This design comes from an exercise in tuning for small area, a short achievable clock period and few clock cycles on the open sky130 flow, not from production work. At most, simulation tests tie the RTL to the original design; equivalence was not proved. Not every run is shown, and edits may drop behaviour that the tests do not exercise. Function not checked in run 4: the RTL went through the layout flow alone.

==> design.v <==
module booth_enc (
    input  [15:0] x,
    output [7:0]  one,
    output [7:0]  two,
    output [7:0]  neg
);
wire [16:0] xe = {x, 1'b0};
genvar k;
generate
    for (k = 0; k < 8; k = k + 1) begin : g_d
        assign one[k] = xe[2*k+1] ^ xe[2*k];
        assign two[k] = (xe[2*k+2] & ~xe[2*k+1] & ~xe[2*k]) | (~xe[2*k+2] & xe[2*k+1] & xe[2*k]);
        assign neg[k] = xe[2*k+2];
    end
endgenerate
endmodule
module mul_cs (
    input  [7:0]  one,
    input  [7:0]  two,
    input  [7:0]  neg,
    input  [15:0] w,
    output [15:0] s,
    output [15:0] c,
    output        c12
);
wire [15:0] wg = w;
wire pp_0_0 = ((one[0] & wg[0])) ^ neg[0];
wire pp_0_1 = ((one[0] & wg[1]) | (two[0] & wg[0])) ^ neg[0];
wire pp_0_2 = ((one[0] & wg[2]) | (two[0] & wg[1])) ^ neg[0];
wire pp_0_3 = ((one[0] & wg[3]) | (two[0] & wg[2])) ^ neg[0];
wire pp_0_4 = ((one[0] & wg[4]) | (two[0] & wg[3])) ^ neg[0];
wire pp_0_5 = ((one[0] & wg[5]) | (two[0] & wg[4])) ^ neg[0];
wire pp_0_6 = ((one[0] & wg[6]) | (two[0] & wg[5])) ^ neg[0];
wire pp_0_7 = ((one[0] & wg[7]) | (two[0] & wg[6])) ^ neg[0];
wire pp_0_8 = ((one[0] & wg[8]) | (two[0] & wg[7])) ^ neg[0];
wire pp_0_9 = ((one[0] & wg[9]) | (two[0] & wg[8])) ^ neg[0];
wire pp_0_10 = ((one[0] & wg[10]) | (two[0] & wg[9])) ^ neg[0];
wire pp_0_11 = ((one[0] & wg[11]) | (two[0] & wg[10])) ^ neg[0];
wire pp_0_12 = ((one[0] & wg[12]) | (two[0] & wg[11])) ^ neg[0];
wire pp_0_13 = ((one[0] & wg[13]) | (two[0] & wg[12])) ^ neg[0];
wire pp_0_14 = ((one[0] & wg[14]) | (two[0] & wg[13])) ^ neg[0];
wire pp_0_15 = ((one[0] & wg[15]) | (two[0] & wg[14])) ^ neg[0];
wire pp_0_16 = ~(((one[0] & wg[15]) | (two[0] & wg[15])) ^ neg[0]);
wire pp_1_0 = ((one[1] & wg[0])) ^ neg[1];
wire pp_1_1 = ((one[1] & wg[1]) | (two[1] & wg[0])) ^ neg[1];
wire pp_1_2 = ((one[1] & wg[2]) | (two[1] & wg[1])) ^ neg[1];
wire pp_1_3 = ((one[1] & wg[3]) | (two[1] & wg[2])) ^ neg[1];
wire pp_1_4 = ((one[1] & wg[4]) | (two[1] & wg[3])) ^ neg[1];
wire pp_1_5 = ((one[1] & wg[5]) | (two[1] & wg[4])) ^ neg[1];
wire pp_1_6 = ((one[1] & wg[6]) | (two[1] & wg[5])) ^ neg[1];
wire pp_1_7 = ((one[1] & wg[7]) | (two[1] & wg[6])) ^ neg[1];
wire pp_1_8 = ((one[1] & wg[8]) | (two[1] & wg[7])) ^ neg[1];
wire pp_1_9 = ((one[1] & wg[9]) | (two[1] & wg[8])) ^ neg[1];
wire pp_1_10 = ((one[1] & wg[10]) | (two[1] & wg[9])) ^ neg[1];
wire pp_1_11 = ((one[1] & wg[11]) | (two[1] & wg[10])) ^ neg[1];
wire pp_1_12 = ((one[1] & wg[12]) | (two[1] & wg[11])) ^ neg[1];
wire pp_1_13 = ((one[1] & wg[13]) | (two[1] & wg[12])) ^ neg[1];
wire pp_1_14 = ((one[1] & wg[14]) | (two[1] & wg[13])) ^ neg[1];
wire pp_1_15 = ((one[1] & wg[15]) | (two[1] & wg[14])) ^ neg[1];
wire pp_1_16 = ~(((one[1] & wg[15]) | (two[1] & wg[15])) ^ neg[1]);
wire pp_2_0 = ((one[2] & wg[0])) ^ neg[2];
wire pp_2_1 = ((one[2] & wg[1]) | (two[2] & wg[0])) ^ neg[2];
wire pp_2_2 = ((one[2] & wg[2]) | (two[2] & wg[1])) ^ neg[2];
wire pp_2_3 = ((one[2] & wg[3]) | (two[2] & wg[2])) ^ neg[2];
wire pp_2_4 = ((one[2] & wg[4]) | (two[2] & wg[3])) ^ neg[2];
wire pp_2_5 = ((one[2] & wg[5]) | (two[2] & wg[4])) ^ neg[2];
wire pp_2_6 = ((one[2] & wg[6]) | (two[2] & wg[5])) ^ neg[2];
wire pp_2_7 = ((one[2] & wg[7]) | (two[2] & wg[6])) ^ neg[2];
wire pp_2_8 = ((one[2] & wg[8]) | (two[2] & wg[7])) ^ neg[2];
wire pp_2_9 = ((one[2] & wg[9]) | (two[2] & wg[8])) ^ neg[2];
wire pp_2_10 = ((one[2] & wg[10]) | (two[2] & wg[9])) ^ neg[2];
wire pp_2_11 = ((one[2] & wg[11]) | (two[2] & wg[10])) ^ neg[2];
wire pp_2_12 = ((one[2] & wg[12]) | (two[2] & wg[11])) ^ neg[2];
wire pp_2_13 = ((one[2] & wg[13]) | (two[2] & wg[12])) ^ neg[2];
wire pp_2_14 = ((one[2] & wg[14]) | (two[2] & wg[13])) ^ neg[2];
wire pp_2_15 = ((one[2] & wg[15]) | (two[2] & wg[14])) ^ neg[2];
wire pp_2_16 = ~(((one[2] & wg[15]) | (two[2] & wg[15])) ^ neg[2]);
wire pp_3_0 = ((one[3] & wg[0])) ^ neg[3];
wire pp_3_1 = ((one[3] & wg[1]) | (two[3] & wg[0])) ^ neg[3];
wire pp_3_2 = ((one[3] & wg[2]) | (two[3] & wg[1])) ^ neg[3];
wire pp_3_3 = ((one[3] & wg[3]) | (two[3] & wg[2])) ^ neg[3];
wire pp_3_4 = ((one[3] & wg[4]) | (two[3] & wg[3])) ^ neg[3];
wire pp_3_5 = ((one[3] & wg[5]) | (two[3] & wg[4])) ^ neg[3];
wire pp_3_6 = ((one[3] & wg[6]) | (two[3] & wg[5])) ^ neg[3];
wire pp_3_7 = ((one[3] & wg[7]) | (two[3] & wg[6])) ^ neg[3];
wire pp_3_8 = ((one[3] & wg[8]) | (two[3] & wg[7])) ^ neg[3];
wire pp_3_9 = ((one[3] & wg[9]) | (two[3] & wg[8])) ^ neg[3];
wire pp_3_10 = ((one[3] & wg[10]) | (two[3] & wg[9])) ^ neg[3];
wire pp_3_11 = ((one[3] & wg[11]) | (two[3] & wg[10])) ^ neg[3];
wire pp_3_12 = ((one[3] & wg[12]) | (two[3] & wg[11])) ^ neg[3];
wire pp_3_13 = ((one[3] & wg[13]) | (two[3] & wg[12])) ^ neg[3];
wire pp_3_14 = ((one[3] & wg[14]) | (two[3] & wg[13])) ^ neg[3];
wire pp_3_15 = ((one[3] & wg[15]) | (two[3] & wg[14])) ^ neg[3];
wire pp_3_16 = ~(((one[3] & wg[15]) | (two[3] & wg[15])) ^ neg[3]);
wire pp_4_0 = ((one[4] & wg[0])) ^ neg[4];
wire pp_4_1 = ((one[4] & wg[1]) | (two[4] & wg[0])) ^ neg[4];
wire pp_4_2 = ((one[4] & wg[2]) | (two[4] & wg[1])) ^ neg[4];
wire pp_4_3 = ((one[4] & wg[3]) | (two[4] & wg[2])) ^ neg[4];
wire pp_4_4 = ((one[4] & wg[4]) | (two[4] & wg[3])) ^ neg[4];
wire pp_4_5 = ((one[4] & wg[5]) | (two[4] & wg[4])) ^ neg[4];
wire pp_4_6 = ((one[4] & wg[6]) | (two[4] & wg[5])) ^ neg[4];
wire pp_4_7 = ((one[4] & wg[7]) | (two[4] & wg[6])) ^ neg[4];
wire pp_4_8 = ((one[4] & wg[8]) | (two[4] & wg[7])) ^ neg[4];
wire pp_4_9 = ((one[4] & wg[9]) | (two[4] & wg[8])) ^ neg[4];
wire pp_4_10 = ((one[4] & wg[10]) | (two[4] & wg[9])) ^ neg[4];
wire pp_4_11 = ((one[4] & wg[11]) | (two[4] & wg[10])) ^ neg[4];
wire pp_4_12 = ((one[4] & wg[12]) | (two[4] & wg[11])) ^ neg[4];
wire pp_4_13 = ((one[4] & wg[13]) | (two[4] & wg[12])) ^ neg[4];
wire pp_4_14 = ((one[4] & wg[14]) | (two[4] & wg[13])) ^ neg[4];
wire pp_4_15 = ((one[4] & wg[15]) | (two[4] & wg[14])) ^ neg[4];
wire pp_4_16 = ~(((one[4] & wg[15]) | (two[4] & wg[15])) ^ neg[4]);
wire pp_5_0 = ((one[5] & wg[0])) ^ neg[5];
wire pp_5_1 = ((one[5] & wg[1]) | (two[5] & wg[0])) ^ neg[5];
wire pp_5_2 = ((one[5] & wg[2]) | (two[5] & wg[1])) ^ neg[5];
wire pp_5_3 = ((one[5] & wg[3]) | (two[5] & wg[2])) ^ neg[5];
wire pp_5_4 = ((one[5] & wg[4]) | (two[5] & wg[3])) ^ neg[5];
wire pp_5_5 = ((one[5] & wg[5]) | (two[5] & wg[4])) ^ neg[5];
wire pp_5_6 = ((one[5] & wg[6]) | (two[5] & wg[5])) ^ neg[5];
wire pp_5_7 = ((one[5] & wg[7]) | (two[5] & wg[6])) ^ neg[5];
wire pp_5_8 = ((one[5] & wg[8]) | (two[5] & wg[7])) ^ neg[5];
wire pp_5_9 = ((one[5] & wg[9]) | (two[5] & wg[8])) ^ neg[5];
wire pp_5_10 = ((one[5] & wg[10]) | (two[5] & wg[9])) ^ neg[5];
wire pp_5_11 = ((one[5] & wg[11]) | (two[5] & wg[10])) ^ neg[5];
wire pp_5_12 = ((one[5] & wg[12]) | (two[5] & wg[11])) ^ neg[5];
wire pp_5_13 = ((one[5] & wg[13]) | (two[5] & wg[12])) ^ neg[5];
wire pp_5_14 = ((one[5] & wg[14]) | (two[5] & wg[13])) ^ neg[5];
wire pp_5_15 = ((one[5] & wg[15]) | (two[5] & wg[14])) ^ neg[5];
wire pp_5_16 = ~(((one[5] & wg[15]) | (two[5] & wg[15])) ^ neg[5]);
wire pp_6_0 = ((one[6] & wg[0])) ^ neg[6];
wire pp_6_1 = ((one[6] & wg[1]) | (two[6] & wg[0])) ^ neg[6];
wire pp_6_2 = ((one[6] & wg[2]) | (two[6] & wg[1])) ^ neg[6];
wire pp_6_3 = ((one[6] & wg[3]) | (two[6] & wg[2])) ^ neg[6];
wire pp_6_4 = ((one[6] & wg[4]) | (two[6] & wg[3])) ^ neg[6];
wire pp_6_5 = ((one[6] & wg[5]) | (two[6] & wg[4])) ^ neg[6];
wire pp_6_6 = ((one[6] & wg[6]) | (two[6] & wg[5])) ^ neg[6];
wire pp_6_7 = ((one[6] & wg[7]) | (two[6] & wg[6])) ^ neg[6];
wire pp_6_8 = ((one[6] & wg[8]) | (two[6] & wg[7])) ^ neg[6];
wire pp_6_9 = ((one[6] & wg[9]) | (two[6] & wg[8])) ^ neg[6];
wire pp_6_10 = ((one[6] & wg[10]) | (two[6] & wg[9])) ^ neg[6];
wire pp_6_11 = ((one[6] & wg[11]) | (two[6] & wg[10])) ^ neg[6];
wire pp_6_12 = ((one[6] & wg[12]) | (two[6] & wg[11])) ^ neg[6];
wire pp_6_13 = ((one[6] & wg[13]) | (two[6] & wg[12])) ^ neg[6];
wire pp_6_14 = ((one[6] & wg[14]) | (two[6] & wg[13])) ^ neg[6];
wire pp_6_15 = ((one[6] & wg[15]) | (two[6] & wg[14])) ^ neg[6];
wire pp_7_0 = ((one[7] & wg[0])) ^ neg[7];
wire pp_7_1 = ((one[7] & wg[1]) | (two[7] & wg[0])) ^ neg[7];
wire pp_7_2 = ((one[7] & wg[2]) | (two[7] & wg[1])) ^ neg[7];
wire pp_7_3 = ((one[7] & wg[3]) | (two[7] & wg[2])) ^ neg[7];
wire pp_7_4 = ((one[7] & wg[4]) | (two[7] & wg[3])) ^ neg[7];
wire pp_7_5 = ((one[7] & wg[5]) | (two[7] & wg[4])) ^ neg[7];
wire pp_7_6 = ((one[7] & wg[6]) | (two[7] & wg[5])) ^ neg[7];
wire pp_7_7 = ((one[7] & wg[7]) | (two[7] & wg[6])) ^ neg[7];
wire pp_7_8 = ((one[7] & wg[8]) | (two[7] & wg[7])) ^ neg[7];
wire pp_7_9 = ((one[7] & wg[9]) | (two[7] & wg[8])) ^ neg[7];
wire pp_7_10 = ((one[7] & wg[10]) | (two[7] & wg[9])) ^ neg[7];
wire pp_7_11 = ((one[7] & wg[11]) | (two[7] & wg[10])) ^ neg[7];
wire pp_7_12 = ((one[7] & wg[12]) | (two[7] & wg[11])) ^ neg[7];
wire pp_7_13 = ((one[7] & wg[13]) | (two[7] & wg[12])) ^ neg[7];
wire hs0 = pp_0_10 ^ pp_1_8;
wire hc0 = pp_0_10 & pp_1_8;
wire hs1 = pp_0_11 ^ pp_1_9;
wire hc1 = pp_0_11 & pp_1_9;
wire tfs0 = pp_0_12 ^ pp_1_10;
wire fs0 = tfs0 ^ pp_2_8;
wire fc0 = (pp_0_12 & pp_1_10) | (tfs0 & pp_2_8);
wire hs2 = pp_3_6 ^ pp_4_4;
wire hc2 = pp_3_6 & pp_4_4;
wire tfs1 = pp_0_13 ^ pp_1_11;
wire fs1 = tfs1 ^ pp_2_9;
wire fc1 = (pp_0_13 & pp_1_11) | (tfs1 & pp_2_9);
wire hs3 = pp_3_7 ^ pp_4_5;
wire hc3 = pp_3_7 & pp_4_5;
wire tfs2 = pp_0_14 ^ pp_1_12;
wire fs2 = tfs2 ^ pp_2_10;
wire fc2 = (pp_0_14 & pp_1_12) | (tfs2 & pp_2_10);
wire tfs3 = pp_3_8 ^ pp_4_6;
wire fs3 = tfs3 ^ pp_5_4;
wire fc3 = (pp_3_8 & pp_4_6) | (tfs3 & pp_5_4);
wire hs4 = pp_6_2 ^ pp_7_0;
wire hc4 = pp_6_2 & pp_7_0;
wire tfs4 = pp_0_15 ^ pp_1_13;
wire fs4 = tfs4 ^ pp_2_11;
wire fc4 = (pp_0_15 & pp_1_13) | (tfs4 & pp_2_11);
wire tfs5 = pp_3_9 ^ pp_4_7;
wire fs5 = tfs5 ^ pp_5_5;
wire fc5 = (pp_3_9 & pp_4_7) | (tfs5 & pp_5_5);
wire hs5 = pp_6_3 ^ pp_7_1;
wire hc5 = pp_6_3 & pp_7_1;
wire tfs6 = pp_0_16 ^ pp_1_14;
wire fs6 = tfs6 ^ pp_2_12;
wire fc6 = (pp_0_16 & pp_1_14) | (tfs6 & pp_2_12);
wire tfs7 = pp_3_10 ^ pp_4_8;
wire fs7 = tfs7 ^ pp_5_6;
wire fc7 = (pp_3_10 & pp_4_8) | (tfs7 & pp_5_6);
wire tfs8 = pp_6_4 ^ pp_7_2;
wire fs8 = tfs8 ^ 1'b1;
wire fc8 = (pp_6_4 & pp_7_2) | (tfs8 & 1'b1);
wire tfs9 = pp_1_15 ^ pp_2_13;
wire fs9 = tfs9 ^ pp_3_11;
wire fc9 = (pp_1_15 & pp_2_13) | (tfs9 & pp_3_11);
wire tfs10 = pp_4_9 ^ pp_5_7;
wire fs10 = tfs10 ^ pp_6_5;
wire fc10 = (pp_4_9 & pp_5_7) | (tfs10 & pp_6_5);
wire hs6 = pp_7_3 ^ 1'b1;
wire hc6 = pp_7_3 & 1'b1;
wire tfs11 = pp_1_16 ^ pp_2_14;
wire fs11 = tfs11 ^ pp_3_12;
wire fc11 = (pp_1_16 & pp_2_14) | (tfs11 & pp_3_12);
wire tfs12 = pp_4_10 ^ pp_5_8;
wire fs12 = tfs12 ^ pp_6_6;
wire fc12 = (pp_4_10 & pp_5_8) | (tfs12 & pp_6_6);
wire tfs13 = pp_2_15 ^ pp_3_13;
wire fs13 = tfs13 ^ pp_4_11;
wire fc13 = (pp_2_15 & pp_3_13) | (tfs13 & pp_4_11);
wire hs7 = pp_5_9 ^ pp_6_7;
wire hc7 = pp_5_9 & pp_6_7;
wire tfs14 = pp_2_16 ^ pp_3_14;
wire fs14 = tfs14 ^ pp_4_12;
wire fc14 = (pp_2_16 & pp_3_14) | (tfs14 & pp_4_12);
wire hs8 = pp_3_15 ^ pp_4_13;
wire hc8 = pp_3_15 & pp_4_13;
wire hs9 = pp_0_6 ^ pp_1_4;
wire hc9 = pp_0_6 & pp_1_4;
wire hs10 = pp_0_7 ^ pp_1_5;
wire hc10 = pp_0_7 & pp_1_5;
wire tfs15 = pp_0_8 ^ pp_1_6;
wire fs15 = tfs15 ^ pp_2_4;
wire fc15 = (pp_0_8 & pp_1_6) | (tfs15 & pp_2_4);
wire hs11 = pp_3_2 ^ pp_4_0;
wire hc11 = pp_3_2 & pp_4_0;
wire tfs16 = pp_0_9 ^ pp_1_7;
wire fs16 = tfs16 ^ pp_2_5;
wire fc16 = (pp_0_9 & pp_1_7) | (tfs16 & pp_2_5);
wire hs12 = pp_3_3 ^ pp_4_1;
wire hc12 = pp_3_3 & pp_4_1;
wire tfs17 = hs0 ^ pp_2_6;
wire fs17 = tfs17 ^ pp_3_4;
wire fc17 = (hs0 & pp_2_6) | (tfs17 & pp_3_4);
wire tfs18 = pp_4_2 ^ pp_5_0;
wire fs18 = tfs18 ^ neg[5];
wire fc18 = (pp_4_2 & pp_5_0) | (tfs18 & neg[5]);
wire tfs19 = hc0 ^ hs1;
wire fs19 = tfs19 ^ pp_2_7;
wire fc19 = (hc0 & hs1) | (tfs19 & pp_2_7);
wire tfs20 = pp_3_5 ^ pp_4_3;
wire fs20 = tfs20 ^ pp_5_1;
wire fc20 = (pp_3_5 & pp_4_3) | (tfs20 & pp_5_1);
wire tfs21 = hc1 ^ fs0;
wire fs21 = tfs21 ^ hs2;
wire fc21 = (hc1 & fs0) | (tfs21 & hs2);
wire tfs22 = pp_5_2 ^ pp_6_0;
wire fs22 = tfs22 ^ neg[6];
wire fc22 = (pp_5_2 & pp_6_0) | (tfs22 & neg[6]);
wire tfs23 = fc0 ^ hc2;
wire fs23 = tfs23 ^ fs1;
wire fc23 = (fc0 & hc2) | (tfs23 & fs1);
wire tfs24 = hs3 ^ pp_5_3;
wire fs24 = tfs24 ^ pp_6_1;
wire fc24 = (hs3 & pp_5_3) | (tfs24 & pp_6_1);
wire tfs25 = fc1 ^ hc3;
wire fs25 = tfs25 ^ fs2;
wire fc25 = (fc1 & hc3) | (tfs25 & fs2);
wire tfs26 = fs3 ^ hs4;
wire fs26 = tfs26 ^ neg[7];
wire fc26 = (fs3 & hs4) | (tfs26 & neg[7]);
wire tfs27 = fc2 ^ fc3;
wire fs27 = tfs27 ^ hc4;
wire fc27 = (fc2 & fc3) | (tfs27 & hc4);
wire tfs28 = fs4 ^ fs5;
wire fs28 = tfs28 ^ hs5;
wire fc28 = (fs4 & fs5) | (tfs28 & hs5);
wire tfs29 = fc4 ^ fc5;
wire fs29 = tfs29 ^ hc5;
wire fc29 = (fc4 & fc5) | (tfs29 & hc5);
wire tfs30 = fs6 ^ fs7;
wire fs30 = tfs30 ^ fs8;
wire fc30 = (fs6 & fs7) | (tfs30 & fs8);
wire tfs31 = fc6 ^ fc7;
wire fs31 = tfs31 ^ fc8;
wire fc31 = (fc6 & fc7) | (tfs31 & fc8);
wire tfs32 = fs9 ^ fs10;
wire fs32 = tfs32 ^ hs6;
wire fc32 = (fs9 & fs10) | (tfs32 & hs6);
wire tfs33 = fc9 ^ fc10;
wire fs33 = tfs33 ^ hc6;
wire fc33 = (fc9 & fc10) | (tfs33 & hc6);
wire tfs34 = fs11 ^ fs12;
wire fs34 = tfs34 ^ pp_7_4;
wire fc34 = (fs11 & fs12) | (tfs34 & pp_7_4);
wire tfs35 = fc11 ^ fc12;
wire fs35 = tfs35 ^ fs13;
wire fc35 = (fc11 & fc12) | (tfs35 & fs13);
wire tfs36 = hs7 ^ pp_7_5;
wire fs36 = tfs36 ^ 1'b1;
wire fc36 = (hs7 & pp_7_5) | (tfs36 & 1'b1);
wire tfs37 = fc13 ^ hc7;
wire fs37 = tfs37 ^ fs14;
wire fc37 = (fc13 & hc7) | (tfs37 & fs14);
wire tfs38 = pp_5_10 ^ pp_6_8;
wire fs38 = tfs38 ^ pp_7_6;
wire fc38 = (pp_5_10 & pp_6_8) | (tfs38 & pp_7_6);
wire tfs39 = fc14 ^ hs8;
wire fs39 = tfs39 ^ pp_5_11;
wire fc39 = (fc14 & hs8) | (tfs39 & pp_5_11);
wire tfs40 = pp_6_9 ^ pp_7_7;
wire fs40 = tfs40 ^ 1'b1;
wire fc40 = (pp_6_9 & pp_7_7) | (tfs40 & 1'b1);
wire tfs41 = hc8 ^ pp_3_16;
wire fs41 = tfs41 ^ pp_4_14;
wire fc41 = (hc8 & pp_3_16) | (tfs41 & pp_4_14);
wire tfs42 = pp_5_12 ^ pp_6_10;
wire fs42 = tfs42 ^ pp_7_8;
wire fc42 = (pp_5_12 & pp_6_10) | (tfs42 & pp_7_8);
wire tfs43 = pp_4_15 ^ pp_5_13;
wire fs43 = tfs43 ^ pp_6_11;
wire fc43 = (pp_4_15 & pp_5_13) | (tfs43 & pp_6_11);
wire hs13 = pp_7_9 ^ 1'b1;
wire hc13 = pp_7_9 & 1'b1;
wire tfs44 = pp_4_16 ^ pp_5_14;
wire fs44 = tfs44 ^ pp_6_12;
wire fc44 = (pp_4_16 & pp_5_14) | (tfs44 & pp_6_12);
wire hs14 = pp_5_15 ^ pp_6_13;
wire hc14 = pp_5_15 & pp_6_13;
wire hs15 = pp_0_4 ^ pp_1_2;
wire hc15 = pp_0_4 & pp_1_2;
wire hs16 = pp_0_5 ^ pp_1_3;
wire hc16 = pp_0_5 & pp_1_3;
wire tfs45 = hs9 ^ pp_2_2;
wire fs45 = tfs45 ^ pp_3_0;
wire fc45 = (hs9 & pp_2_2) | (tfs45 & pp_3_0);
wire tfs46 = hc9 ^ hs10;
wire fs46 = tfs46 ^ pp_2_3;
wire fc46 = (hc9 & hs10) | (tfs46 & pp_2_3);
wire tfs47 = hc10 ^ fs15;
wire fs47 = tfs47 ^ hs11;
wire fc47 = (hc10 & fs15) | (tfs47 & hs11);
wire tfs48 = fc15 ^ hc11;
wire fs48 = tfs48 ^ fs16;
wire fc48 = (fc15 & hc11) | (tfs48 & fs16);
wire tfs49 = fc16 ^ hc12;
wire fs49 = tfs49 ^ fs17;
wire fc49 = (fc16 & hc12) | (tfs49 & fs17);
wire tfs50 = fc17 ^ fc18;
wire fs50 = tfs50 ^ fs19;
wire fc50 = (fc17 & fc18) | (tfs50 & fs19);
wire tfs51 = fc19 ^ fc20;
wire fs51 = tfs51 ^ fs21;
wire fc51 = (fc19 & fc20) | (tfs51 & fs21);
wire tfs52 = fc21 ^ fc22;
wire fs52 = tfs52 ^ fs23;
wire fc52 = (fc21 & fc22) | (tfs52 & fs23);
wire tfs53 = fc23 ^ fc24;
wire fs53 = tfs53 ^ fs25;
wire fc53 = (fc23 & fc24) | (tfs53 & fs25);
wire tfs54 = fc25 ^ fc26;
wire fs54 = tfs54 ^ fs27;
wire fc54 = (fc25 & fc26) | (tfs54 & fs27);
wire tfs55 = fc27 ^ fc28;
wire fs55 = tfs55 ^ fs29;
wire fc55 = (fc27 & fc28) | (tfs55 & fs29);
wire tfs56 = fc29 ^ fc30;
wire fs56 = tfs56 ^ fs31;
wire fc56 = (fc29 & fc30) | (tfs56 & fs31);
wire tfs57 = fc31 ^ fc32;
wire fs57 = tfs57 ^ fs33;
wire fc57 = (fc31 & fc32) | (tfs57 & fs33);
wire tfs58 = fc33 ^ fc34;
wire fs58 = tfs58 ^ fs35;
wire fc58 = (fc33 & fc34) | (tfs58 & fs35);
wire tfs59 = fc35 ^ fc36;
wire fs59 = tfs59 ^ fs37;
wire fc59 = (fc35 & fc36) | (tfs59 & fs37);
wire tfs60 = fc37 ^ fc38;
wire fs60 = tfs60 ^ fs39;
wire fc60 = (fc37 & fc38) | (tfs60 & fs39);
wire tfs61 = fc39 ^ fc40;
wire fs61 = tfs61 ^ fs41;
wire fc61 = (fc39 & fc40) | (tfs61 & fs41);
wire tfs62 = fc41 ^ fc42;
wire fs62 = tfs62 ^ fs43;
wire fc62 = (fc41 & fc42) | (tfs62 & fs43);
wire tfs63 = fc43 ^ hc13;
wire fs63 = tfs63 ^ fs44;
wire fc63 = (fc43 & hc13) | (tfs63 & fs44);
wire tfs64 = fc44 ^ hs14;
wire fs64 = tfs64 ^ pp_7_11;
wire fc64 = (fc44 & hs14) | (tfs64 & pp_7_11);
wire tfs65 = hc14 ^ pp_5_16;
wire fs65 = tfs65 ^ pp_6_14;
wire fc65 = (hc14 & pp_5_16) | (tfs65 & pp_6_14);
wire hs17 = pp_6_15 ^ pp_7_13;
wire hc17 = pp_6_15 & pp_7_13;
wire hs18 = pp_0_2 ^ pp_1_0;
wire hc18 = pp_0_2 & pp_1_0;
wire hs19 = pp_0_3 ^ pp_1_1;
wire hc19 = pp_0_3 & pp_1_1;
wire tfs66 = hs15 ^ pp_2_0;
wire fs66 = tfs66 ^ neg[2];
wire fc66 = (hs15 & pp_2_0) | (tfs66 & neg[2]);
wire tfs67 = hc15 ^ hs16;
wire fs67 = tfs67 ^ pp_2_1;
wire fc67 = (hc15 & hs16) | (tfs67 & pp_2_1);
wire tfs68 = hc16 ^ fs45;
wire fs68 = tfs68 ^ neg[3];
wire fc68 = (hc16 & fs45) | (tfs68 & neg[3]);
wire tfs69 = fc45 ^ fs46;
wire fs69 = tfs69 ^ pp_3_1;
wire fc69 = (fc45 & fs46) | (tfs69 & pp_3_1);
wire tfs70 = fc46 ^ fs47;
wire fs70 = tfs70 ^ neg[4];
wire fc70 = (fc46 & fs47) | (tfs70 & neg[4]);
wire tfs71 = fc47 ^ fs48;
wire fs71 = tfs71 ^ hs12;
wire fc71 = (fc47 & fs48) | (tfs71 & hs12);
wire tfs72 = fc48 ^ fs49;
wire fs72 = tfs72 ^ fs18;
wire fc72 = (fc48 & fs49) | (tfs72 & fs18);
wire tfs73 = fc49 ^ fs50;
wire fs73 = tfs73 ^ fs20;
wire fc73 = (fc49 & fs50) | (tfs73 & fs20);
wire tfs74 = fc50 ^ fs51;
wire fs74 = tfs74 ^ fs22;
wire fc74 = (fc50 & fs51) | (tfs74 & fs22);
wire tfs75 = fc51 ^ fs52;
wire fs75 = tfs75 ^ fs24;
wire fc75 = (fc51 & fs52) | (tfs75 & fs24);
wire tfs76 = fc52 ^ fs53;
wire fs76 = tfs76 ^ fs26;
wire fc76 = (fc52 & fs53) | (tfs76 & fs26);
wire tfs77 = fc53 ^ fs54;
wire fs77 = tfs77 ^ fs28;
wire fc77 = (fc53 & fs54) | (tfs77 & fs28);
wire tfs78 = fc54 ^ fs55;
wire fs78 = tfs78 ^ fs30;
wire fc78 = (fc54 & fs55) | (tfs78 & fs30);
wire tfs79 = fc55 ^ fs56;
wire fs79 = tfs79 ^ fs32;
wire fc79 = (fc55 & fs56) | (tfs79 & fs32);
wire tfs80 = fc56 ^ fs57;
wire fs80 = tfs80 ^ fs34;
wire fc80 = (fc56 & fs57) | (tfs80 & fs34);
wire tfs81 = fc57 ^ fs58;
wire fs81 = tfs81 ^ fs36;
wire fc81 = (fc57 & fs58) | (tfs81 & fs36);
wire tfs82 = fc58 ^ fs59;
wire fs82 = tfs82 ^ fs38;
wire fc82 = (fc58 & fs59) | (tfs82 & fs38);
wire tfs83 = fc59 ^ fs60;
wire fs83 = tfs83 ^ fs40;
wire fc83 = (fc59 & fs60) | (tfs83 & fs40);
wire tfs84 = fc60 ^ fs61;
wire fs84 = tfs84 ^ fs42;
wire fc84 = (fc60 & fs61) | (tfs84 & fs42);
wire tfs85 = fc61 ^ fs62;
wire fs85 = tfs85 ^ hs13;
wire fc85 = (fc61 & fs62) | (tfs85 & hs13);
wire tfs86 = fc62 ^ fs63;
wire fs86 = tfs86 ^ pp_7_10;
wire fc86 = (fc62 & fs63) | (tfs86 & pp_7_10);
wire tfs87 = fc63 ^ fs64;
wire fs87 = tfs87 ^ 1'b1;
wire fc87 = (fc63 & fs64) | (tfs87 & 1'b1);
wire tfs88 = fc64 ^ fs65;
wire fs88 = tfs88 ^ pp_7_12;
wire fc88 = (fc64 & fs65) | (tfs88 & pp_7_12);
wire tfs89 = fc65 ^ hs17;
wire fs89 = tfs89 ^ 1'b1;
wire fc89 = (fc65 & hs17) | (tfs89 & 1'b1);
wire [27:0] ra = {fc88, fc87, fc86, fc85, fc84, fc83, fc82, fc81, fc80, fc79, fc78, fc77, fc76, fc75, fc74, fc73, fc72, fc71, fc70, fc69, fc68, fc67, fc66, hc19, hc18, hs18, pp_0_1, pp_0_0};
wire [27:0] rb = {fs89, fs88, fs87, fs86, fs85, fs84, fs83, fs82, fs81, fs80, fs79, fs78, fs77, fs76, fs75, fs74, fs73, fs72, fs71, fs70, fs69, fs68, fs67, fs66, hs19, neg[1], 1'b0, neg[0]};
wire [12:0] lo = {1'b0, ra[11:0]} + {1'b0, rb[11:0]};
assign s = ra[27:12];
assign c = rb[27:12];
assign c12 = lo[12];
endmodule
module cnn_accel (
    input         clk,
    input         rst_n,       
    input         cnn_start,   
    output        cnn_finish,  
    output        mem_we,
    output [19:0] mem_addr,
    output [15:0] mem_wdata,
    input  [15:0] mem_rdata
);
localparam P = 8;            
localparam S_IDLE  = 3'd0;
localparam S_INIT  = 3'd1;   
localparam S_X     = 3'd2;   
localparam S_W     = 3'd3;   
localparam S_WR    = 3'd4;   
localparam S_PR    = 3'd5;   
localparam S_PD    = 3'd6;   
localparam K_NONE = 2'd0;
localparam K_X    = 2'd1;
localparam K_W    = 2'd2;
localparam K_P    = 2'd3;
reg [2:0]  st;
reg        start_q;     
reg        fin_q;
reg        we_q;
reg [19:0] addr_q;
reg [15:0] wdata_q;
assign cnn_finish = fin_q;
assign mem_we     = we_q;
assign mem_addr   = addr_q;
assign mem_wdata  = wdata_q;
reg [4:0] lay;
wire [19:0] c_in      = ({20{lay[0]}} & 20'd2) | ({20{lay[1]}} & 20'd17906) | ({20{lay[2]}} & 20'd34306) | ({20{lay[3]}} & 20'd53890) | ({20{lay[4]}} & 20'd566914);  
wire [19:0] c_w       = ({20{lay[0]}} & 20'd3074) | ({20{lay[1]}} & 20'd21506) | ({20{lay[2]}} & 20'd35458) | ({20{lay[3]}} & 20'd54914) | ({20{lay[4]}} & 20'd567414);  
wire [19:0] c_out     = ({20{lay[0]}} & 20'd3506) | ({20{lay[1]}} & 20'd29698) | ({20{lay[2]}} & 20'd53890) | ({20{lay[3]}} & 20'd566914) | ({20{lay[4]}} & 20'd572414);  
wire [10:0] c_n       = ({11{lay[0]}} & 11'd27) | ({11{lay[1]}} & 11'd256) | ({11{lay[2]}} & 11'd288) | ({11{lay[3]}} & 11'd1024) | ({11{lay[4]}} & 11'd500);  
wire [1:0] c_kmax    = ({2{lay[0]}} & 2'd2) | ({2{lay[1]}} & 2'd3) | ({2{lay[2]}} & 2'd2) | ({2{lay[3]}} & 2'd3);  
wire [4:0] c_ohmax   = ({5{lay[0]}} & 5'd29) | ({5{lay[1]}} & 5'd11) | ({5{lay[2]}} & 5'd3);  
wire [5:0] c_gmax    = ({6{lay[0]}} & 6'd1) | ({6{lay[1]}} & 6'd3) | ({6{lay[2]}} & 6'd7) | ({6{lay[3]}} & 6'd62) | ({6{lay[4]}} & 6'd1);  
wire [2:0] c_orem    = ({3{lay[3]}} & 3'd4) | ({3{lay[4]}} & 3'd2);  
wire c_skip    = (lay[1] & 1'b1) | (lay[2] & 1'b1) | (lay[3] & 1'b1) | (lay[4] & 1'b1);  
wire [19:0] c_xrow    = ({20{lay[0]}} & 20'd30) | ({20{lay[1]}} & 20'd12) | ({20{lay[2]}} & 20'd4) | ({20{lay[3]}} & 20'd1) | ({20{lay[4]}} & 20'd1);  
wire [19:0] c_xch     = ({20{lay[0]}} & 20'd958) | ({20{lay[1]}} & 20'd177) | ({20{lay[2]}} & 20'd22) | ({20{lay[3]}} & 20'd1) | ({20{lay[4]}} & 20'd1);  
wire [19:0] c_ohsq    = ({20{lay[0]}} & 20'd900) | ({20{lay[1]}} & 20'd144) | ({20{lay[2]}} & 20'd16) | ({20{lay[3]}} & 20'd1) | ({20{lay[4]}} & 20'd1);  
wire [19:0] c_wnext   = ({20{lay[0]}} & 20'd1048388) | ({20{lay[1]}} & 20'd1046785) | ({20{lay[2]}} & 20'd1046561) | ({20{lay[3]}} & 20'd1041409) | ({20{lay[4]}} & 20'd1045077);  
wire [19:0] c_wapos7  = ({20{lay[0]}} & 20'd1035077) | ({20{lay[1]}} & 20'd1044113) | ({20{lay[2]}} & 20'd1047569) | ({20{lay[3]}} & 20'd1048074) | ({20{lay[4]}} & 20'd1048562);  
wire [19:0] c_xlg     = ({20{lay[0]}} & 20'd1046462) | ({20{lay[1]}} & 20'd1045153) | ({20{lay[2]}} & 20'd1047446) | ({20{lay[3]}} & 20'd1047553) | ({20{lay[4]}} & 20'd1048077);  
wire [19:0] c_xlp     = ({20{lay[0]}} & 20'd1046463) | ({20{lay[1]}} & 20'd1045154) | ({20{lay[2]}} & 20'd1047447) | ({20{lay[3]}} & 20'd1047554) | ({20{lay[4]}} & 20'd1048078);  
wire [19:0] c_xlr     = ({20{lay[0]}} & 20'd1046465) | ({20{lay[1]}} & 20'd1045157) | ({20{lay[2]}} & 20'd1047449) | ({20{lay[3]}} & 20'd1047557) | ({20{lay[4]}} & 20'd1048078);  
wire [19:0] c_pin     = lay[0] ? 20'd3506 : 20'd29698;  
wire [19:0] c_pout    = lay[0] ? 20'd17906 : 20'd34306;  
wire [19:0] c_pdown   = lay[0] ? 20'd29 : 20'd11;  
wire [19:0] c_pup     = lay[0] ? 20'd1048547 : 20'd1048565;  
wire [3:0] c_pomax   = lay[0] ? 4'd14 : 4'd5;  
wire [11:0] c_pwin    = lay[0] ? 12'd3600 : 12'd1152;  
wire c_relu = ~lay[4];
reg [19:0] xa;          
reg [19:0] wt;          
reg [19:0] wa;          
reg [11:0] tr;          
reg [1:0]  kc, kr;      
reg [3:0]  k;           
reg [5:0]  og;          
reg [4:0]  oc, orow;    
reg        ft;          
reg        pv;          
reg [1:0]  wsel;        
wire n_tr1  = (tr == 12'd1);
wire n_kc   = (kc == c_kmax);
wire n_kr   = (kr == c_kmax);
wire n_lg   = (og == c_gmax);
wire n_loc  = (oc == c_ohmax);
wire n_prow = (oc[3:0] == c_pomax);
reg f_tr1, f_skip, f_kc, f_kr, f_lg, f_loc, f_lpos, f_prow;
always @(posedge clk) begin
    f_tr1  <= n_tr1;
    f_skip <= c_skip && (tr == 12'd4);
    f_kc   <= n_kc;
    f_kr   <= n_kr;
    f_lg   <= n_lg;
    f_loc  <= n_loc;
    f_lpos <= n_loc && (orow == c_ohmax);
    f_prow <= n_prow;
end
wire last_k = (k == P - 1);
reg [1:0]  i_kind;      
reg        i_f;         
reg  [19:0] ainc;
always @(posedge clk) begin
    case (st)
    S_X:     ainc <= n_tr1 ? (!n_lg ? c_xlg : n_loc ? c_xlr : c_xlp) :
                     !n_kc ? 20'd1 : !n_kr ? c_xrow : c_xch;
    S_W:     ainc <= !last_k ? {9'd0, c_n} : f_tr1 ? 20'd1 : c_wnext;
    S_WR:    ainc <= !last_k ? c_ohsq : f_lg ? c_wapos7 : c_ohsq;
    default: ainc <= (k == 4'd4) ? (n_prow ? 20'd1 : c_pup) :
                     (k == 4'd1) ? c_pdown : 20'd1;
    endcase
end
wire [19:0] a_add = addr_q + ainc;
always @(posedge clk or negedge rst_n) begin
    if (!rst_n) begin
        st      <= S_IDLE;
        start_q <= 1'b0;
        fin_q   <= 1'b0;
        we_q    <= 1'b0;
    end else begin
        start_q <= cnn_start;
        fin_q   <= 1'b0;
        we_q    <= 1'b0;
        case (st)
        S_IDLE:  if (start_q) st <= S_INIT;
        S_INIT:  st <= S_X;
        S_X:     st <= S_W;
        S_W:     if (last_k) st <= f_tr1 ? S_WR : S_X;
        S_WR: begin
            we_q <= !(f_lg && c_orem != 3'd0 && k >= c_orem);
            if (last_k) begin
                if (!f_lg || !f_lpos)     st <= S_X;
                else if (lay[0] | lay[1]) st <= S_PR;
                else if (lay[4]) begin fin_q <= 1'b1; st <= S_IDLE; end
                else                      st <= S_INIT;
            end
        end
        S_PR: begin
            if (k == 4'd3) we_q <= pv;
            if (k == 4'd4 && f_tr1) st <= S_PD;
        end
        S_PD: begin
            if (k == 4'd3) begin
                we_q <= 1'b1;
                st   <= S_INIT;
            end
        end
        default: st <= S_IDLE;
        endcase
    end
end
always @(posedge clk) begin
    i_kind <= K_NONE;
    i_f    <= 1'b0;
    addr_q <= a_add;
    case (st)
    S_IDLE: begin
        lay <= 5'b00001;
        kc  <= 2'd0;
        kr  <= 2'd0;
    end
    S_INIT: begin
        xa <= c_in; wt <= c_w; wa <= c_out; tr <= {1'b0, c_n};
        og <= 6'd0; oc <= 5'd0; orow <= 5'd0; ft <= 1'b1; wsel <= 2'b00;
    end
    S_X: begin
        addr_q <= xa;
        i_kind <= K_X;
        if (!ft) wt <= a_add;
        if (wsel != 2'b00) wa <= a_add;
        wsel <= 2'b00;
        kc <= f_kc ? 2'd0 : kc + 2'd1;
        if (f_kc) kr <= f_kr ? 2'd0 : kr + 2'd1;
        k  <= 4'd0;
    end
    S_W: begin
        if (k == 4'd0) begin
            addr_q <= wt;
            xa <= a_add;
        end
        i_kind <= f_skip ? K_NONE : K_W;
        i_f <= ft;
        k <= k + 4'd1;
        if (last_k) begin
            ft <= 1'b0;
            tr <= tr - 12'd1;
            k  <= 4'd0;
        end
    end
    S_WR: begin
        if (k == 4'd0) begin
            addr_q <= wa;
            wt <= f_lg ? c_w : a_add;
        end
        k <= k + 4'd1;
        if (last_k) begin
            k  <= 4'd0;
            tr <= {1'b0, c_n};
            ft <= 1'b1;
            wsel <= {f_lg, ~f_lg};
            if (!f_lg) begin
                og <= og + 6'd1;
            end else if (!f_lpos) begin
                og <= 6'd0;
                oc <= f_loc ? 5'd0 : oc + 5'd1;
                if (f_loc) orow <= orow + 5'd1;
            end else if (lay[0] | lay[1]) begin
                xa <= c_pin; wa <= c_pout; tr <= c_pwin; oc <= 5'd0; pv <= 1'b0;
            end else begin
                lay <= {lay[3:0], 1'b0};
            end
        end
    end
    S_PR: begin
        if (k != 4'd3) i_kind <= K_P;
        i_f <= (k == 4'd0);
        k <= k + 4'd1;
        case (k)
        4'd0: if (!pv) addr_q <= xa;   
        4'd3: begin addr_q <= wa; xa <= a_add; end
        4'd4: begin
            addr_q <= xa;
            if (pv) wa <= a_add;
            pv <= 1'b1;
            k  <= 4'd0;
            oc <= f_prow ? 5'd0 : oc + 5'd1;
            tr <= tr - 12'd1;
        end
        default: ;
        endcase
    end
    S_PD: begin
        addr_q <= wa;
        k <= k + 4'd1;
        if (k == 4'd3) begin
            k   <= 4'd0;
            lay <= {lay[3:0], 1'b0};
        end
    end
    default: ;
    endcase
end
reg [1:0] d1_kind, d2_kind, d3_kind;
reg       d1_f, d2_f, d3_f, d3_w;
always @(posedge clk) begin
    d1_kind <= i_kind;  d1_f <= i_f;
    d2_kind <= d1_kind; d2_f <= d1_f;
    d3_kind <= d2_kind; d3_f <= d2_f;
    d3_w    <= (d2_kind == K_W);
end
reg [15:0] rd_q;        
reg [7:0]  x_one, x_two, x_neg;   
reg [15:0] ps, pc;      
reg        pc12;        
reg        e_v;         
reg        e_f;         
reg [15:0] ring [0:P];
wire [7:0] b_one, b_two, b_neg;
booth_enc u_enc (.x(rd_q), .one(b_one), .two(b_two), .neg(b_neg));
wire [15:0] ms, mc;
wire        mc12;
mul_cs u_mul (.one(x_one), .two(x_two), .neg(x_neg), .w(rd_q),
              .s(ms), .c(mc), .c12(mc12));
wire [15:0] base = e_f ? 16'd0 : ring[P];
wire [15:0] qs   = e_v ? ps : 16'd0;
wire [15:0] qc   = e_v ? pc : 16'd0;
wire [15:0] as   = base ^ qs ^ qc;
wire [15:0] ac   = (base & qs) | (base & qc) | (qs & qc);
wire [15:0] acc  = as + {ac[14:0], e_v & pc12};
integer j;
always @(posedge clk) begin
    rd_q <= mem_rdata;
    if (d3_kind == K_X) begin
        x_one <= b_one;
        x_two <= b_two;
        x_neg <= b_neg;
    end
    ps   <= ms;
    pc   <= mc;
    pc12 <= mc12;
    e_v  <= d3_w;
    e_f  <= d3_f;
    ring[0] <= acc;
    for (j = 1; j <= P; j = j + 1) ring[j] <= ring[j-1];
    if (d3_kind == K_P) begin
        if (d3_f || rd_q > wdata_q) wdata_q <= rd_q;
    end else if (st == S_WR) begin
        wdata_q <= (c_relu && ring[2][15]) ? 16'd0 : ring[2];
    end
end
endmodule
==> flow/run.sh <==
#!/bin/bash
# The standard layout (standard.sh: ORFS with the standard synthesis,
# floorplan, power grid and tap cells), with one change: every input and
# output port is still given its own buffer, but a plain sky130 buffer
# (buf_2) instead of the delay cell (clkdlybuf4s50_1) buffer_ports picks by
# default, which adds about 0.6 ns to every path into or out of the design.
set -euo pipefail
export BUFFER_PORTS_ARGS="-buffer_cell sky130_fd_sc_hd__buf_2"
bash standard.sh > standard_make.log 2>&1
==> standard.sh <==
#!/bin/bash
# synth_recipe.tcl (not shown) runs the flow's synth.tcl, then flattens the netlist and writes it again
# the make line also repeats each setting of config.mk as NAME=value (left out here)
make -C /OpenROAD-flow-scripts/flow DESIGN_CONFIG=/design/flow/config.mk WORK_HOME=/design/flow/orfs CLKGATE_MAP_FILE= SYNTH_SCRIPT=/design/flow/synth_recipe.tcl "${@:-finish}"
==> config.mk <==
export PLATFORM = sky130hd
export DESIGN_NAME = cnn_accel
export DESIGN_NICKNAME = cnn_accel
export VERILOG_FILES = /design/flow/design.v
export SDC_FILE = /design/flow/constraint.sdc
export NUM_CORES = 4
export LEC_CHECK = 0
export CAP_MARGIN = 20
export CORE_MARGIN = 2
export CORE_UTILIZATION = 80
export CTS_CLUSTER_DIAMETER = 80
export CTS_CLUSTER_SIZE = 24
export SLEW_MARGIN = 20
==> constraint.sdc <==
create_clock -name core_clock -period 20.0 [get_ports {clk}]
set_input_delay 4.0000 -clock core_clock [delete_from_list [all_inputs] [get_ports {clk}]]
set_output_delay 4.0000 -clock core_clock [all_outputs]
set_load 0.01 [all_outputs]
Run 1, placement by cell class:
Fill, decap, tap and diode cells in grey.
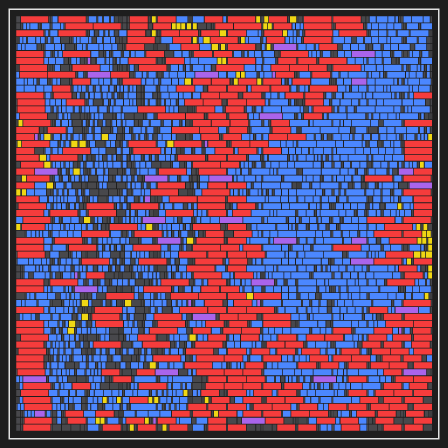
| class | colour | cells | share of their area |
|---|---|---|---|
| other buffers and delay cells | yellow | 83 | 2.2% |
| flops | red | 402 | 43% |
| combinational and other logic | blue | 1,568 | 52% |
| clock drivers and dummy loads | purple | 37 | 3.0% |
Seq area share: 42.0%
Core ar.: 26,700 um2
row cnt: 60

Run 1, register map, names as in the netlist:
Other sequential cells in the stronger grey, the rest of the logic in the fainter grey.
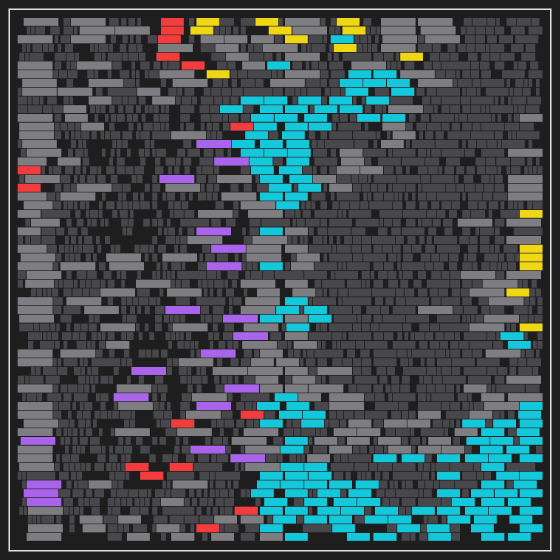
| netlist name | colour | sequential cells |
|---|---|---|
| `ring` | cyan | 144 |
| `rd_q` | yellow | 16 |
| `wa` | purple | 20 |
| `ainc` | red | 15 |

==> metrics.yaml, run 1 <==
sta:
  final_max_slew_viol_count: 0
  setup_viol: 0
  rsz0062_at_grt: "no"
  max_freq_ghz: 0.194
  finalHoldViolCount: 0
  worstMarginPinSlew_ps: 1230
  min_period_ps: 5150
  min_period_over_period_pct: 25.8
  finClkSkew_ps: 23.6
  tns_ps: 0
  timing.slew.headroom_pct: 18.3
  fin_ws_ps: 14850
cells_and_area:
  syn2layout_area_growth_pct: 5.09
  buf_share_pct: 2.13
  largestClassByArea: "multi-input gates"
  largest_reg_flops: 144
  final_cells: 2431
  num_antenna_cells: 0
  flops_and_latches: 402
  drive_above_1_share_pct: 7.46
  nets: 2287
  multi_input_gates: 1403
  final.clkbuf_count: 32
  register_area_um2: 9530
  multi_input_area_share_pct: 48.3
  multi_input_area_um2: 10900
  fill_cells: 1441
  clk_share_pct: 2.98
  buffers_excl_clock: 83
  top_register: "ring"
  inverters: 165
run_status:
  outcome: "finished clean"
logic_synthesis:
  ys_types: 81
  yosysTopAreaCellShare_pct: 23.3
  synth.most_common_cell: "dfxtp_1"
  async_flop_share_pct: 1.49
  synth_top_area_cell: "dfxtp_1"
  ys_seq_area_share_pct: 44.2
  synth.avg_cell_area_um2: 10.3
  ys_warn_count: 2
  synth-edff-count: 145
  synth_flop_cell: "dfxtp_1"
  synth_seq_cells: 402
  synth_common_cells: "dfxtp_1 (251), inv_1 (160), edfxtp_1 (145), a22oi_1 (139), nor2_1 (136)"
  synthesis.nets: 2315
  synth_area_leaders: "dfxtp_1 (23%), edfxtp_1 (20%), fa_1 (9.2%), ha_1 (5.3%), xnor2_1 (5.0%)"
  syn_area_um2: 21600
  syn_inst: 2105
detailed_routing:
  drt-pass1-iter-count: 9
  vias: 17122
  ant_nets: 0
  post-route-drc-count: 0
  routedWlPerCell_um: 24.9
  drt-initial-drc-count: 2691
  via_per_inst: 7.04
clock_network:
  clock_latency_ps: 560
  path_clk_slew_ps: 100
  cts_tree: "built"
  htree_levels: 1
  root_buffer: "clkbuf_16"
  cts.sinks: 402
  cts_setup_buffers: 0
  cts_repair_resize_count: 0
  cts-buffers-inserted: 22
  holdBufCountCts: 0
  cts_buffer_depth: 3
critical_path:
  crit_end: "mem_wdata[4]"
  cp_data_arrival_time_ps: 1150
  r2r_start: "e_v$_DFF_P_"
  reg2reg_setup_slack_ps: 15630
  critPathLaunch: "wdata_q[4]$_DFFE_PP_"
  path_cells: "buf_2"
  critPathTopFamily: "flip-flops"
  startpoint_type: "flip-flop"
  path_buf_inv: 1
  endpoint_kind: "output port"
  crit_fanout: 2
  worst_ep_required_time_ps: 16000
  path_depth: 1
  worst_path_max_delay_cell: "edfxtp_1"
  cpPeakStageDelay_ps: 430
  critPathKind: "flip-flop to output port"
  reg2reg_to: "ring[0][14]$_DFF_P_"
  r2r_cells: 12
floorplan:
  n_tap_cell: 341
  initial_core_util_pct: 80.8
  die_w_um: 168
  io_pins: 57
placement:
  pre_cts_ws_ps: 15440
  dp.cells: 2394
  port_buffers: 56
  hpwlAfterDp_um: 41600
  place.gp.congestion: 1.04
global_routing:
  grt_max_degree: 50
  grt_pass1_wl_um: 93500
  grt_pass1_vias: 16869
  grt-ovfl-total: 0
  grt_usage_pct: 42.8
  antenna_found_initial: 1
flow_run:
  maxCapViolations: 0
hold_path:
  hold_path_depth: 0
  hold_path_end: "ring[1][15]$_DFF_P_"
  hold_start: "ring[0][15]$_DFF_P_"
  min_path_type: "flip-flop to flip-flop"
Testbench counts for the RTL of run 1, summed over its fixed seeds: cycles 8,190,648.
Run 1, final layout:
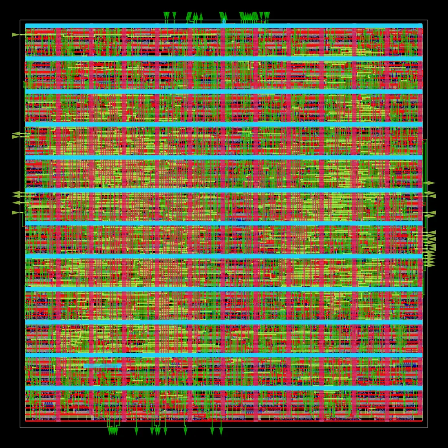
Total Wirelength: 60,500 um
die area: 28,300 um2
Die Y: 168 um

==> run 1: cells by family after synthesis <==
logic type | count (synthesis) | share of synthesized area (%)
buf+inv | 300 | 5.23
mux | 13 | 0.620
simple gates | 434 | 9.60
fa+ha+maj | 191 | 14.5
compound gates | 564 | 17.7
xor+xnor | 201 | 8.16
flops | 402 | 44.2
==> run 1: per-stage QoR <==
step / util [%] / hold WS (ps) / cell area [um2]
finish: 84.9 / 321 / 22700
global route: 84.9 / 333 / 22700
CTS: 84.9 / 323 / 22700
detailed placement: 82.3 / 312 / 22000
global placement: 82.3 / 310 / 22000
floorplan: - / 310 / 21600
==> run 1: cell usage in the layout, fill, tap and decap left out, types with 38 or more instances in the layout <==
master and n:
and2_1 38, xor2_1 78, o21ai_0 120, inv_1 160
a21oi_1 101, xnor2_1 123, ha_1 92, fa_1 99
edfxtp_1 145, nor2_1 135, buf_2 56, nand2_1 115
a22oi_1 139, dfxtp_1 251
==> run 1: metal layers <==
metal	global-route usage [%]	vias to the layer above	routed length, um
met1	50.7	7946	20000
met5	0	-	13
met2	69.9	1420	28000
met3	8.70	454	6810
met4	31.1	2	5720
li1	-	7300	-
==> run 2, diff against run 1 <==
==> flow/run.sh (replaced) <==
#!/bin/bash
# The standard layout (standard.sh: ORFS with the standard synthesis,
# floorplan, power grid and tap cells, at the design's clock and SDC), with
# two changes in how it is made:
# - every input and output port still gets its own buffer, but a plain sky130
#   buffer (buf_2) instead of the delay cell (clkdlybuf4s50_1) buffer_ports
#   picks by default, which adds about 0.6 ns to each path into or out of
#   the design;
# - ORFS's timing repair aims for SETUP_SLACK_MARGIN ns of setup slack, so
#   that it sizes the paths between registers for speed.
set -euo pipefail
export BUFFER_PORTS_ARGS="-buffer_cell sky130_fd_sc_hd__buf_2"
export SETUP_SLACK_MARGIN=15.2
bash standard.sh > standard_make.log 2>&1
--- a/config.mk
+++ b/config.mk
@@ -7,7 +7,5 @@
 export LEC_CHECK = 0
 export CAP_MARGIN = 20
 export CORE_MARGIN = 2
-export CORE_UTILIZATION = 80
-export CTS_CLUSTER_DIAMETER = 80
-export CTS_CLUSTER_SIZE = 24
+export CORE_UTILIZATION = 40
 export SLEW_MARGIN = 20
Run 2, placement by cell class:
Fill, decap, tap and diode cells in grey.
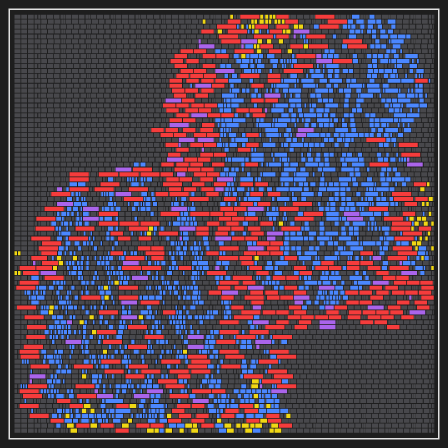
| class | colour | cells | share of their area |
|---|---|---|---|
| other buffers and delay cells | yellow | 114 | 3.6% |
| clock drivers and dummy loads | purple | 82 | 6.8% |
| combinational and other logic | blue | 1,568 | 49% |
| flops | red | 402 | 41% |

Run 2, register map, names as in the netlist:
Other sequential cells in the stronger grey, the rest of the logic in the fainter grey.
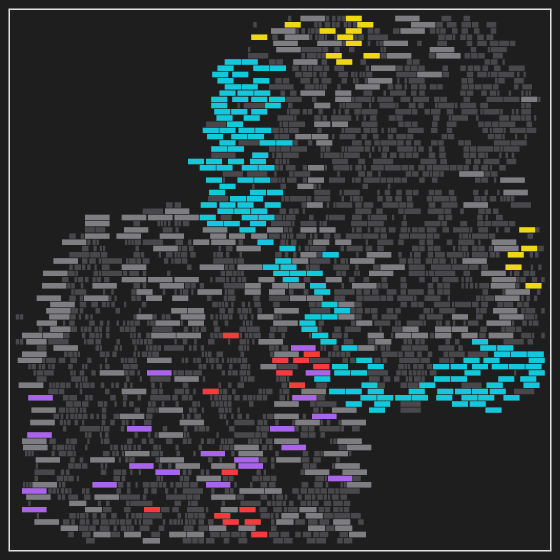
| netlist name | colour | sequential cells |
|---|---|---|
| `ainc` | red | 15 |
| `rd_q` | yellow | 16 |
| `wa` | purple | 20 |
| `ring` | cyan | 144 |
Seq area share: 39.1%
register area: 9550 um2

==> metrics.yaml, run 2 <==
run_status:
  outcome: "finished clean"  # unchanged
detailed_routing:
  ant_nets: 0  # unchanged
  routedWlPerCell_um: 20.5  # was 24.9 um
  drt-pass1-iter-count: 6  # was 9
  post-route-drc-count: 0  # unchanged
  drt-initial-drc-count: 1770  # was 2,691
  wl_um: 58700  # was 60,500 um
  vias: 16229  # was 17,122
  via_per_inst: 5.67  # was 7.04
critical_path:
  crit_fanout: 2  # unchanged
  endpoint_kind: "output port"  # unchanged
  critPathKind: "flip-flop to output port"  # unchanged
  path_cells: "buf_2"  # unchanged
  startpoint_type: "flip-flop"  # unchanged
  worst_ep_required_time_ps: 16000  # about the same
  worst_path_max_delay_cell: "edfxtp_1"  # unchanged
  cp_data_arrival_time_ps: 1130  # was 1150 ps
  critPathTopFamily: "flip-flops"  # unchanged
  path_buf_inv: 1  # unchanged
  cpPeakStageDelay_ps: 390  # was 430 ps
cells_and_area:
  num_antenna_cells: 0  # unchanged
  clk_share_pct: 6.55  # was 2.98%
  buffers_excl_clock: 114  # was 83
  final.clkbuf_count: 67  # was 32
  final_cells: 2862  # was 2,431
  multi_input_area_um2: 10900  # about the same
  buf_share_pct: 3.44  # was 2.13%
  final_area_um2: 24400  # was 22,700 um2
  syn2layout_area_growth_pct: 13.2  # was 5.09%
  final_common_cell: "dfxtp_1"  # unchanged
  final_cell_mix: "dfxtp_1 (231), inv_1 (160), edfxtp_1 (145)"  # was dfxtp_1 (251), inv_1 (160), edfxtp_1 (145)
  largest_reg_flops: 144  # unchanged
  nets: 2340  # was 2,287
  flops_and_latches: 402  # unchanged
  inverters: 165  # unchanged
  final_core_util_pct: 45.6  # was 84.9%
  fill_cells: 4972  # was 1,441
  multi_input_gates: 1403  # unchanged
  multi_input_area_share_pct: 44.8  # was 48.3%
  top_register: "ring"  # unchanged
  largestClassByArea: "multi-input gates"  # unchanged
  drive_above_1_share_pct: 11.8  # was 7.46%
placement:
  port_buffers: 56  # unchanged
  dpl_cell_area_um2: 22500  # was 22,000 um2
  place.gp.congestion: 0.914  # was 1.04
  dp.cells: 2754  # was 2,394
  hpwlAfterDp_um: 40300  # was 41,600 um
  pre_cts_ws_ps: 15460  # was 15,440 ps
clock_network:
  cts.sinks: 402  # unchanged
  clock_latency_ps: 590  # was 560 ps
  cts_buffer_depth: 3  # unchanged
  cts-buffers-inserted: 44  # was 22
  cts_tree: "built"  # unchanged
  cts_setup_buffers: 14  # was 0
  path_clk_slew_ps: 60  # was 100 ps
  root_buffer: "clkbuf_16"  # unchanged
  cts_repair_resize_count: 40  # was 0
  htree_levels: 2  # was 1
  holdBufCountCts: 0  # unchanged
logic_synthesis:
  synth.avg_cell_area_um2: 10.3  # unchanged
  ys_seq_area_share_pct: 44.2  # unchanged
  syn_area_um2: 21600  # unchanged
  synth-edff-count: 145  # unchanged
  synth_area_leaders: "dfxtp_1 (23%), edfxtp_1 (20%), fa_1 (9.2%), ha_1 (5.3%), xnor2_1 (5.0%)"  # unchanged
  synth_flop_cell: "dfxtp_1"  # unchanged
  synth_top_area_cell: "dfxtp_1"  # unchanged
  ys_warn_count: 2  # unchanged
  synth.most_common_cell: "dfxtp_1"  # unchanged
  synthesis.nets: 2315  # unchanged
  async_flop_share_pct: 1.49  # unchanged
  synth_common_cells: "dfxtp_1 (251), inv_1 (160), edfxtp_1 (145), a22oi_1 (139), nor2_1 (136)"  # unchanged
  synth_seq_cells: 402  # unchanged
  ys_types: 81  # unchanged
  yosysTopAreaCellShare_pct: 23.3  # unchanged
  syn_inst: 2105  # unchanged
global_routing:
  grt_usage_pct: 20.9  # was 42.8%
  grt_pass1_vias: 15943  # was 16,869
  grt-ovfl-total: 0  # unchanged
  antenna_found_initial: 2  # was 1
  grt_max_degree: 50  # unchanged
  grt_pass1_wl_um: 92000  # was 93,500 um
flow_run:
  maxCapViolations: 0  # unchanged
sta:
  finClkSkew_ps: 51.2  # was 23.6 ps
  timing.slew.headroom_pct: 27.7  # was 18.3%
  finalHoldViolCount: 0  # unchanged
  max_freq_ghz: 0.195  # was 0.194 GHz
  tns_ps: 0  # unchanged
  min_period_ps: 5130  # was 5150 ps
  setup_viol: 0  # unchanged
  final_max_slew_viol_count: 0  # unchanged
  hold_slack_ps: 292  # was 321 ps
  rsz0062_at_grt: "yes"  # was no
  worstMarginPinSlew_ps: 1080  # was 1230 ps
  fin_ws_ps: 14870  # was 14,850 ps
  min_period_over_period_pct: 25.6  # was 25.8%
floorplan:
  die-area_um2: 55800  # was 28,300 um2
  n_tap_cell: 696  # was 341
  io_pins: 57  # unchanged
  row_count: 85  # was 60
  initial_core_util_pct: 40.3  # was 80.8%
  core_area_um2: 53600  # was 26,700 um2
  die_w_um: 236  # was 168 um
  die_h_um: 236  # was 168 um
hold_path:
  min_path_type: "flip-flop to flip-flop"  # unchanged
-- run 2: final timing paths --
check	startpoint	to	slack, ps	depth (start not counted)
max	wdata_q[0]$_DFFE_PP_	mem_wdata[0]	14870	1
min	d1_kind[1]$_DFF_P_	d2_kind[1]$_DFF_P_	290	0
max reg2reg	rd_q[6]$_DFF_P_	pc12$_DFF_P_	16010	12
min reg2reg	d1_kind[1]$_DFF_P_	d2_kind[1]$_DFF_P_	290	0
max in group asynchronous	rst_n	st[1]$_DFFE_PN0P_	16640	1
min in group asynchronous	rst_n	fin_q$_DFF_PN0_	3220	1
-- run 2: cell families (layout without fill, tap and decap cells) --
logic type / Yosys count / in the layout / share of synthesized area, %
XOR/XNOR: 201 / 201 / 8.16
buffers and inverters: 300 / 361 / 5.23
AND/OR/NAND/NOR: 434 / 434 / 9.60
AO/OA/AOI/OAI: 564 / 564 / 17.7
flip-flops: 402 / 402 / 44.2
multiplexers: 13 / 13 / 0.620
adder cells (fa/ha/maj): 191 / 191 / 14.5
-- run 2: per-layer routing --
metal  track usage (%)  share of wire, %  vias up
li1                  -                 -     7436
met1              28.5                43     7926
met2              33.1                46      738
met3              4.10               8.1      129
met4              7.59               3.1        0
met5                 0                 0        -
==> run 3, diff against run 2 <==
--- a/config.mk
+++ b/config.mk
@@ -8,4 +8,6 @@
 export CAP_MARGIN = 20
 export CORE_MARGIN = 2
 export CORE_UTILIZATION = 40
+export CTS_CLUSTER_DIAMETER = 80
+export CTS_CLUSTER_SIZE = 24
 export SLEW_MARGIN = 20
Run 3, the metal 3 layer:
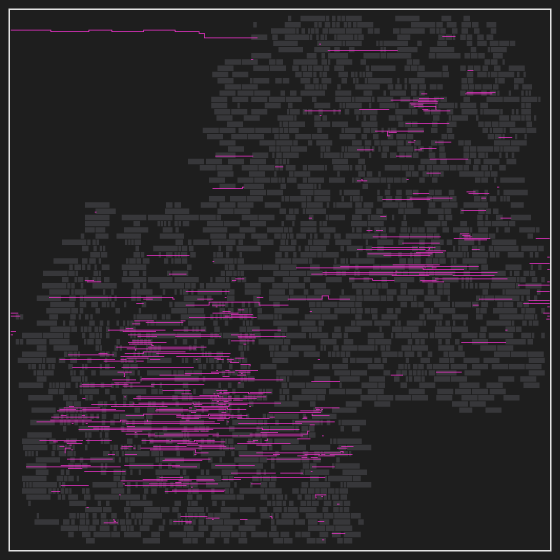
longest straight run: 76.4 um
share of all routed wire: 7.8%
wire length on this layer: 4,510 um
met3 Use GR: 3.21%
vias after detailed routing: 16,005
Total Wirelength: 58,200 um

Run 3, placement by cell class:
Fill, decap, tap and diode cells in grey.
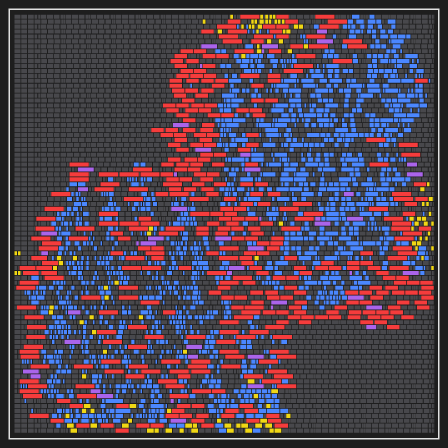
final core utilization: 44.3%
Core ar.: 53,600 um2

==> metrics.yaml, run 3 <==
run_status:
  outcome: "finished clean"  # unchanged
clock_network:
  htree_levels: 1  # was 2
  holdBufCountCts: 0  # unchanged
  cts_tree: "built"  # unchanged
  cts.sinks: 402  # unchanged
  path_clk_slew_ps: 100  # was 60 ps
  clock_latency_ps: 600  # was 590 ps
  cts_buffer_depth: 3  # unchanged
  root_buffer: "clkbuf_16"  # unchanged
  cts-buffers-inserted: 27  # was 44
hold_path:
  min_path_type: "flip-flop to flip-flop"  # unchanged
  hold_start: "ring[5][13]$_DFF_P_"  # was d1_kind[1]$_DFF_P_
  hold_path_depth: 0  # unchanged
global_routing:
  met1_usage_pct: 28.6  # was 28.5%
  grt_usage_pct: 20.5  # was 20.9%
  grt_max_degree: 50  # unchanged
  busiest_layer: "met2"  # unchanged
  grt_pass1_wl_um: 91100  # was 92,000 um
  antenna_found_initial: 1  # was 2
  grt_pass1_vias: 15695  # was 15,943
  grt-ovfl-total: 0  # unchanged
  grtUsageMet2_pct: 33.2  # was 33.1%
critical_path:
  worst_ep_required_time_ps: 16000  # about the same
  r2r_cells: 12  # unchanged
  path_buf_inv: 1  # unchanged
  critPathLaunch: "wdata_q[0]$_DFFE_PP_"  # unchanged
  startpoint_type: "flip-flop"  # unchanged
  crit_fanout: 2  # unchanged
  path_depth: 1  # unchanged
  path_cells: "buf_2"  # unchanged
  worst_path_max_delay_cell: "edfxtp_1"  # unchanged
  cp_data_arrival_time_ps: 1160  # was 1130 ps
  r2r_start: "rd_q[6]$_DFF_P_"  # unchanged
  cpPeakStageDelay_ps: 410  # was 390 ps
  endpoint_kind: "output port"  # unchanged
  critPathTopFamily: "flip-flops"  # unchanged
  critPathKind: "flip-flop to output port"  # unchanged
placement:
  place.gp.congestion: 0.914  # unchanged
  dpl_cell_area_um2: 22500  # unchanged
  hpwlAfterDp_um: 40300  # unchanged
  dp.cells: 2754  # unchanged
  port_buffers: 56  # unchanged
cells_and_area:
  fill_cells: 5046  # was 4,972
  largest_reg_flops: 144  # unchanged
  num_antenna_cells: 0  # unchanged
  final_cells: 2826  # was 2,862
  final_common_cell: "dfxtp_1"  # unchanged
  nets: 2320  # was 2,340
  top_register: "ring"  # unchanged
  final_cell_mix: "dfxtp_1 (231), inv_1 (160), edfxtp_1 (145)"  # unchanged
  drive_above_1_share_pct: 10.4  # was 11.8%
  syn2layout_area_growth_pct: 10.0  # was 13.2%
  final_area_um2: 23700  # was 24,400 um2
sta:
  finClkSkew_ps: 31.4  # was 51.2 ps
  setup_viol: 0  # unchanged
  worstMarginPinSlew_ps: 1120  # was 1080 ps
  rsz0062_at_grt: "yes"  # unchanged
  final_max_slew_viol_count: 0  # unchanged
  min_period_over_period_pct: 25.8  # was 25.6%
  timing.slew.headroom_pct: 24.7  # was 27.7%
  min_period_ps: 5160  # was 5130 ps
  max_freq_ghz: 0.194  # was 0.195 GHz
  finalHoldViolCount: 0  # unchanged
  tns_ps: 0  # unchanged
logic_synthesis:
  synth.mux.area_fraction_pct: 0.620  # unchanged
  ys_types: 81  # unchanged
  synthAdderAreaFrac_pct: 14.5  # unchanged
  synth_top_family_by_area: "compound AO/OA/AOI/OAI gates"  # unchanged
  synth_top_area_cell: "dfxtp_1"  # unchanged
  ys_seq_area_share_pct: 44.2  # unchanged
  synth_flop_cell: "dfxtp_1"  # unchanged
  synth-simple-area-share_pct: 9.60  # unchanged
  synth_common_cells: "dfxtp_1 (251), inv_1 (160), edfxtp_1 (145), a22oi_1 (139), nor2_1 (136)"  # unchanged
  synthesis.nets: 2315  # unchanged
  synth_xor_area_share_pct: 8.16  # unchanged
  synth.avg_cell_area_um2: 10.3  # unchanged
  synth.most_common_cell: "dfxtp_1"  # unchanged
  syn_inst: 2105  # unchanged
  synth-edff-count: 145  # unchanged
  synth_seq_cells: 402  # unchanged
  synth_compound_area_share_pct: 17.7  # unchanged
  syn_area_um2: 21600  # unchanged
  synth_area_leaders: "dfxtp_1 (23%), edfxtp_1 (20%), fa_1 (9.2%), ha_1 (5.3%), xnor2_1 (5.0%)"  # unchanged
  ys_warn_count: 2  # unchanged
  yosysTopAreaCellShare_pct: 23.3  # unchanged
detailed_routing:
  wl_met1_um: 25200  # about the same
  met3_length_um: 4510  # was 4770 um
  drt-pass1-iter-count: 6  # unchanged
  ant_nets: 0  # unchanged
  via_per_inst: 5.66  # was 5.67
  routedWlPerCell_um: 20.6  # was 20.5 um
  drt-initial-drc-count: 1594  # was 1,770
  highest_layer: "met4"  # unchanged
  post-route-drc-count: 0  # unchanged
flow_run:
  maxCapViolations: 0  # unchanged
floorplan:
  die-area_um2: 55800  # unchanged
  die_w_um: 236  # unchanged
  row_count: 85  # unchanged
  io_pins: 57  # unchanged
  initial_core_util_pct: 40.3  # unchanged
  die_h_um: 236  # unchanged
## run 3: cell counts after synthesis
Identical to the previous run, type by type.
## run 3: layout make-up
type                    count  area [um2]  area share (%)
flip-flops and latches    402        9550            40.2
multi-input cells        1403       10900            46.1
inverters                 165         619            2.61
clock inverters            17         218           0.917
well taps                 696         871            3.67
repair buffers            111         818            3.45
clock buffers              32         716            3.01
## run 3: path summary, 6_finish.rpt
check	slack [ps]	to
max	14840	mem_wdata[0]
max in group asynchronous	16650	st[1]$_DFFE_PN0P_
min reg2reg	310	ring[6][13]$_DFF_P_
max reg2reg	15930	pc12$_DFF_P_
min in group asynchronous	3210	start_q$_DFF_PN0_
min	310	ring[6][13]$_DFF_P_
## run 3: stage by stage
step,setup WS [ps],hold slack [ps]
floorplan,15590,310
global placement,15480,310
detailed placement,15460,312
CTS,14810,313
global route,14770,318
finish,14840,313
## run 3: timing repair
action                     in CTS  in global routing
buffers inserted               14                  9
setup endpoints to repair      38                 38
gates resized for setup        40                  0
pin swaps                       0                  0
==> run 4, diff against run 3 <==
--- a/design.v
+++ b/design.v
@@ -473,6 +473,45 @@
 assign c = rb[27:12];
 assign c12 = lo[12];
 endmodule
+module bk_add #(parameter W = 16, parameter L = 5) (   
+    input  [W-1:0] a,
+    input  [W-1:0] b,
+    input          ci,
+    output [W-1:0] s
+);
+wire [W:0] g0 = {a & b, ci};
+wire [W:0] p0 = {a ^ b, 1'b0};
+wire [W:0] g [0:2*L];
+wire [W:0] p [0:2*L];
+assign g[0] = g0;
+assign p[0] = p0;
+genvar lv, i;
+generate
+    for (lv = 0; lv < L; lv = lv + 1) begin : up
+        for (i = 0; i <= W; i = i + 1) begin : b
+            if ((i % (2 << lv)) == ((2 << lv) - 1)) begin : m
+                assign g[lv+1][i] = g[lv][i] | (p[lv][i] & g[lv][i - (1 << lv)]);
+                assign p[lv+1][i] = p[lv][i] & p[lv][i - (1 << lv)];
+            end else begin : k
+                assign g[lv+1][i] = g[lv][i];
+                assign p[lv+1][i] = p[lv][i];
+            end
+        end
+    end
+    for (lv = L - 2; lv >= 0; lv = lv - 1) begin : dn
+        for (i = 0; i <= W; i = i + 1) begin : b
+            if (i >= (3 << lv) - 1 && ((i + 1 - (1 << lv)) % (2 << lv)) == 0) begin : m
+                assign g[2*L-1-lv][i] = g[2*L-2-lv][i] | (p[2*L-2-lv][i] & g[2*L-2-lv][i - (1 << lv)]);
+                assign p[2*L-1-lv][i] = p[2*L-2-lv][i] & p[2*L-2-lv][i - (1 << lv)];
+            end else begin : k
+                assign g[2*L-1-lv][i] = g[2*L-2-lv][i];
+                assign p[2*L-1-lv][i] = p[2*L-2-lv][i];
+            end
+        end
+    end
+endgenerate
+assign s = p0[W:1] ^ g[2*L-1][W-1:0];
+endmodule
 module cnn_accel (
     input         clk,
     input         rst_n,       
@@ -572,7 +611,8 @@
                      (k == 4'd1) ? c_pdown : 20'd1;
     endcase
 end
-wire [19:0] a_add = addr_q + ainc;
+wire [19:0] a_add;
+bk_add #(.W(20), .L(5)) u_aadd (.a(addr_q), .b(ainc), .ci(1'b0), .s(a_add));
 always @(posedge clk or negedge rst_n) begin
     if (!rst_n) begin
         st      <= S_IDLE;
@@ -728,7 +768,8 @@
 wire [15:0] qc   = e_v ? pc : 16'd0;
 wire [15:0] as   = base ^ qs ^ qc;
 wire [15:0] ac   = (base & qs) | (base & qc) | (qs & qc);
-wire [15:0] acc  = as + {ac[14:0], e_v & pc12};
+wire [15:0] acc;
+bk_add #(.W(16), .L(5)) u_acc (.a(as), .b({ac[14:0], e_v & pc12}), .ci(1'b0), .s(acc));
 integer j;
 always @(posedge clk) begin
     rd_q <= mem_rdata;
==> flow/run.sh (replaced) <==
#!/bin/bash
# The standard layout (standard.sh: ORFS with the standard synthesis,
# floorplan, power grid and tap cells), with one change: every input and
# output port is still given its own buffer, but a plain sky130 buffer
# (buf_2) instead of the delay cell (clkdlybuf4s50_1) buffer_ports picks by
# default, which adds about 0.6 ns to every path into or out of the design.
set -euo pipefail
export BUFFER_PORTS_ARGS="-buffer_cell sky130_fd_sc_hd__buf_2"
bash standard.sh > standard_make.log 2>&1
--- a/config.mk
+++ b/config.mk
@@ -7,7 +7,7 @@
 export LEC_CHECK = 0
 export CAP_MARGIN = 20
 export CORE_MARGIN = 2
-export CORE_UTILIZATION = 40
+export CORE_UTILIZATION = 65
 export CTS_CLUSTER_DIAMETER = 80
 export CTS_CLUSTER_SIZE = 24
 export SLEW_MARGIN = 20
Run 4, register map, names as in the netlist:
Other sequential cells in the stronger grey, the rest of the logic in the fainter grey.
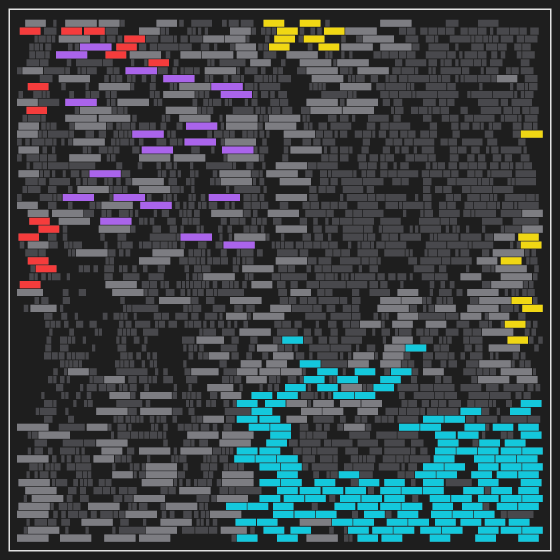
register area: 9530 um2
Seq area share: 42.1%
final core utilization: 69.8%

Run 4, final layout:
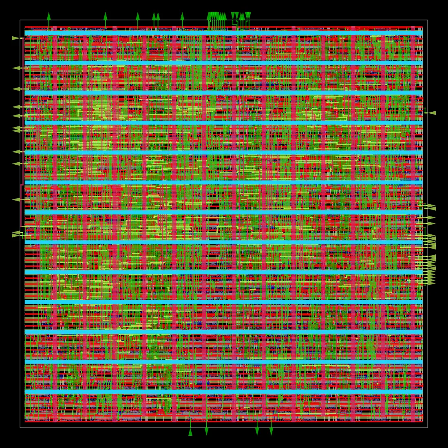
row cnt: 66
Final Non-Filler Cells: 2,479
die area: 34,400 um2
Die Y: 185 um

==> metrics.yaml, run 4 <==
cells_and_area:
  final_area_um2: 22600  # was 23,700 um2
  syn2layout_area_growth_pct: 5.86  # was 10.0%
  drive_above_1_share_pct: 6.82  # was 10.4%
  num_antenna_cells: 0  # unchanged
  final_cell_mix: "dfxtp_1 (250), inv_1 (186), edfxtp_1 (145)"  # was dfxtp_1 (231), inv_1 (160), edfxtp_1 (145)
  final_common_cell: "dfxtp_1"  # unchanged
  top_register: "ring"  # unchanged
  fill_cells: 2468  # was 5,046
  nets: 2246  # was 2,320
  largest_reg_flops: 144  # unchanged
global_routing:
  grt-ovfl-total: 0  # unchanged
  grt_usage_pct: 32.9  # was 20.5%
  grt_max_degree: 66  # was 50
  antenna_found_initial: 0  # was 1
  busiest_layer: "met2"  # unchanged
  grt_pass1_wl_um: 86200  # was 91,100 um
  grt_pass1_vias: 15395  # was 15,695
  met1_usage_pct: 41.3  # was 28.6%
  grtUsageMet2_pct: 55.8  # was 33.2%
  grt.met3_usage_pct: 3.97  # was 3.21%
logic_synthesis:
  synth.most_common_cell: "dfxtp_1"  # unchanged
  synth.mux.area_fraction_pct: 0.608  # was 0.620%
  synth.avg_cell_area_um2: 10.4  # was 10.3 um2
  synth_seq_cells: 402  # unchanged
  yosysTopAreaCellShare_pct: 23.5  # was 23.3%
  ys_types: 78  # was 81
  synth_area_leaders: "dfxtp_1 (23%), edfxtp_1 (20%), fa_1 (11%), ha_1 (5.4%), a22oi_1 (4.6%)"  # was dfxtp_1 (23%), edfxtp_1 (20%), fa_1 (9.2%), ha_1 (5.3%), xnor2_1 (5.0%)
  synth-simple-area-share_pct: 9.28  # was 9.60%
  synth_top_area_cell: "dfxtp_1"  # unchanged
  synthAdderAreaFrac_pct: 16.0  # was 14.5%
  synthesis.nets: 2280  # was 2,315
  synth_common_cells: "dfxtp_1 (251), inv_1 (186), edfxtp_1 (145), a22oi_1 (130), nor2_1 (119)"  # was dfxtp_1 (251), inv_1 (160), edfxtp_1 (145), a22oi_1 (139), nor2_1 (136)
  synth_compound_area_share_pct: 15.9  # was 17.7%
  async_flop_share_pct: 1.49  # unchanged
  synth_flop_cell: "dfxtp_1"  # unchanged
  ys_seq_area_share_pct: 44.5  # was 44.2%
  synth_xor_area_share_pct: 7.90  # was 8.16%
  syn_inst: 2056  # was 2,105
  synth-edff-count: 145  # unchanged
  synth_top_family_by_area: "adder cells"  # was compound AO/OA/AOI/OAI gates
  ys_warn_count: 4  # was 2
  syn_area_um2: 21400  # was 21,600 um2
critical_path:
  endpoint_kind: "output port"  # unchanged
  critPathTopFamily: "flip-flops"  # unchanged
  worst_path_max_delay_cell: "edfxtp_1"  # unchanged
  path_buf_inv: 1  # unchanged
  cpPeakStageDelay_ps: 420  # was 410 ps
  worst_ep_required_time_ps: 16000  # about the same
  crit_fanout: 2  # unchanged
  critPathKind: "flip-flop to output port"  # unchanged
  path_cells: "buf_2"  # unchanged
  startpoint_type: "flip-flop"  # unchanged
  cp_data_arrival_time_ps: 1120  # was 1160 ps
clock_network:
  cts_setup_buffers: 0  # was 14
  htree_levels: 1  # unchanged
  path_clk_slew_ps: 90  # was 100 ps
  cts_tree: "built"  # unchanged
  holdBufCountCts: 0  # unchanged
  cts_buffer_depth: 3  # unchanged
  cts-buffers-inserted: 23  # was 27
  root_buffer: "clkbuf_16"  # unchanged
  cts_repair_resize_count: 0  # was 40
  clock_latency_ps: 560  # was 600 ps
  cts.sinks: 402  # unchanged
detailed_routing:
  vias: 15576  # was 16,005
  wl_um: 56100  # was 58,200 um
  wl_met1_um: 21400  # was 25,200 um
  routedWlPerCell_um: 22.6  # was 20.6 um
  drt-initial-drc-count: 1547  # was 1,594
  route.met2.wl_um: 27500  # was 26,900 um
  ant_nets: 0  # unchanged
  highest_layer: "met4"  # unchanged
  met3_length_um: 4040  # was 4510 um
  via_per_inst: 6.28  # was 5.66
  post-route-drc-count: 0  # unchanged
  drt-pass1-iter-count: 6  # unchanged
sta:
  max_freq_ghz: 0.195  # was 0.194 GHz
  min_period_ps: 5120  # was 5160 ps
  min_period_over_period_pct: 25.6  # was 25.8%
  worstMarginPinSlew_ps: 1130  # was 1120 ps
  hold_slack_ps: 325  # was 313 ps
  tns_ps: 0  # unchanged
  finClkSkew_ps: 35.6  # was 31.4 ps
  final_max_slew_viol_count: 0  # unchanged
  timing.slew.headroom_pct: 24.3  # was 24.7%
  setup_viol: 0  # unchanged
  rsz0062_at_grt: "no"  # was yes
  fin_ws_ps: 14880  # was 14,840 ps
  finalHoldViolCount: 0  # unchanged
floorplan:
  initial_core_util_pct: 65.9  # was 40.3%
  die_w_um: 185  # was 236 um
  core_area_um2: 32500  # was 53,600 um2
  io_pins: 57  # unchanged
placement:
  place.gp.congestion: 0.938  # was 0.914
  hpwlAfterDp_um: 38500  # was 40,300 um
  port_buffers: 56  # unchanged
  pre_cts_ws_ps: 15460  # about the same
  dp.cells: 2439  # was 2,754
  dpl_cell_area_um2: 21900  # was 22,500 um2
run_status:
  outcome: "finished clean"  # unchanged
flow_run:
  maxCapViolations: 0  # unchanged
hold_path:
  min_path_type: "flip-flop to flip-flop"  # unchanged
## run 4: area by class of cell
class | instances | area (um2) | area share [%]
timing repair buffer | 81 | 468 | 2.07
multi-input combinational | 1327 | 10600 | 47.0
tap | 442 | 553 | 2.44
inverter | 187 | 702 | 3.10
clock buffer | 32 | 641 | 2.83
clock inverter | 8 | 104 | 0.459
sequential | 402 | 9530 | 42.1
## run 4: final timing paths
check	startpoint	end	slack (ps)	cells after the start
setup reg to reg	rd_q[7]$_DFF_P_	pc12$_DFF_P_	15920	13
hold reg to reg	ring[7][1]$_DFF_P_	ring[8][1]$_DFF_P_	330	0
min in group asynchronous	rst_n	we_q$_DFF_PN0_	3270	1
hold / removal	ring[7][1]$_DFF_P_	ring[8][1]$_DFF_P_	330	0
setup / recovery	wdata_q[8]$_DFFE_PP_	mem_wdata[8]	14880	1
max in group asynchronous	rst_n	st[0]$_DFFE_PN0P_	16520	1
==> run 5, diff against run 4 <==
--- a/design.v
+++ b/design.v
@@ -743,18 +743,17 @@
     endcase
 end
 reg [1:0] d1_kind, d2_kind, d3_kind;
-reg       d1_f, d2_f, d3_f, d3_w;
+reg       d1_f, d2_f, d3_f, d2_z;
 always @(posedge clk) begin
     d1_kind <= i_kind;  d1_f <= i_f;
     d2_kind <= d1_kind; d2_f <= d1_f;
     d3_kind <= d2_kind; d3_f <= d2_f;
-    d3_w    <= (d2_kind == K_W);
+    d2_z    <= (d1_kind == K_NONE);
 end
 reg [15:0] rd_q;        
 reg [7:0]  x_one, x_two, x_neg;   
 reg [15:0] ps, pc;      
 reg        pc12;        
-reg        e_v;         
 reg        e_f;         
 reg [15:0] ring [0:P];
 wire [7:0] b_one, b_two, b_neg;
@@ -764,15 +763,13 @@
 mul_cs u_mul (.one(x_one), .two(x_two), .neg(x_neg), .w(rd_q),
               .s(ms), .c(mc), .c12(mc12));
 wire [15:0] base = e_f ? 16'd0 : ring[P];
-wire [15:0] qs   = e_v ? ps : 16'd0;
-wire [15:0] qc   = e_v ? pc : 16'd0;
-wire [15:0] as   = base ^ qs ^ qc;
-wire [15:0] ac   = (base & qs) | (base & qc) | (qs & qc);
+wire [15:0] as   = base ^ ps ^ pc;
+wire [15:0] ac   = (base & ps) | (base & pc) | (ps & pc);
 wire [15:0] acc;
-bk_add #(.W(16), .L(5)) u_acc (.a(as), .b({ac[14:0], e_v & pc12}), .ci(1'b0), .s(acc));
+bk_add #(.W(16), .L(5)) u_acc (.a(as), .b({ac[14:0], pc12}), .ci(1'b0), .s(acc));
 integer j;
 always @(posedge clk) begin
-    rd_q <= mem_rdata;
+    rd_q <= d2_z ? 16'd0 : mem_rdata;
     if (d3_kind == K_X) begin
         x_one <= b_one;
         x_two <= b_two;
@@ -781,7 +778,6 @@
     ps   <= ms;
     pc   <= mc;
     pc12 <= mc12;
-    e_v  <= d3_w;
     e_f  <= d3_f;
     ring[0] <= acc;
     for (j = 1; j <= P; j = j + 1) ring[j] <= ring[j-1];
Run 5, register map, names as in the netlist:
Other sequential cells in the stronger grey, the rest of the logic in the fainter grey.
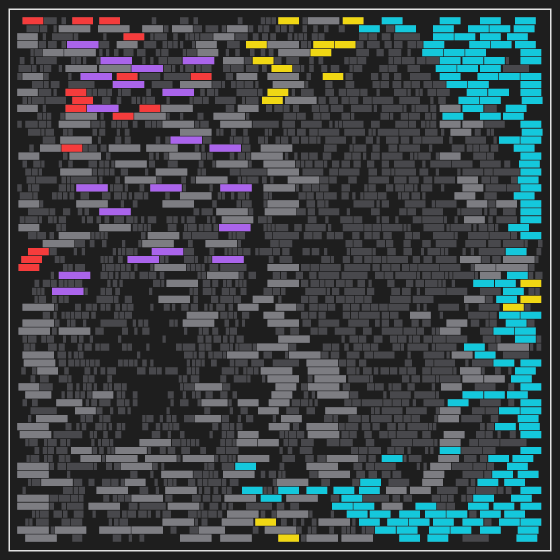
| netlist name | colour | sequential cells |
|---|---|---|
| `ring` | cyan | 144 |
| `ainc` | red | 15 |
| `rd_q` | yellow | 16 |
| `wa` | purple | 20 |
register area: 9510 um2
final core utilization: 69.5%
Seq area share: 42.4%

Run 5, placement by cell class:
Fill, decap, tap and diode cells in grey.
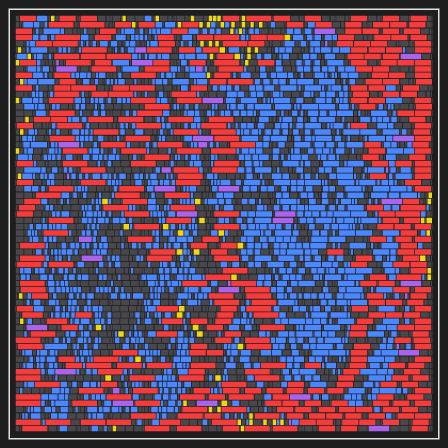
| class | colour | cells | share of their area |
|---|---|---|---|
| flops | red | 401 | 43% |
| clock drivers and dummy loads | purple | 38 | 3.2% |
| combinational and other logic | blue | 1,494 | 51% |
| other buffers and delay cells | yellow | 83 | 2.2% |
final cell area excluding filler cells: 22,400 um2
Core ar.: 32,300 um2

==> metrics.yaml, run 5 <==
run_status:
  outcome: "finished clean"  # unchanged
cells_and_area:
  final_cells: 2458  # was 2,479
  multi_input_gates: 1320  # was 1,327
  fill_cells: 2473  # was 2,468
  top_register: "ring"  # unchanged
  flops_and_latches: 401  # was 402
  largest_reg_flops: 144  # unchanged
  buf_share_pct: 2.15  # was 2.07%
  multi_input_area_um2: 10500  # was 10,600 um2
  multi_input_area_share_pct: 46.9  # was 47.0%
  syn2layout_area_growth_pct: 5.82  # was 5.86%
  buffers_excl_clock: 83  # was 81
  final_cell_mix: "dfxtp_1 (250), inv_1 (172), edfxtp_1 (145)"  # was dfxtp_1 (250), inv_1 (186), edfxtp_1 (145)
  drive_above_1_share_pct: 6.60  # was 6.82%
  largestClassByArea: "multi-input gates"  # unchanged
  final_common_cell: "dfxtp_1"  # unchanged
  num_antenna_cells: 0  # unchanged
  inverters: 174  # was 187
  final.clkbuf_count: 33  # was 32
  nets: 2226  # was 2,246
  clk_share_pct: 3.12  # was 3.29%
floorplan:
  initial_core_util_pct: 65.6  # was 65.9%
  die-area_um2: 34100  # was 34,400 um2
  row_count: 66  # unchanged
  die_w_um: 185  # about the same
  die_h_um: 185  # about the same
  io_pins: 57  # unchanged
  n_tap_cell: 442  # unchanged
logic_synthesis:
  synth.most_common_cell: "dfxtp_1"  # unchanged
  synth-simple-area-share_pct: 8.85  # was 9.28%
  syn_area_um2: 21200  # was 21,400 um2
  yosysTopAreaCellShare_pct: 23.6  # was 23.5%
  ys_seq_area_share_pct: 44.9  # was 44.5%
  synth_seq_cells: 401  # was 402
  syn_inst: 2029  # was 2,056
  synth.mux.area_fraction_pct: 0.295  # was 0.608%
  synth_flop_cell: "dfxtp_1"  # unchanged
  synth_common_cells: "dfxtp_1 (250), inv_1 (172), edfxtp_1 (145), a22oi_1 (128), nor2_1 (123)"  # was dfxtp_1 (251), inv_1 (186), edfxtp_1 (145), a22oi_1 (130), nor2_1 (119)
  synthesis.nets: 2253  # was 2,280
  ys_types: 75  # was 78
  ys_warn_count: 4  # unchanged
  synth-edff-count: 145  # unchanged
  synth_top_area_cell: "dfxtp_1"  # unchanged
  synth_compound_area_share_pct: 16.5  # was 15.9%
  synth_xor_area_share_pct: 7.89  # was 7.90%
  synthAdderAreaFrac_pct: 16.1  # was 16.0%
  async_flop_share_pct: 1.50  # was 1.49%
  synth_area_leaders: "dfxtp_1 (24%), edfxtp_1 (21%), fa_1 (11%), ha_1 (5.4%), a22oi_1 (4.5%)"  # was dfxtp_1 (23%), edfxtp_1 (20%), fa_1 (11%), ha_1 (5.4%), a22oi_1 (4.6%)
  synth_top_family_by_area: "compound AO/OA/AOI/OAI gates"  # was adder cells
  synth.avg_cell_area_um2: 10.4  # about the same
clock_network:
  holdBufCountCts: 0  # unchanged
  cts_repair_resize_count: 0  # unchanged
  htree_levels: 1  # unchanged
  path_clk_slew_ps: 90  # about the same
  cts_setup_buffers: 0  # unchanged
  cts-buffers-inserted: 22  # was 23
  clock_latency_ps: 570  # was 560 ps
  root_buffer: "clkbuf_16"  # unchanged
  cts.sinks: 401  # was 402
  cts_tree: "built"  # unchanged
  cts_buffer_depth: 3  # unchanged
global_routing:
  grt_max_degree: 75  # was 66
  antenna_found_initial: 0  # unchanged
  grt-ovfl-total: 0  # unchanged
  grt_pass1_wl_um: 84900  # was 86,200 um
  grt_pass1_vias: 15214  # was 15,395
  grt_usage_pct: 32.5  # was 32.9%
sta:
  finClkSkew_ps: 21.3  # was 35.6 ps
  hold_slack_ps: 329  # was 325 ps
  rsz0062_at_grt: "no"  # unchanged
  min_period_over_period_pct: 25.7  # was 25.6%
  timing.slew.headroom_pct: 24.5  # was 24.3%
  worstMarginPinSlew_ps: 1130  # about the same
  final_max_slew_viol_count: 0  # unchanged
  min_period_ps: 5140  # was 5120 ps
  max_freq_ghz: 0.195  # about the same
  fin_ws_ps: 14860  # was 14,880 ps
  finalHoldViolCount: 0  # unchanged
  tns_ps: 0  # unchanged
  setup_viol: 0  # unchanged
placement:
  port_buffers: 56  # unchanged
  dpl_cell_area_um2: 21700  # was 21,900 um2
  dp.cells: 2420  # was 2,439
  hpwlAfterDp_um: 38100  # was 38,500 um
  place.gp.congestion: 0.932  # was 0.938
  pre_cts_ws_ps: 15440  # was 15,460 ps
critical_path:
  r2r_cells: 11  # was 13
  endpoint_kind: "output port"  # unchanged
  startpoint_type: "flip-flop"  # unchanged
  path_cells: "buf_2"  # unchanged
  critPathKind: "flip-flop to output port"  # unchanged
  path_buf_inv: 1  # unchanged
  worst_path_max_delay_cell: "edfxtp_1"  # unchanged
  crit_fanout: 2  # unchanged
  critPathTopFamily: "flip-flops"  # unchanged
  path_depth: 1  # unchanged
  worst_ep_required_time_ps: 16000  # about the same
  cp_data_arrival_time_ps: 1140  # was 1120 ps
  cpPeakStageDelay_ps: 420  # about the same
flow_run:
  maxCapViolations: 0  # unchanged
detailed_routing:
  drt-pass1-iter-count: 8  # was 6
  post-route-drc-count: 0  # unchanged
  wl_um: 54900  # was 56,100 um
  drt-initial-drc-count: 1439  # was 1,547
  vias: 15471  # was 15,576
  via_per_inst: 6.29  # was 6.28
  routedWlPerCell_um: 22.3  # was 22.6 um
  ant_nets: 0  # unchanged
hold_path:
  hold_path_depth: 0  # unchanged
  min_path_type: "flip-flop to flip-flop"  # unchanged
Testbench counts for the RTL of run 5, summed over its fixed seeds: cycles 8,190,648.
==> run 5: path summary, 6_finish.rpt <==
kind,start,end,slack [ps]
worst max-delay path,wdata_q[12]$_DFFE_PP_,mem_wdata[12],14860
worst min-delay path,ring[3][9]$_DFF_P_,ring[4][9]$_DFF_P_,330
worst max register to register,e_f$_DFF_P_,ring[0][14]$_DFF_P_,15390
worst min register to register,ring[3][9]$_DFF_P_,ring[4][9]$_DFF_P_,330
max in group asynchronous,rst_n,st[2]$_DFFE_PN0P_,16510
min in group asynchronous,rst_n,st[0]$_DFFE_PN0P_,3290
==> run 5: layer usage <==
metal	vias up	global-route usage (%)	part of all wire [%]	routed length (um)
met2	750	54.9	48	26400
met5	-	0	0	0
met4	0	15.8	5.3	2910
met1	7565	41.1	39	21600
li1	6981	-	-	-
met3	175	4.62	7.4	4070
==> run 6, diff against run 5 <==
--- a/design.v
+++ b/design.v
@@ -598,6 +598,14 @@
     f_prow <= n_prow;
 end
 wire last_k = (k == P - 1);
+wire [11:0] tr_b  = {~tr[10:0] & tr_b[10:0], 1'b1};    
+wire [11:0] tr_m1 = tr ^ tr_b;
+wire [5:0]  og_c  = {og[4:0] & og_c[4:0], 1'b1};       
+wire [5:0]  og_p1 = og ^ og_c;
+wire [4:0]  oc_c  = {oc[3:0] & oc_c[3:0], 1'b1};
+wire [4:0]  oc_p1 = oc ^ oc_c;
+wire [4:0]  or_c  = {orow[3:0] & or_c[3:0], 1'b1};
+wire [4:0]  or_p1 = orow ^ or_c;
 reg [1:0]  i_kind;      
 reg        i_f;         
 reg  [19:0] ainc;
@@ -685,7 +693,7 @@
         k <= k + 4'd1;
         if (last_k) begin
             ft <= 1'b0;
-            tr <= tr - 12'd1;
+            tr <= tr_m1;
             k  <= 4'd0;
         end
     end
@@ -701,11 +709,11 @@
             ft <= 1'b1;
             wsel <= {f_lg, ~f_lg};
             if (!f_lg) begin
-                og <= og + 6'd1;
+                og <= og_p1;
             end else if (!f_lpos) begin
                 og <= 6'd0;
-                oc <= f_loc ? 5'd0 : oc + 5'd1;
-                if (f_loc) orow <= orow + 5'd1;
+                oc <= f_loc ? 5'd0 : oc_p1;
+                if (f_loc) orow <= or_p1;
             end else if (lay[0] | lay[1]) begin
                 xa <= c_pin; wa <= c_pout; tr <= c_pwin; oc <= 5'd0; pv <= 1'b0;
             end else begin
@@ -725,8 +733,8 @@
             if (pv) wa <= a_add;
             pv <= 1'b1;
             k  <= 4'd0;
-            oc <= f_prow ? 5'd0 : oc + 5'd1;
-            tr <= tr - 12'd1;
+            oc <= f_prow ? 5'd0 : oc_p1;
+            tr <= tr_m1;
         end
         default: ;
         endcase
@@ -767,6 +775,8 @@
 wire [15:0] ac   = (base & ps) | (base & pc) | (ps & pc);
 wire [15:0] acc;
 bk_add #(.W(16), .L(5)) u_acc (.a(as), .b({ac[14:0], pc12}), .ci(1'b0), .s(acc));
+wire [15:0] gt_c = {(rd_q[14:0] & ~wdata_q[14:0]) | (~(rd_q[14:0] ^ wdata_q[14:0]) & gt_c[14:0]), 1'b0};
+wire        rd_gt = (rd_q[15] & ~wdata_q[15]) | (~(rd_q[15] ^ wdata_q[15]) & gt_c[15]);
 integer j;
 always @(posedge clk) begin
     rd_q <= d2_z ? 16'd0 : mem_rdata;
@@ -782,7 +792,7 @@
     ring[0] <= acc;
     for (j = 1; j <= P; j = j + 1) ring[j] <= ring[j-1];
     if (d3_kind == K_P) begin
-        if (d3_f || rd_q > wdata_q) wdata_q <= rd_q;
+        if (d3_f || rd_gt) wdata_q <= rd_q;
     end else if (st == S_WR) begin
         wdata_q <= (c_relu && ring[2][15]) ? 16'd0 : ring[2];
     end
==> flow/run.sh (replaced) <==
#!/bin/bash
# The standard layout (standard.sh: ORFS with the standard synthesis,
# floorplan, power grid and tap cells), with one change: every input and
# output port is still given its own buffer, but a plain sky130 buffer
# (buf_4) instead of the delay cell (clkdlybuf4s50_1) buffer_ports picks by
# default, which adds about 0.6 ns to every path into or out of the design.
set -euo pipefail
export BUFFER_PORTS_ARGS="-buffer_cell sky130_fd_sc_hd__buf_4"
bash standard.sh > standard_make.log 2>&1
Run 6, the metal 3 layer:
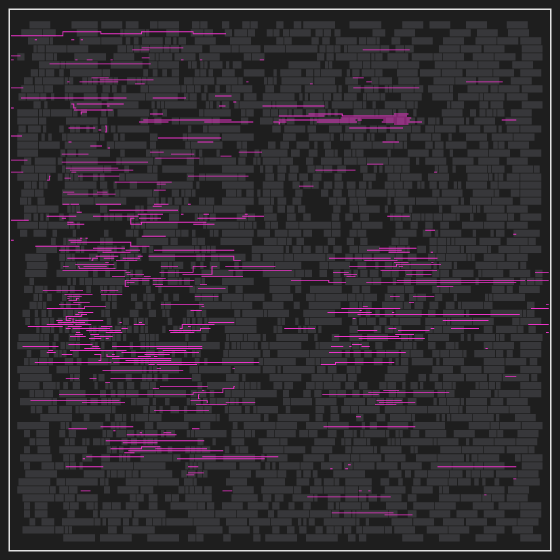
nets with wire on the layer: 187
longest straight run: 54.7 um
share of all routed wire: 6.4%
main direction: horizontal

Run 6, final layout:
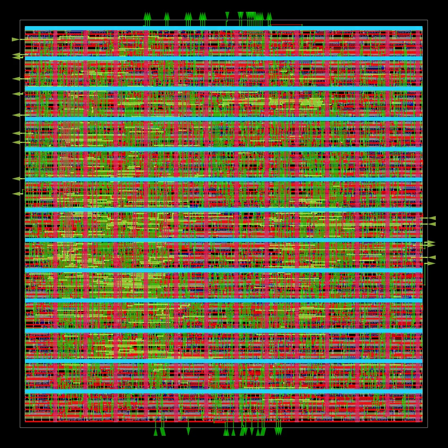
Final Non-Filler Cells: 2,348
Die Y: 183 um
die area: 33,600 um2
Total Wirelength: 51,000 um

==> metrics.yaml, run 6 <==
flow_run:
  maxCapViolations: 0  # unchanged
sta:
  rsz0062_at_grt: "no"  # unchanged
  max_freq_ghz: 0.195  # about the same
  min_period_ps: 5130  # was 5140 ps
  fin_ws_ps: 14870  # was 14,860 ps
  min_period_over_period_pct: 25.7  # about the same
  tns_ps: 0  # unchanged
  hold_slack_ps: 323  # was 329 ps
  worstMarginPinSlew_ps: 1150  # was 1130 ps
  final_max_slew_viol_count: 0  # unchanged
  setup_viol: 0  # unchanged
  finalHoldViolCount: 0  # unchanged
  finClkSkew_ps: 22.9  # was 21.3 ps
logic_synthesis:
  synth_top_area_cell: "dfxtp_1"  # unchanged
  syn_area_um2: 20900  # was 21,200 um2
  synth_compound_area_share_pct: 16.0  # was 16.5%
  synth.avg_cell_area_um2: 10.7  # was 10.4 um2
  ys_types: 77  # was 75
  synth_flop_cell: "dfxtp_1"  # unchanged
  async_flop_share_pct: 1.50  # unchanged
  synth_area_leaders: "dfxtp_1 (24%), edfxtp_1 (21%), fa_1 (11%), ha_1 (6.4%), a22oi_1 (5.9%)"  # was dfxtp_1 (24%), edfxtp_1 (21%), fa_1 (11%), ha_1 (5.4%), a22oi_1 (4.5%)
  synth-edff-count: 145  # unchanged
  synth_seq_cells: 401  # unchanged
  synth_xor_area_share_pct: 7.43  # was 7.89%
  ys_warn_count: 4  # unchanged
  synth.most_common_cell: "dfxtp_1"  # unchanged
  synth.mux.area_fraction_pct: 0.252  # was 0.295%
  synth_top_family_by_area: "adder cells"  # was compound AO/OA/AOI/OAI gates
  synthAdderAreaFrac_pct: 17.2  # was 16.1%
  yosysTopAreaCellShare_pct: 24.0  # was 23.6%
  synth_common_cells: "dfxtp_1 (250), inv_1 (168), a22oi_1 (164), edfxtp_1 (145), fa_1 (113)"  # was dfxtp_1 (250), inv_1 (172), edfxtp_1 (145), a22oi_1 (128), nor2_1 (123)
  ys_seq_area_share_pct: 45.6  # was 44.9%
detailed_routing:
  via_per_inst: 6.26  # was 6.29
  drt-initial-drc-count: 1470  # was 1,439
  routedWlPerCell_um: 21.7  # was 22.3 um
  ant_nets: 0  # unchanged
  vias: 14695  # was 15,471
  post-route-drc-count: 0  # unchanged
  drt-pass1-iter-count: 6  # was 8
critical_path:
  crit_fanout: 2  # unchanged
  cp_data_arrival_time_ps: 1130  # was 1140 ps
  worst_path_max_delay_cell: "edfxtp_1"  # unchanged
  worst_ep_required_time_ps: 16000  # about the same
  startpoint_type: "flip-flop"  # unchanged
  path_buf_inv: 1  # unchanged
  endpoint_kind: "output port"  # unchanged
  critPathTopFamily: "flip-flops"  # unchanged
  path_cells: "buf_4"  # was buf_2
  cpPeakStageDelay_ps: 420  # about the same
clock_network:
  cts_tree: "built"  # unchanged
  holdBufCountCts: 0  # unchanged
  cts-buffers-inserted: 23  # was 22
  clock_latency_ps: 560  # was 570 ps
  htree_levels: 1  # unchanged
  cts_setup_buffers: 0  # unchanged
  root_buffer: "clkbuf_16"  # unchanged
  cts_buffer_depth: 3  # unchanged
  path_clk_slew_ps: 90  # about the same
cells_and_area:
  final_core_util_pct: 70.5  # was 69.5%
  drive_above_1_share_pct: 7.30  # was 6.60%
  top_register: "ring"  # unchanged
  largest_reg_flops: 144  # unchanged
  num_antenna_cells: 0  # unchanged
  final_area_um2: 22300  # was 22,400 um2
  final_cell_mix: "dfxtp_1 (250), inv_1 (168), a22oi_1 (164)"  # was dfxtp_1 (250), inv_1 (172), edfxtp_1 (145)
  final_common_cell: "dfxtp_1"  # unchanged
  nets: 2170  # was 2,226
global_routing:
  grt_usage_pct: 31.0  # was 32.5%
  grt-ovfl-total: 0  # unchanged
  grtUsageMet2_pct: 53.8  # was 54.9%
  grt_max_degree: 43  # was 75
  grt_pass1_vias: 14997  # was 15,214
  grt.met3_usage_pct: 3.75  # was 4.62%
  antenna_found_initial: 0  # unchanged
  met1_usage_pct: 38.6  # was 41.1%
placement:
  port_buffers: 56  # unchanged
  place.gp.congestion: 0.961  # was 0.932
  dpl_cell_area_um2: 21500  # was 21,700 um2
floorplan:
  io_pins: 57  # unchanged
  die_w_um: 183  # was 185 um
  row_count: 65  # was 66
  initial_core_util_pct: 66.1  # was 65.6%
  core_area_um2: 31600  # was 32,300 um2
hold_path:
  min_path_type: "flip-flop to flip-flop"  # unchanged
run_status:
  outcome: "finished clean"  # unchanged
Testbench counts for the RTL of run 6, summed over its fixed seeds: cycles 8,190,648.
## run 6: path summary, 6_finish.rpt
check	startpoint	endpoint	slack, ps	depth (start not counted)
min in group asynchronous	rst_n	st[0]$_DFFE_PN0P_	3230	1
min	ring[7][13]$_DFF_P_	ring[8][13]$_DFF_P_	320	0
max	wdata_q[12]$_DFFE_PP_	mem_wdata[12]	14870	1
min reg2reg	ring[7][13]$_DFF_P_	ring[8][13]$_DFF_P_	320	0
max in group asynchronous	rst_n	st[1]$_DFFE_PN0P_	16650	1
max reg2reg	e_f$_DFF_P_	ring[0][13]$_DFF_P_	15970	10
## run 6: layout make-up
type                            instances  area, um2
Multi-Input combinational cell       1250      10300
Sequential cell                       401       9510
Fill cell                            2429       9300
Timing Repair Buffer                   87        653
Inverter                              169        634
Clock buffer                           30        612
Tap cell                              402        503
Clock inverter                          9       91.3
## run 6: cell families after synthesis
logic type	after synthesis
flops	401
mux	5
compound gates	502
xor+xnor	177
fa+ha+maj	219
simple gates	347
buf+inv	298
## run 6: routing by layer
metal / vias to the layer above / share of wire (%)
met5: - / 0
met4: 0 / 5.2
met3: 144 / 6.4
met2: 622 / 50
met1: 7197 / 39
li1: 6732 / -
==> run 7, diff against run 6 <==
==> flow/run.sh (replaced) <==
#!/bin/bash
# The standard layout (standard.sh: ORFS with the standard synthesis,
# floorplan, power grid and tap cells), with one change: every input and
# output port is still given its own buffer, but a plain sky130 buffer
# (buf_2) instead of the delay cell (clkdlybuf4s50_1) buffer_ports picks by
# default, which adds about 0.6 ns to every path into or out of the design.
set -euo pipefail
export BUFFER_PORTS_ARGS="-buffer_cell sky130_fd_sc_hd__buf_2"
bash standard.sh > standard_make.log 2>&1
--- a/config.mk
+++ b/config.mk
@@ -5,9 +5,9 @@
 export SDC_FILE = /design/flow/constraint.sdc
 export NUM_CORES = 4
 export LEC_CHECK = 0
-export CAP_MARGIN = 20
+export CAP_MARGIN = 5
 export CORE_MARGIN = 2
 export CORE_UTILIZATION = 65
 export CTS_CLUSTER_DIAMETER = 80
 export CTS_CLUSTER_SIZE = 24
-export SLEW_MARGIN = 20
+export SLEW_MARGIN = 5
Run 7, clock wires, drivers and flops:
The bar under the picture is 50 um long.
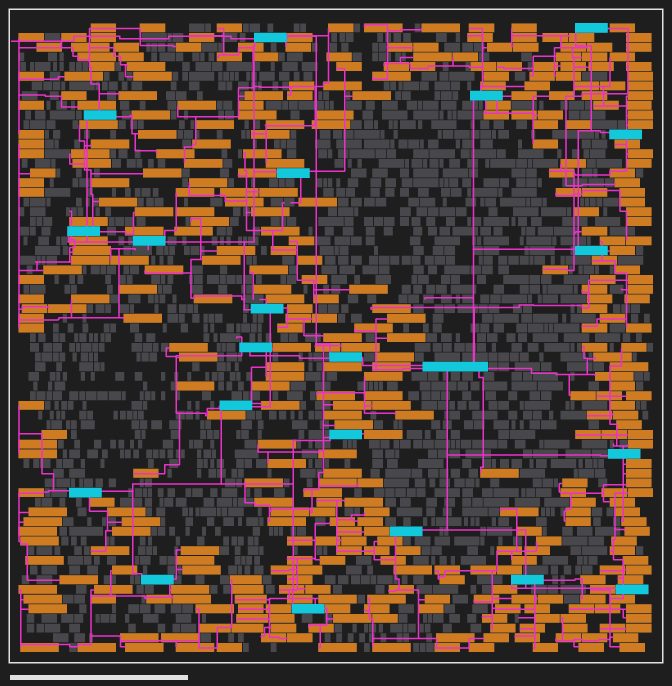
[clock drivers] cyan | count: 23
[flip-flops] orange | count: 401
[clock wires] magenta | length: 4,130 um
routed clock nets: 24
flops lie: widely spread
skew final: 19.7 ps
Clock Latency Late Sink: 560 ps

Run 7, the metal 3 layer:
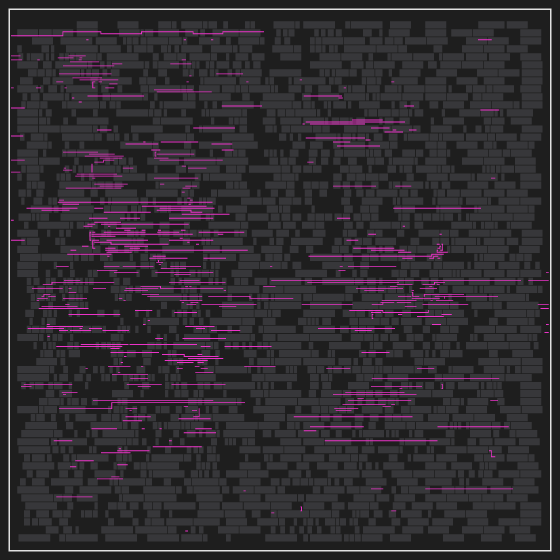
longest straight run: 84.4 um
wire length on this layer: 3,070 um
nets with wire on the layer: 193
main direction: horizontal
share of all routed wire: 6.0%

==> metrics.yaml, run 7 <==
global_routing:
  grtUsageMet2_pct: 54.4  # was 53.8%
  grt-ovfl-total: 0  # unchanged
  busiest_layer: "met2"  # unchanged
  antenna_found_initial: 1  # was 0
  grt_pass1_vias: 15059  # was 14,997
  met1_usage_pct: 39.4  # was 38.6%
  grt_max_degree: 48  # was 43
  grt_pass1_wl_um: 82300  # was 81,600 um
  grt.met3_usage_pct: 3.40  # was 3.75%
  grt_usage_pct: 31.4  # was 31.0%
logic_synthesis:
  syn_area_um2: 20900  # unchanged
  synth_top_family_by_area: "adder cells"  # unchanged
  synth.mux.area_fraction_pct: 0.252  # unchanged
  ys_warn_count: 4  # unchanged
  synth_xor_area_share_pct: 7.43  # unchanged
  synth.most_common_cell: "dfxtp_1"  # unchanged
  syn_inst: 1949  # unchanged
  synthAdderAreaFrac_pct: 17.2  # unchanged
  synth_flop_cell: "dfxtp_1"  # unchanged
  async_flop_share_pct: 1.50  # unchanged
  synth-edff-count: 145  # unchanged
  synth_area_leaders: "dfxtp_1 (24%), edfxtp_1 (21%), fa_1 (11%), ha_1 (6.4%), a22oi_1 (5.9%)"  # unchanged
  synth_seq_cells: 401  # unchanged
  synth_top_area_cell: "dfxtp_1"  # unchanged
  synth-simple-area-share_pct: 8.11  # unchanged
  ys_types: 77  # unchanged
  synth.avg_cell_area_um2: 10.7  # unchanged
  synthesis.nets: 2187  # unchanged
  synth_compound_area_share_pct: 16.0  # unchanged
  synth_common_cells: "dfxtp_1 (250), inv_1 (168), a22oi_1 (164), edfxtp_1 (145), fa_1 (113)"  # unchanged
  yosysTopAreaCellShare_pct: 24.0  # unchanged
  ys_seq_area_share_pct: 45.6  # unchanged
critical_path:
  cpPeakStageDelay_ps: 400  # was 420 ps
  endpoint_kind: "output port"  # unchanged
  worst_path_max_delay_cell: "edfxtp_1"  # unchanged
  reg2reg_setup_slack_ps: 15940  # was 15,970 ps
  startpoint_type: "flip-flop"  # unchanged
  critPathTopFamily: "flip-flops"  # unchanged
  r2r_start: "e_f$_DFF_P_"  # unchanged
  cp_data_arrival_time_ps: 1120  # was 1130 ps
  path_buf_inv: 1  # unchanged
  critPathKind: "flip-flop to output port"  # unchanged
  critPathLaunch: "wdata_q[3]$_DFFE_PP_"  # was wdata_q[12]$_DFFE_PP_
  worst_ep_required_time_ps: 16000  # about the same
  path_cells: "buf_2"  # was buf_4
  crit_fanout: 2  # unchanged
cells_and_area:
  top_register: "ring"  # unchanged
  drive_above_1_share_pct: 7.29  # was 7.30%
  nets: 2172  # was 2,170
  final_cells: 2351  # was 2,348
  register_area_um2: 9510  # unchanged
  multi_input_area_um2: 10300  # unchanged
  syn2layout_area_growth_pct: 6.12  # was 6.68%
  final_common_cell: "dfxtp_1"  # unchanged
  final_cell_mix: "dfxtp_1 (250), inv_1 (168), a22oi_1 (164)"  # unchanged
  largest_reg_flops: 144  # unchanged
  num_antenna_cells: 0  # unchanged
  final_core_util_pct: 70.2  # was 70.5%
  fill_cells: 2390  # was 2,429
sta:
  timing.slew.headroom_pct: 22.7  # was 23.5%
  fin_ws_ps: 14880  # was 14,870 ps
  tns_ps: 0  # unchanged
  setup_viol: 0  # unchanged
  worstMarginPinSlew_ps: 1160  # was 1150 ps
  max_freq_ghz: 0.195  # about the same
  min_period_ps: 5120  # was 5130 ps
  finalHoldViolCount: 0  # unchanged
  hold_slack_ps: 329  # was 323 ps
  final_max_slew_viol_count: 0  # unchanged
  rsz0062_at_grt: "no"  # unchanged
  min_period_over_period_pct: 25.6  # was 25.7%
detailed_routing:
  via_per_inst: 6.27  # was 6.26
  wl_um: 51400  # was 51,000 um
  post-route-drc-count: 0  # unchanged
  route.met2.wl_um: 25700  # was 25,400 um
  ant_nets: 0  # unchanged
  drt-initial-drc-count: 1331  # was 1,470
  vias: 14731  # was 14,695
  met3_length_um: 3070  # was 3270 um
  wl_met1_um: 20100  # was 19,700 um
  drt-pass1-iter-count: 6  # unchanged
  highest_layer: "met4"  # unchanged
  routedWlPerCell_um: 21.9  # was 21.7 um
floorplan:
  row_count: 65  # unchanged
  die_h_um: 183  # unchanged
  die_w_um: 183  # unchanged
  initial_core_util_pct: 66.1  # unchanged
  core_area_um2: 31600  # unchanged
  io_pins: 57  # unchanged
  die-area_um2: 33600  # unchanged
clock_network:
  cts-buffers-inserted: 23  # unchanged
  cts_tree: "built"  # unchanged
  path_clk_slew_ps: 90  # about the same
  cts_repair_resize_count: 0  # unchanged
  htree_levels: 1  # unchanged
  cts_buffer_depth: 3  # unchanged
  holdBufCountCts: 0  # unchanged
  root_buffer: "clkbuf_16"  # unchanged
  cts_setup_buffers: 0  # unchanged
  cts.sinks: 401  # unchanged
flow_run:
  maxCapViolations: 0  # unchanged
placement:
  pre_cts_ws_ps: 15460  # was 15,440 ps
  hpwlAfterDp_um: 36300  # was 35,500 um
  dp.cells: 2311  # was 2,308
  place.gp.congestion: 0.938  # was 0.961
  port_buffers: 56  # unchanged
hold_path:
  hold_start: "ring[3][15]$_DFF_P_"  # was ring[7][13]$_DFF_P_
  min_path_type: "flip-flop to flip-flop"  # unchanged
run_status:
  outcome: "finished clean"  # unchanged
## run 7: path summary, 6_finish.rpt
kind                                  endpoint  depth (start not counted)
max reg2reg                ring[0][13]$_DFF_P_                         10
min reg2reg                ring[4][15]$_DFF_P_                          0
max                               mem_wdata[3]                          1
max in group asynchronous    st[2]$_DFFE_PN0P_                          1
min                        ring[4][15]$_DFF_P_                          0
min in group asynchronous       we_q$_DFF_PN0_                          1
## run 7: cell type report
| class | count | area share (%) |
|---|---|---|
| Sequential cell | 401 | 42.9 |
| Clock inverter | 8 | 0.463 |
| Multi-Input combinational cell | 1250 | 46.3 |
| Tap cell | 402 | 2.27 |
| Inverter | 169 | 2.86 |
| Clock buffer | 32 | 2.75 |
| Timing Repair Buffer | 89 | 2.38 |
## run 7: through the flow
stage                     area, um2
final                         22100
after CTS                     22100
after detailed placement      21400
after floorplan               20900
after global placement        21400
after global routing          22100
==> run 8, diff against run 7 <==
--- a/config.mk
+++ b/config.mk
@@ -5,9 +5,10 @@
 export SDC_FILE = /design/flow/constraint.sdc
 export NUM_CORES = 4
 export LEC_CHECK = 0
-export CAP_MARGIN = 5
+export CAP_MARGIN = 20
 export CORE_MARGIN = 2
 export CORE_UTILIZATION = 65
 export CTS_CLUSTER_DIAMETER = 80
 export CTS_CLUSTER_SIZE = 24
-export SLEW_MARGIN = 5
+export GPL_TIMING_DRIVEN = 0
+export SLEW_MARGIN = 20
Run 8, final layout:
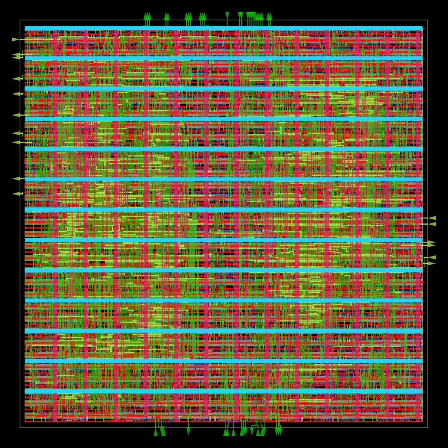
row cnt: 65
Total Wirelength: 59,900 um
number of top-level pins: 57
final core utilization: 71.3%
final cell area excluding filler cells: 22,500 um2

Run 8, register map, names as in the netlist:
Other sequential cells in the stronger grey, the rest of the logic in the fainter grey.
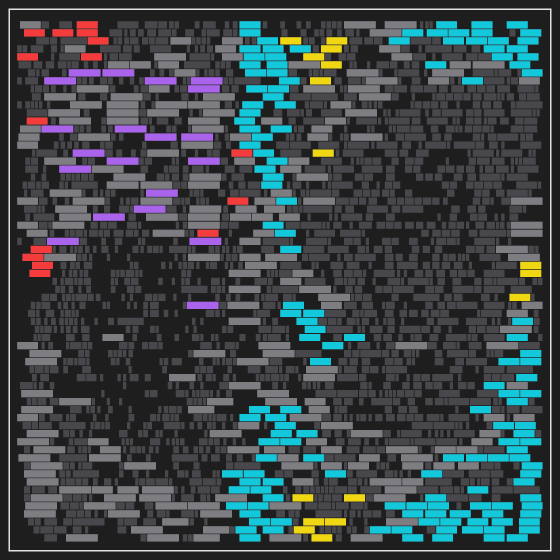
Seq area share: 42.3%
register area: 9510 um2

==> metrics.yaml, run 8 <==
clock_network:
  cts_setup_buffers: 0  # unchanged
  cts-buffers-inserted: 23  # unchanged
  clock_latency_ps: 580  # was 560 ps
  root_buffer: "clkbuf_16"  # unchanged
  cts.sinks: 401  # unchanged
  cts_buffer_depth: 3  # unchanged
  path_clk_slew_ps: 90  # about the same
  holdBufCountCts: 0  # unchanged
  cts_repair_resize_count: 0  # unchanged
  htree_levels: 1  # unchanged
  cts_tree: "built"  # unchanged
placement:
  dpl_cell_area_um2: 21700  # was 21,400 um2
  pre_cts_ws_ps: 15100  # was 15,460 ps
  place.gp.congestion: 0.990  # was 0.938
  port_buffers: 56  # unchanged
  hpwlAfterDp_um: 43900  # was 36,300 um
  dp.cells: 2411  # was 2,311
sta:
  min_period_ps: 5210  # was 5120 ps
  hold_slack_ps: 321  # was 329 ps
  timing.slew.headroom_pct: 29.6  # was 22.7%
  fin_ws_ps: 14790  # was 14,880 ps
  setup_viol: 0  # unchanged
  min_period_over_period_pct: 26.1  # was 25.6%
  rsz0062_at_grt: "no"  # unchanged
  tns_ps: 0  # unchanged
  worstMarginPinSlew_ps: 1050  # was 1160 ps
  final_max_slew_viol_count: 0  # unchanged
  finClkSkew_ps: 28.4  # was 19.7 ps
  finalHoldViolCount: 0  # unchanged
  max_freq_ghz: 0.192  # was 0.195 GHz
cells_and_area:
  largestClassByArea: "multi-input gates"  # unchanged
  final_common_cell: "dfxtp_1"  # unchanged
  multi_input_area_um2: 10300  # about the same
  clk_share_pct: 3.27  # was 3.22%
  num_antenna_cells: 3  # was 0
  flops_and_latches: 401  # unchanged
  buffers_excl_clock: 189  # was 89
  drive_above_1_share_pct: 5.80  # was 7.29%
  syn2layout_area_growth_pct: 7.80  # was 6.12%
  final_cell_mix: "dfxtp_1 (250), inv_1 (168), a22oi_1 (164)"  # unchanged
  nets: 2272  # was 2,172
  final_cells: 2455  # was 2,351
  inverters: 169  # unchanged
  multi_input_gates: 1250  # unchanged
  buf_share_pct: 3.73  # was 2.38%
  multi_input_area_share_pct: 45.6  # was 46.3%
  top_register: "ring"  # unchanged
  largest_reg_flops: 144  # unchanged
  fill_cells: 2370  # was 2,390
  final.clkbuf_count: 34  # was 32
critical_path:
  r2r_start: "e_f$_DFF_P_"  # unchanged
  worst_ep_required_time_ps: 16000  # about the same
  reg2reg_to: "ring[0][13]$_DFF_P_"  # unchanged
  crit_fanout: 2  # unchanged
  endpoint_kind: "output port"  # unchanged
  critPathLaunch: "wdata_q[6]$_DFFE_PP_"  # was wdata_q[3]$_DFFE_PP_
  startpoint_type: "flip-flop"  # unchanged
  path_cells: "buf_2"  # unchanged
  worst_path_max_delay_cell: "edfxtp_1"  # unchanged
  reg2reg_setup_slack_ps: 15110  # was 15,940 ps
  crit_end: "mem_wdata[6]"  # was mem_wdata[3]
  r2r_cells: 11  # was 10
  critPathKind: "flip-flop to output port"  # unchanged
  critPathTopFamily: "flip-flops"  # unchanged
  path_buf_inv: 1  # unchanged
  cpPeakStageDelay_ps: 470  # was 400 ps
  cp_data_arrival_time_ps: 1210  # was 1120 ps
  path_depth: 1  # unchanged
global_routing:
  grt_pass1_vias: 16071  # was 15,059
  busiest_layer: "met2"  # unchanged
  grtUsageMet2_pct: 62.3  # was 54.4%
  grt.met3_usage_pct: 6.39  # was 3.40%
  met1_usage_pct: 43.6  # was 39.4%
  grt_pass1_wl_um: 92000  # was 82,300 um
  grt-ovfl-total: 0  # unchanged
  antenna_found_initial: 1  # unchanged
  grt_max_degree: 26  # was 48
  grt_usage_pct: 36.2  # was 31.4%
logic_synthesis:
  synth_area_leaders: "dfxtp_1 (24%), edfxtp_1 (21%), fa_1 (11%), ha_1 (6.4%), a22oi_1 (5.9%)"  # unchanged
  async_flop_share_pct: 1.50  # unchanged
  synth_seq_cells: 401  # unchanged
  syn_area_um2: 20900  # unchanged
  synth_common_cells: "dfxtp_1 (250), inv_1 (168), a22oi_1 (164), edfxtp_1 (145), fa_1 (113)"  # unchanged
  ys_types: 77  # unchanged
  syn_inst: 1949  # unchanged
  synthesis.nets: 2187  # unchanged
  synth_flop_cell: "dfxtp_1"  # unchanged
  ys_warn_count: 4  # unchanged
  yosysTopAreaCellShare_pct: 24.0  # unchanged
  synth.most_common_cell: "dfxtp_1"  # unchanged
  synth-edff-count: 145  # unchanged
  synth.avg_cell_area_um2: 10.7  # unchanged
  ys_seq_area_share_pct: 45.6  # unchanged
  synth_top_area_cell: "dfxtp_1"  # unchanged
detailed_routing:
  ant_nets: 0  # unchanged
  via_per_inst: 6.43  # was 6.27
  vias: 15786  # was 14,731
  post-route-drc-count: 0  # unchanged
  routedWlPerCell_um: 24.4  # was 21.9 um
  drt-initial-drc-count: 2043  # was 1,331
  drt-pass1-iter-count: 9  # was 6
floorplan:
  initial_core_util_pct: 66.1  # unchanged
  die-area_um2: 33600  # unchanged
  die_w_um: 183  # unchanged
  n_tap_cell: 402  # unchanged
  die_h_um: 183  # unchanged
  core_area_um2: 31600  # unchanged
hold_path:
  min_path_type: "flip-flop to flip-flop"  # unchanged
  hold_start: "ring[0][3]$_DFF_P_"  # was ring[3][15]$_DFF_P_
run_status:
  outcome: "finished clean"  # unchanged
flow_run:
  maxCapViolations: 0  # unchanged
run 8: cell counts after synthesis:
No cell type changed its count.
run 8: worst min-delay path by stage:
stage | end | depth (start not counted) | slack, ps
after global placement | ring[5][10]$_DFF_P_ | 0 | 310
after CTS | ring[1][3]$_DFF_P_ | 0 | 320
after floorplan | d1_f$_DFF_P_ | 0 | 310
final | ring[1][3]$_DFF_P_ | 0 | 320
after global routing | ring[1][3]$_DFF_P_ | 0 | 330
after detailed placement | ring[2][8]$_DFF_P_ | 0 | 310
run 8: layer usage:
layer / part of all wire (%) / vias up
met5: 0 / -
met4: 6.2 / 0
met3: 8.6 / 240
met2: 49 / 976
met1: 36 / 7625
li1: - / 6945
run 8: kinds of logic (layout without fill, tap and decap cells):
logic type	count (synthesis)	count (layout)	synth area share [%]
AOI/OAI and AO/OA	502	502	16.0
xor gates and xnor gates	177	177	7.43
adders and majority gates	219	219	17.2
buffers and inverters	298	399	5.42
DFF	401	401	45.6
muxes	5	5	0.252
other	0	3	0
and+or+nand+nor	347	347	8.11
==> run 9, diff against run 8 <==
--- a/config.mk
+++ b/config.mk
@@ -10,5 +10,4 @@
 export CORE_UTILIZATION = 65
 export CTS_CLUSTER_DIAMETER = 80
 export CTS_CLUSTER_SIZE = 24
-export GPL_TIMING_DRIVEN = 0
 export SLEW_MARGIN = 20
Run 9, final layout:
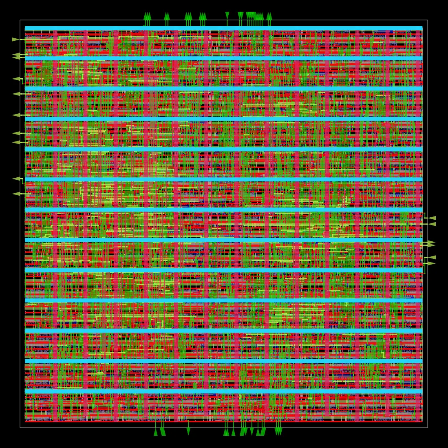
Total Wirelength: 51,400 um
final core utilization: 70.2%
Final Non-Filler Cells: 2,351

Run 9, placement by cell class:
Fill, decap, tap and diode cells in grey.
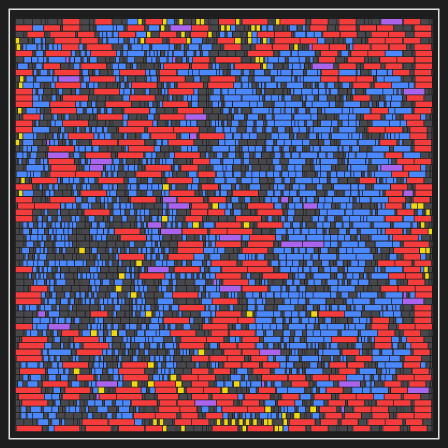
Core ar.: 31,600 um2
final cell area excluding filler cells: 22,100 um2
Seq area share: 42.9%

==> metrics.yaml, run 9 <==
run_status:
  outcome: "finished clean"  # unchanged
detailed_routing:
  drt-pass1-iter-count: 6  # was 9
  via_per_inst: 6.27  # was 6.43
  ant_nets: 0  # unchanged
  met3_length_um: 3070  # was 5150 um
  vias: 14731  # was 15,786
  wl_met1_um: 20100  # was 21,800 um
  drt-initial-drc-count: 1331  # was 2,043
  routedWlPerCell_um: 21.9  # was 24.4 um
  highest_layer: "met4"  # unchanged
  post-route-drc-count: 0  # unchanged
  route.met2.wl_um: 25700  # was 29,200 um
cells_and_area:
  syn2layout_area_growth_pct: 6.12  # was 7.80%
  num_antenna_cells: 0  # was 3
  inverters: 169  # unchanged
  final_common_cell: "dfxtp_1"  # unchanged
  multi_input_gates: 1250  # unchanged
  nets: 2172  # was 2,272
  multi_input_area_share_pct: 46.3  # was 45.6%
  flops_and_latches: 401  # unchanged
  final.clkbuf_count: 32  # was 34
  buffers_excl_clock: 89  # was 189
  fill_cells: 2390  # was 2,370
  largest_reg_flops: 144  # unchanged
  drive_above_1_share_pct: 7.29  # was 5.80%
  clk_share_pct: 3.22  # was 3.27%
  largestClassByArea: "multi-input gates"  # unchanged
  final_cell_mix: "dfxtp_1 (250), inv_1 (168), a22oi_1 (164)"  # unchanged
  register_area_um2: 9510  # unchanged
  top_register: "ring"  # unchanged
  buf_share_pct: 2.38  # was 3.73%
  multi_input_area_um2: 10300  # about the same
logic_synthesis:
  yosysTopAreaCellShare_pct: 24.0  # unchanged
  synth_common_cells: "dfxtp_1 (250), inv_1 (168), a22oi_1 (164), edfxtp_1 (145), fa_1 (113)"  # unchanged
  synth_compound_area_share_pct: 16.0  # unchanged
  synth-edff-count: 145  # unchanged
  synth_seq_cells: 401  # unchanged
  ys_types: 77  # unchanged
  synth_top_area_cell: "dfxtp_1"  # unchanged
  synth-simple-area-share_pct: 8.11  # unchanged
  synthesis.nets: 2187  # unchanged
  synth.avg_cell_area_um2: 10.7  # unchanged
  async_flop_share_pct: 1.50  # unchanged
  synth_top_family_by_area: "adder cells"  # unchanged
  ys_warn_count: 4  # unchanged
  synth.mux.area_fraction_pct: 0.252  # unchanged
  syn_area_um2: 20900  # unchanged
  synthAdderAreaFrac_pct: 17.2  # unchanged
  synth.most_common_cell: "dfxtp_1"  # unchanged
  synth_flop_cell: "dfxtp_1"  # unchanged
  ys_seq_area_share_pct: 45.6  # unchanged
  synth_xor_area_share_pct: 7.43  # unchanged
  syn_inst: 1949  # unchanged
  synth_area_leaders: "dfxtp_1 (24%), edfxtp_1 (21%), fa_1 (11%), ha_1 (6.4%), a22oi_1 (5.9%)"  # unchanged
floorplan:
  n_tap_cell: 402  # unchanged
  initial_core_util_pct: 66.1  # unchanged
  io_pins: 57  # unchanged
  die_h_um: 183  # unchanged
  die_w_um: 183  # unchanged
  die-area_um2: 33600  # unchanged
  row_count: 65  # unchanged
critical_path:
  critPathKind: "flip-flop to output port"  # unchanged
  cp_data_arrival_time_ps: 1120  # was 1210 ps
  critPathTopFamily: "flip-flops"  # unchanged
  path_buf_inv: 1  # unchanged
  reg2reg_setup_slack_ps: 15940  # was 15,110 ps
  path_cells: "buf_2"  # unchanged
  path_depth: 1  # unchanged
  worst_ep_required_time_ps: 16000  # about the same
  r2r_cells: 10  # was 11
  crit_end: "mem_wdata[3]"  # was mem_wdata[6]
  critPathLaunch: "wdata_q[3]$_DFFE_PP_"  # was wdata_q[6]$_DFFE_PP_
  reg2reg_to: "ring[0][13]$_DFF_P_"  # unchanged
  crit_fanout: 2  # unchanged
  r2r_start: "e_f$_DFF_P_"  # unchanged
  startpoint_type: "flip-flop"  # unchanged
  endpoint_kind: "output port"  # unchanged
  worst_path_max_delay_cell: "edfxtp_1"  # unchanged
  cpPeakStageDelay_ps: 400  # was 470 ps
global_routing:
  met1_usage_pct: 39.4  # was 43.6%
  busiest_layer: "met2"  # unchanged
  grtUsageMet2_pct: 54.4  # was 62.3%
  grt-ovfl-total: 0  # unchanged
  grt_max_degree: 48  # was 26
  grt_pass1_vias: 15059  # was 16,071
  grt_pass1_wl_um: 82300  # was 92,000 um
  grt.met3_usage_pct: 3.40  # was 6.39%
  antenna_found_initial: 1  # unchanged
  grt_usage_pct: 31.4  # was 36.2%
clock_network:
  htree_levels: 1  # unchanged
  path_clk_slew_ps: 90  # about the same
  root_buffer: "clkbuf_16"  # unchanged
  cts_tree: "built"  # unchanged
  cts_repair_resize_count: 0  # unchanged
  cts.sinks: 401  # unchanged
  cts_setup_buffers: 0  # unchanged
  cts-buffers-inserted: 23  # unchanged
  clock_latency_ps: 560  # was 580 ps
  holdBufCountCts: 0  # unchanged
  cts_buffer_depth: 3  # unchanged
sta:
  finClkSkew_ps: 19.7  # was 28.4 ps
  max_freq_ghz: 0.195  # was 0.192 GHz
  setup_viol: 0  # unchanged
  final_max_slew_viol_count: 0  # unchanged
  tns_ps: 0  # unchanged
  timing.slew.headroom_pct: 22.7  # was 29.6%
  hold_slack_ps: 329  # was 321 ps
  worstMarginPinSlew_ps: 1160  # was 1050 ps
  rsz0062_at_grt: "no"  # unchanged
  fin_ws_ps: 14880  # was 14,790 ps
  finalHoldViolCount: 0  # unchanged
  min_period_over_period_pct: 25.6  # was 26.1%
  min_period_ps: 5120  # was 5210 ps
flow_run:
  maxCapViolations: 0  # unchanged
placement:
  dp.cells: 2311  # was 2,411
  dpl_cell_area_um2: 21400  # was 21,700 um2
  hpwlAfterDp_um: 36300  # was 43,900 um
  place.gp.congestion: 0.938  # was 0.990
  port_buffers: 56  # unchanged
  pre_cts_ws_ps: 15460  # was 15,100 ps
hold_path:
  hold_path_depth: 0  # unchanged
  min_path_type: "flip-flop to flip-flop"  # unchanged
==> run 9: cell count changes in the layout (fill, tap and decap cells not counted), sizes merged <==
cell / change
diode: -3
inv: +5
bufinv: -1
clkbuf: -106
clkinv: -3
buf: +4
==> run 9: worst min-delay path by stage <==
stage,end,slack (ps),startpoint
2_1_floorplan,d1_f$_DFF_P_,310,i_f$_DFF_P_
3_3_place_gp,ring[6][3]$_DFF_P_,310,ring[5][3]$_DFF_P_
3_5_place_dp,ring[5][4]$_DFF_P_,310,ring[4][4]$_DFF_P_
4_1_cts,ring[4][13]$_DFF_P_,330,ring[3][13]$_DFF_P_
5_1_grt,ring[5][2]$_DFF_P_,330,ring[4][2]$_DFF_P_
6_report,ring[4][15]$_DFF_P_,330,ring[3][15]$_DFF_P_

[afterwards: timing with drivers on the ports]
In the flow no input, the clock included, has a driving cell. The finished layouts below were timed again as built, in two steps. Step 1, drivers: a clkbuf_16 drives clk and a buf_2 each remaining input, both assumed. Step 2 also shifts input and output timing later by t, the mid clock arrival at the registers, as if the neighbouring blocks saw the same clock. Slacks: ideal / step 1 / step 2; pairs: ideal / step 1.
| run | t (ns) | slack for setup (ns) | worst data-port slew with drivers (ns) |
|---|---|---|---|
| run 1 | 0.604 | 14.848 / 14.797 / 15.401 | 0.04 |
| run 2 | 0.623 | 14.872 / 14.818 / 15.441 | 0.04 |
| run 3 | 0.643 | 14.844 / 14.791 / 15.434 | 0.04 |
| run 4 | 0.595 | 14.879 / 14.828 / 15.424 | 0.03 |
| run 5 | 0.609 | 14.862 / 14.809 / 15.395 | 0.03 |
| run 6 | 0.598 | 14.866 / 14.814 / 15.412 | 0.04 |
| run 7 | 0.603 | 14.880 / 14.826 / 15.429 | 0.04 |
| run 8 | 0.615 | 14.789 / 14.736 / 15.105 | 0.03 |
| run 9 | 0.603 | 14.880 / 14.826 / 15.429 | 0.04 |
After both steps setup and hold are still met in every run listed.
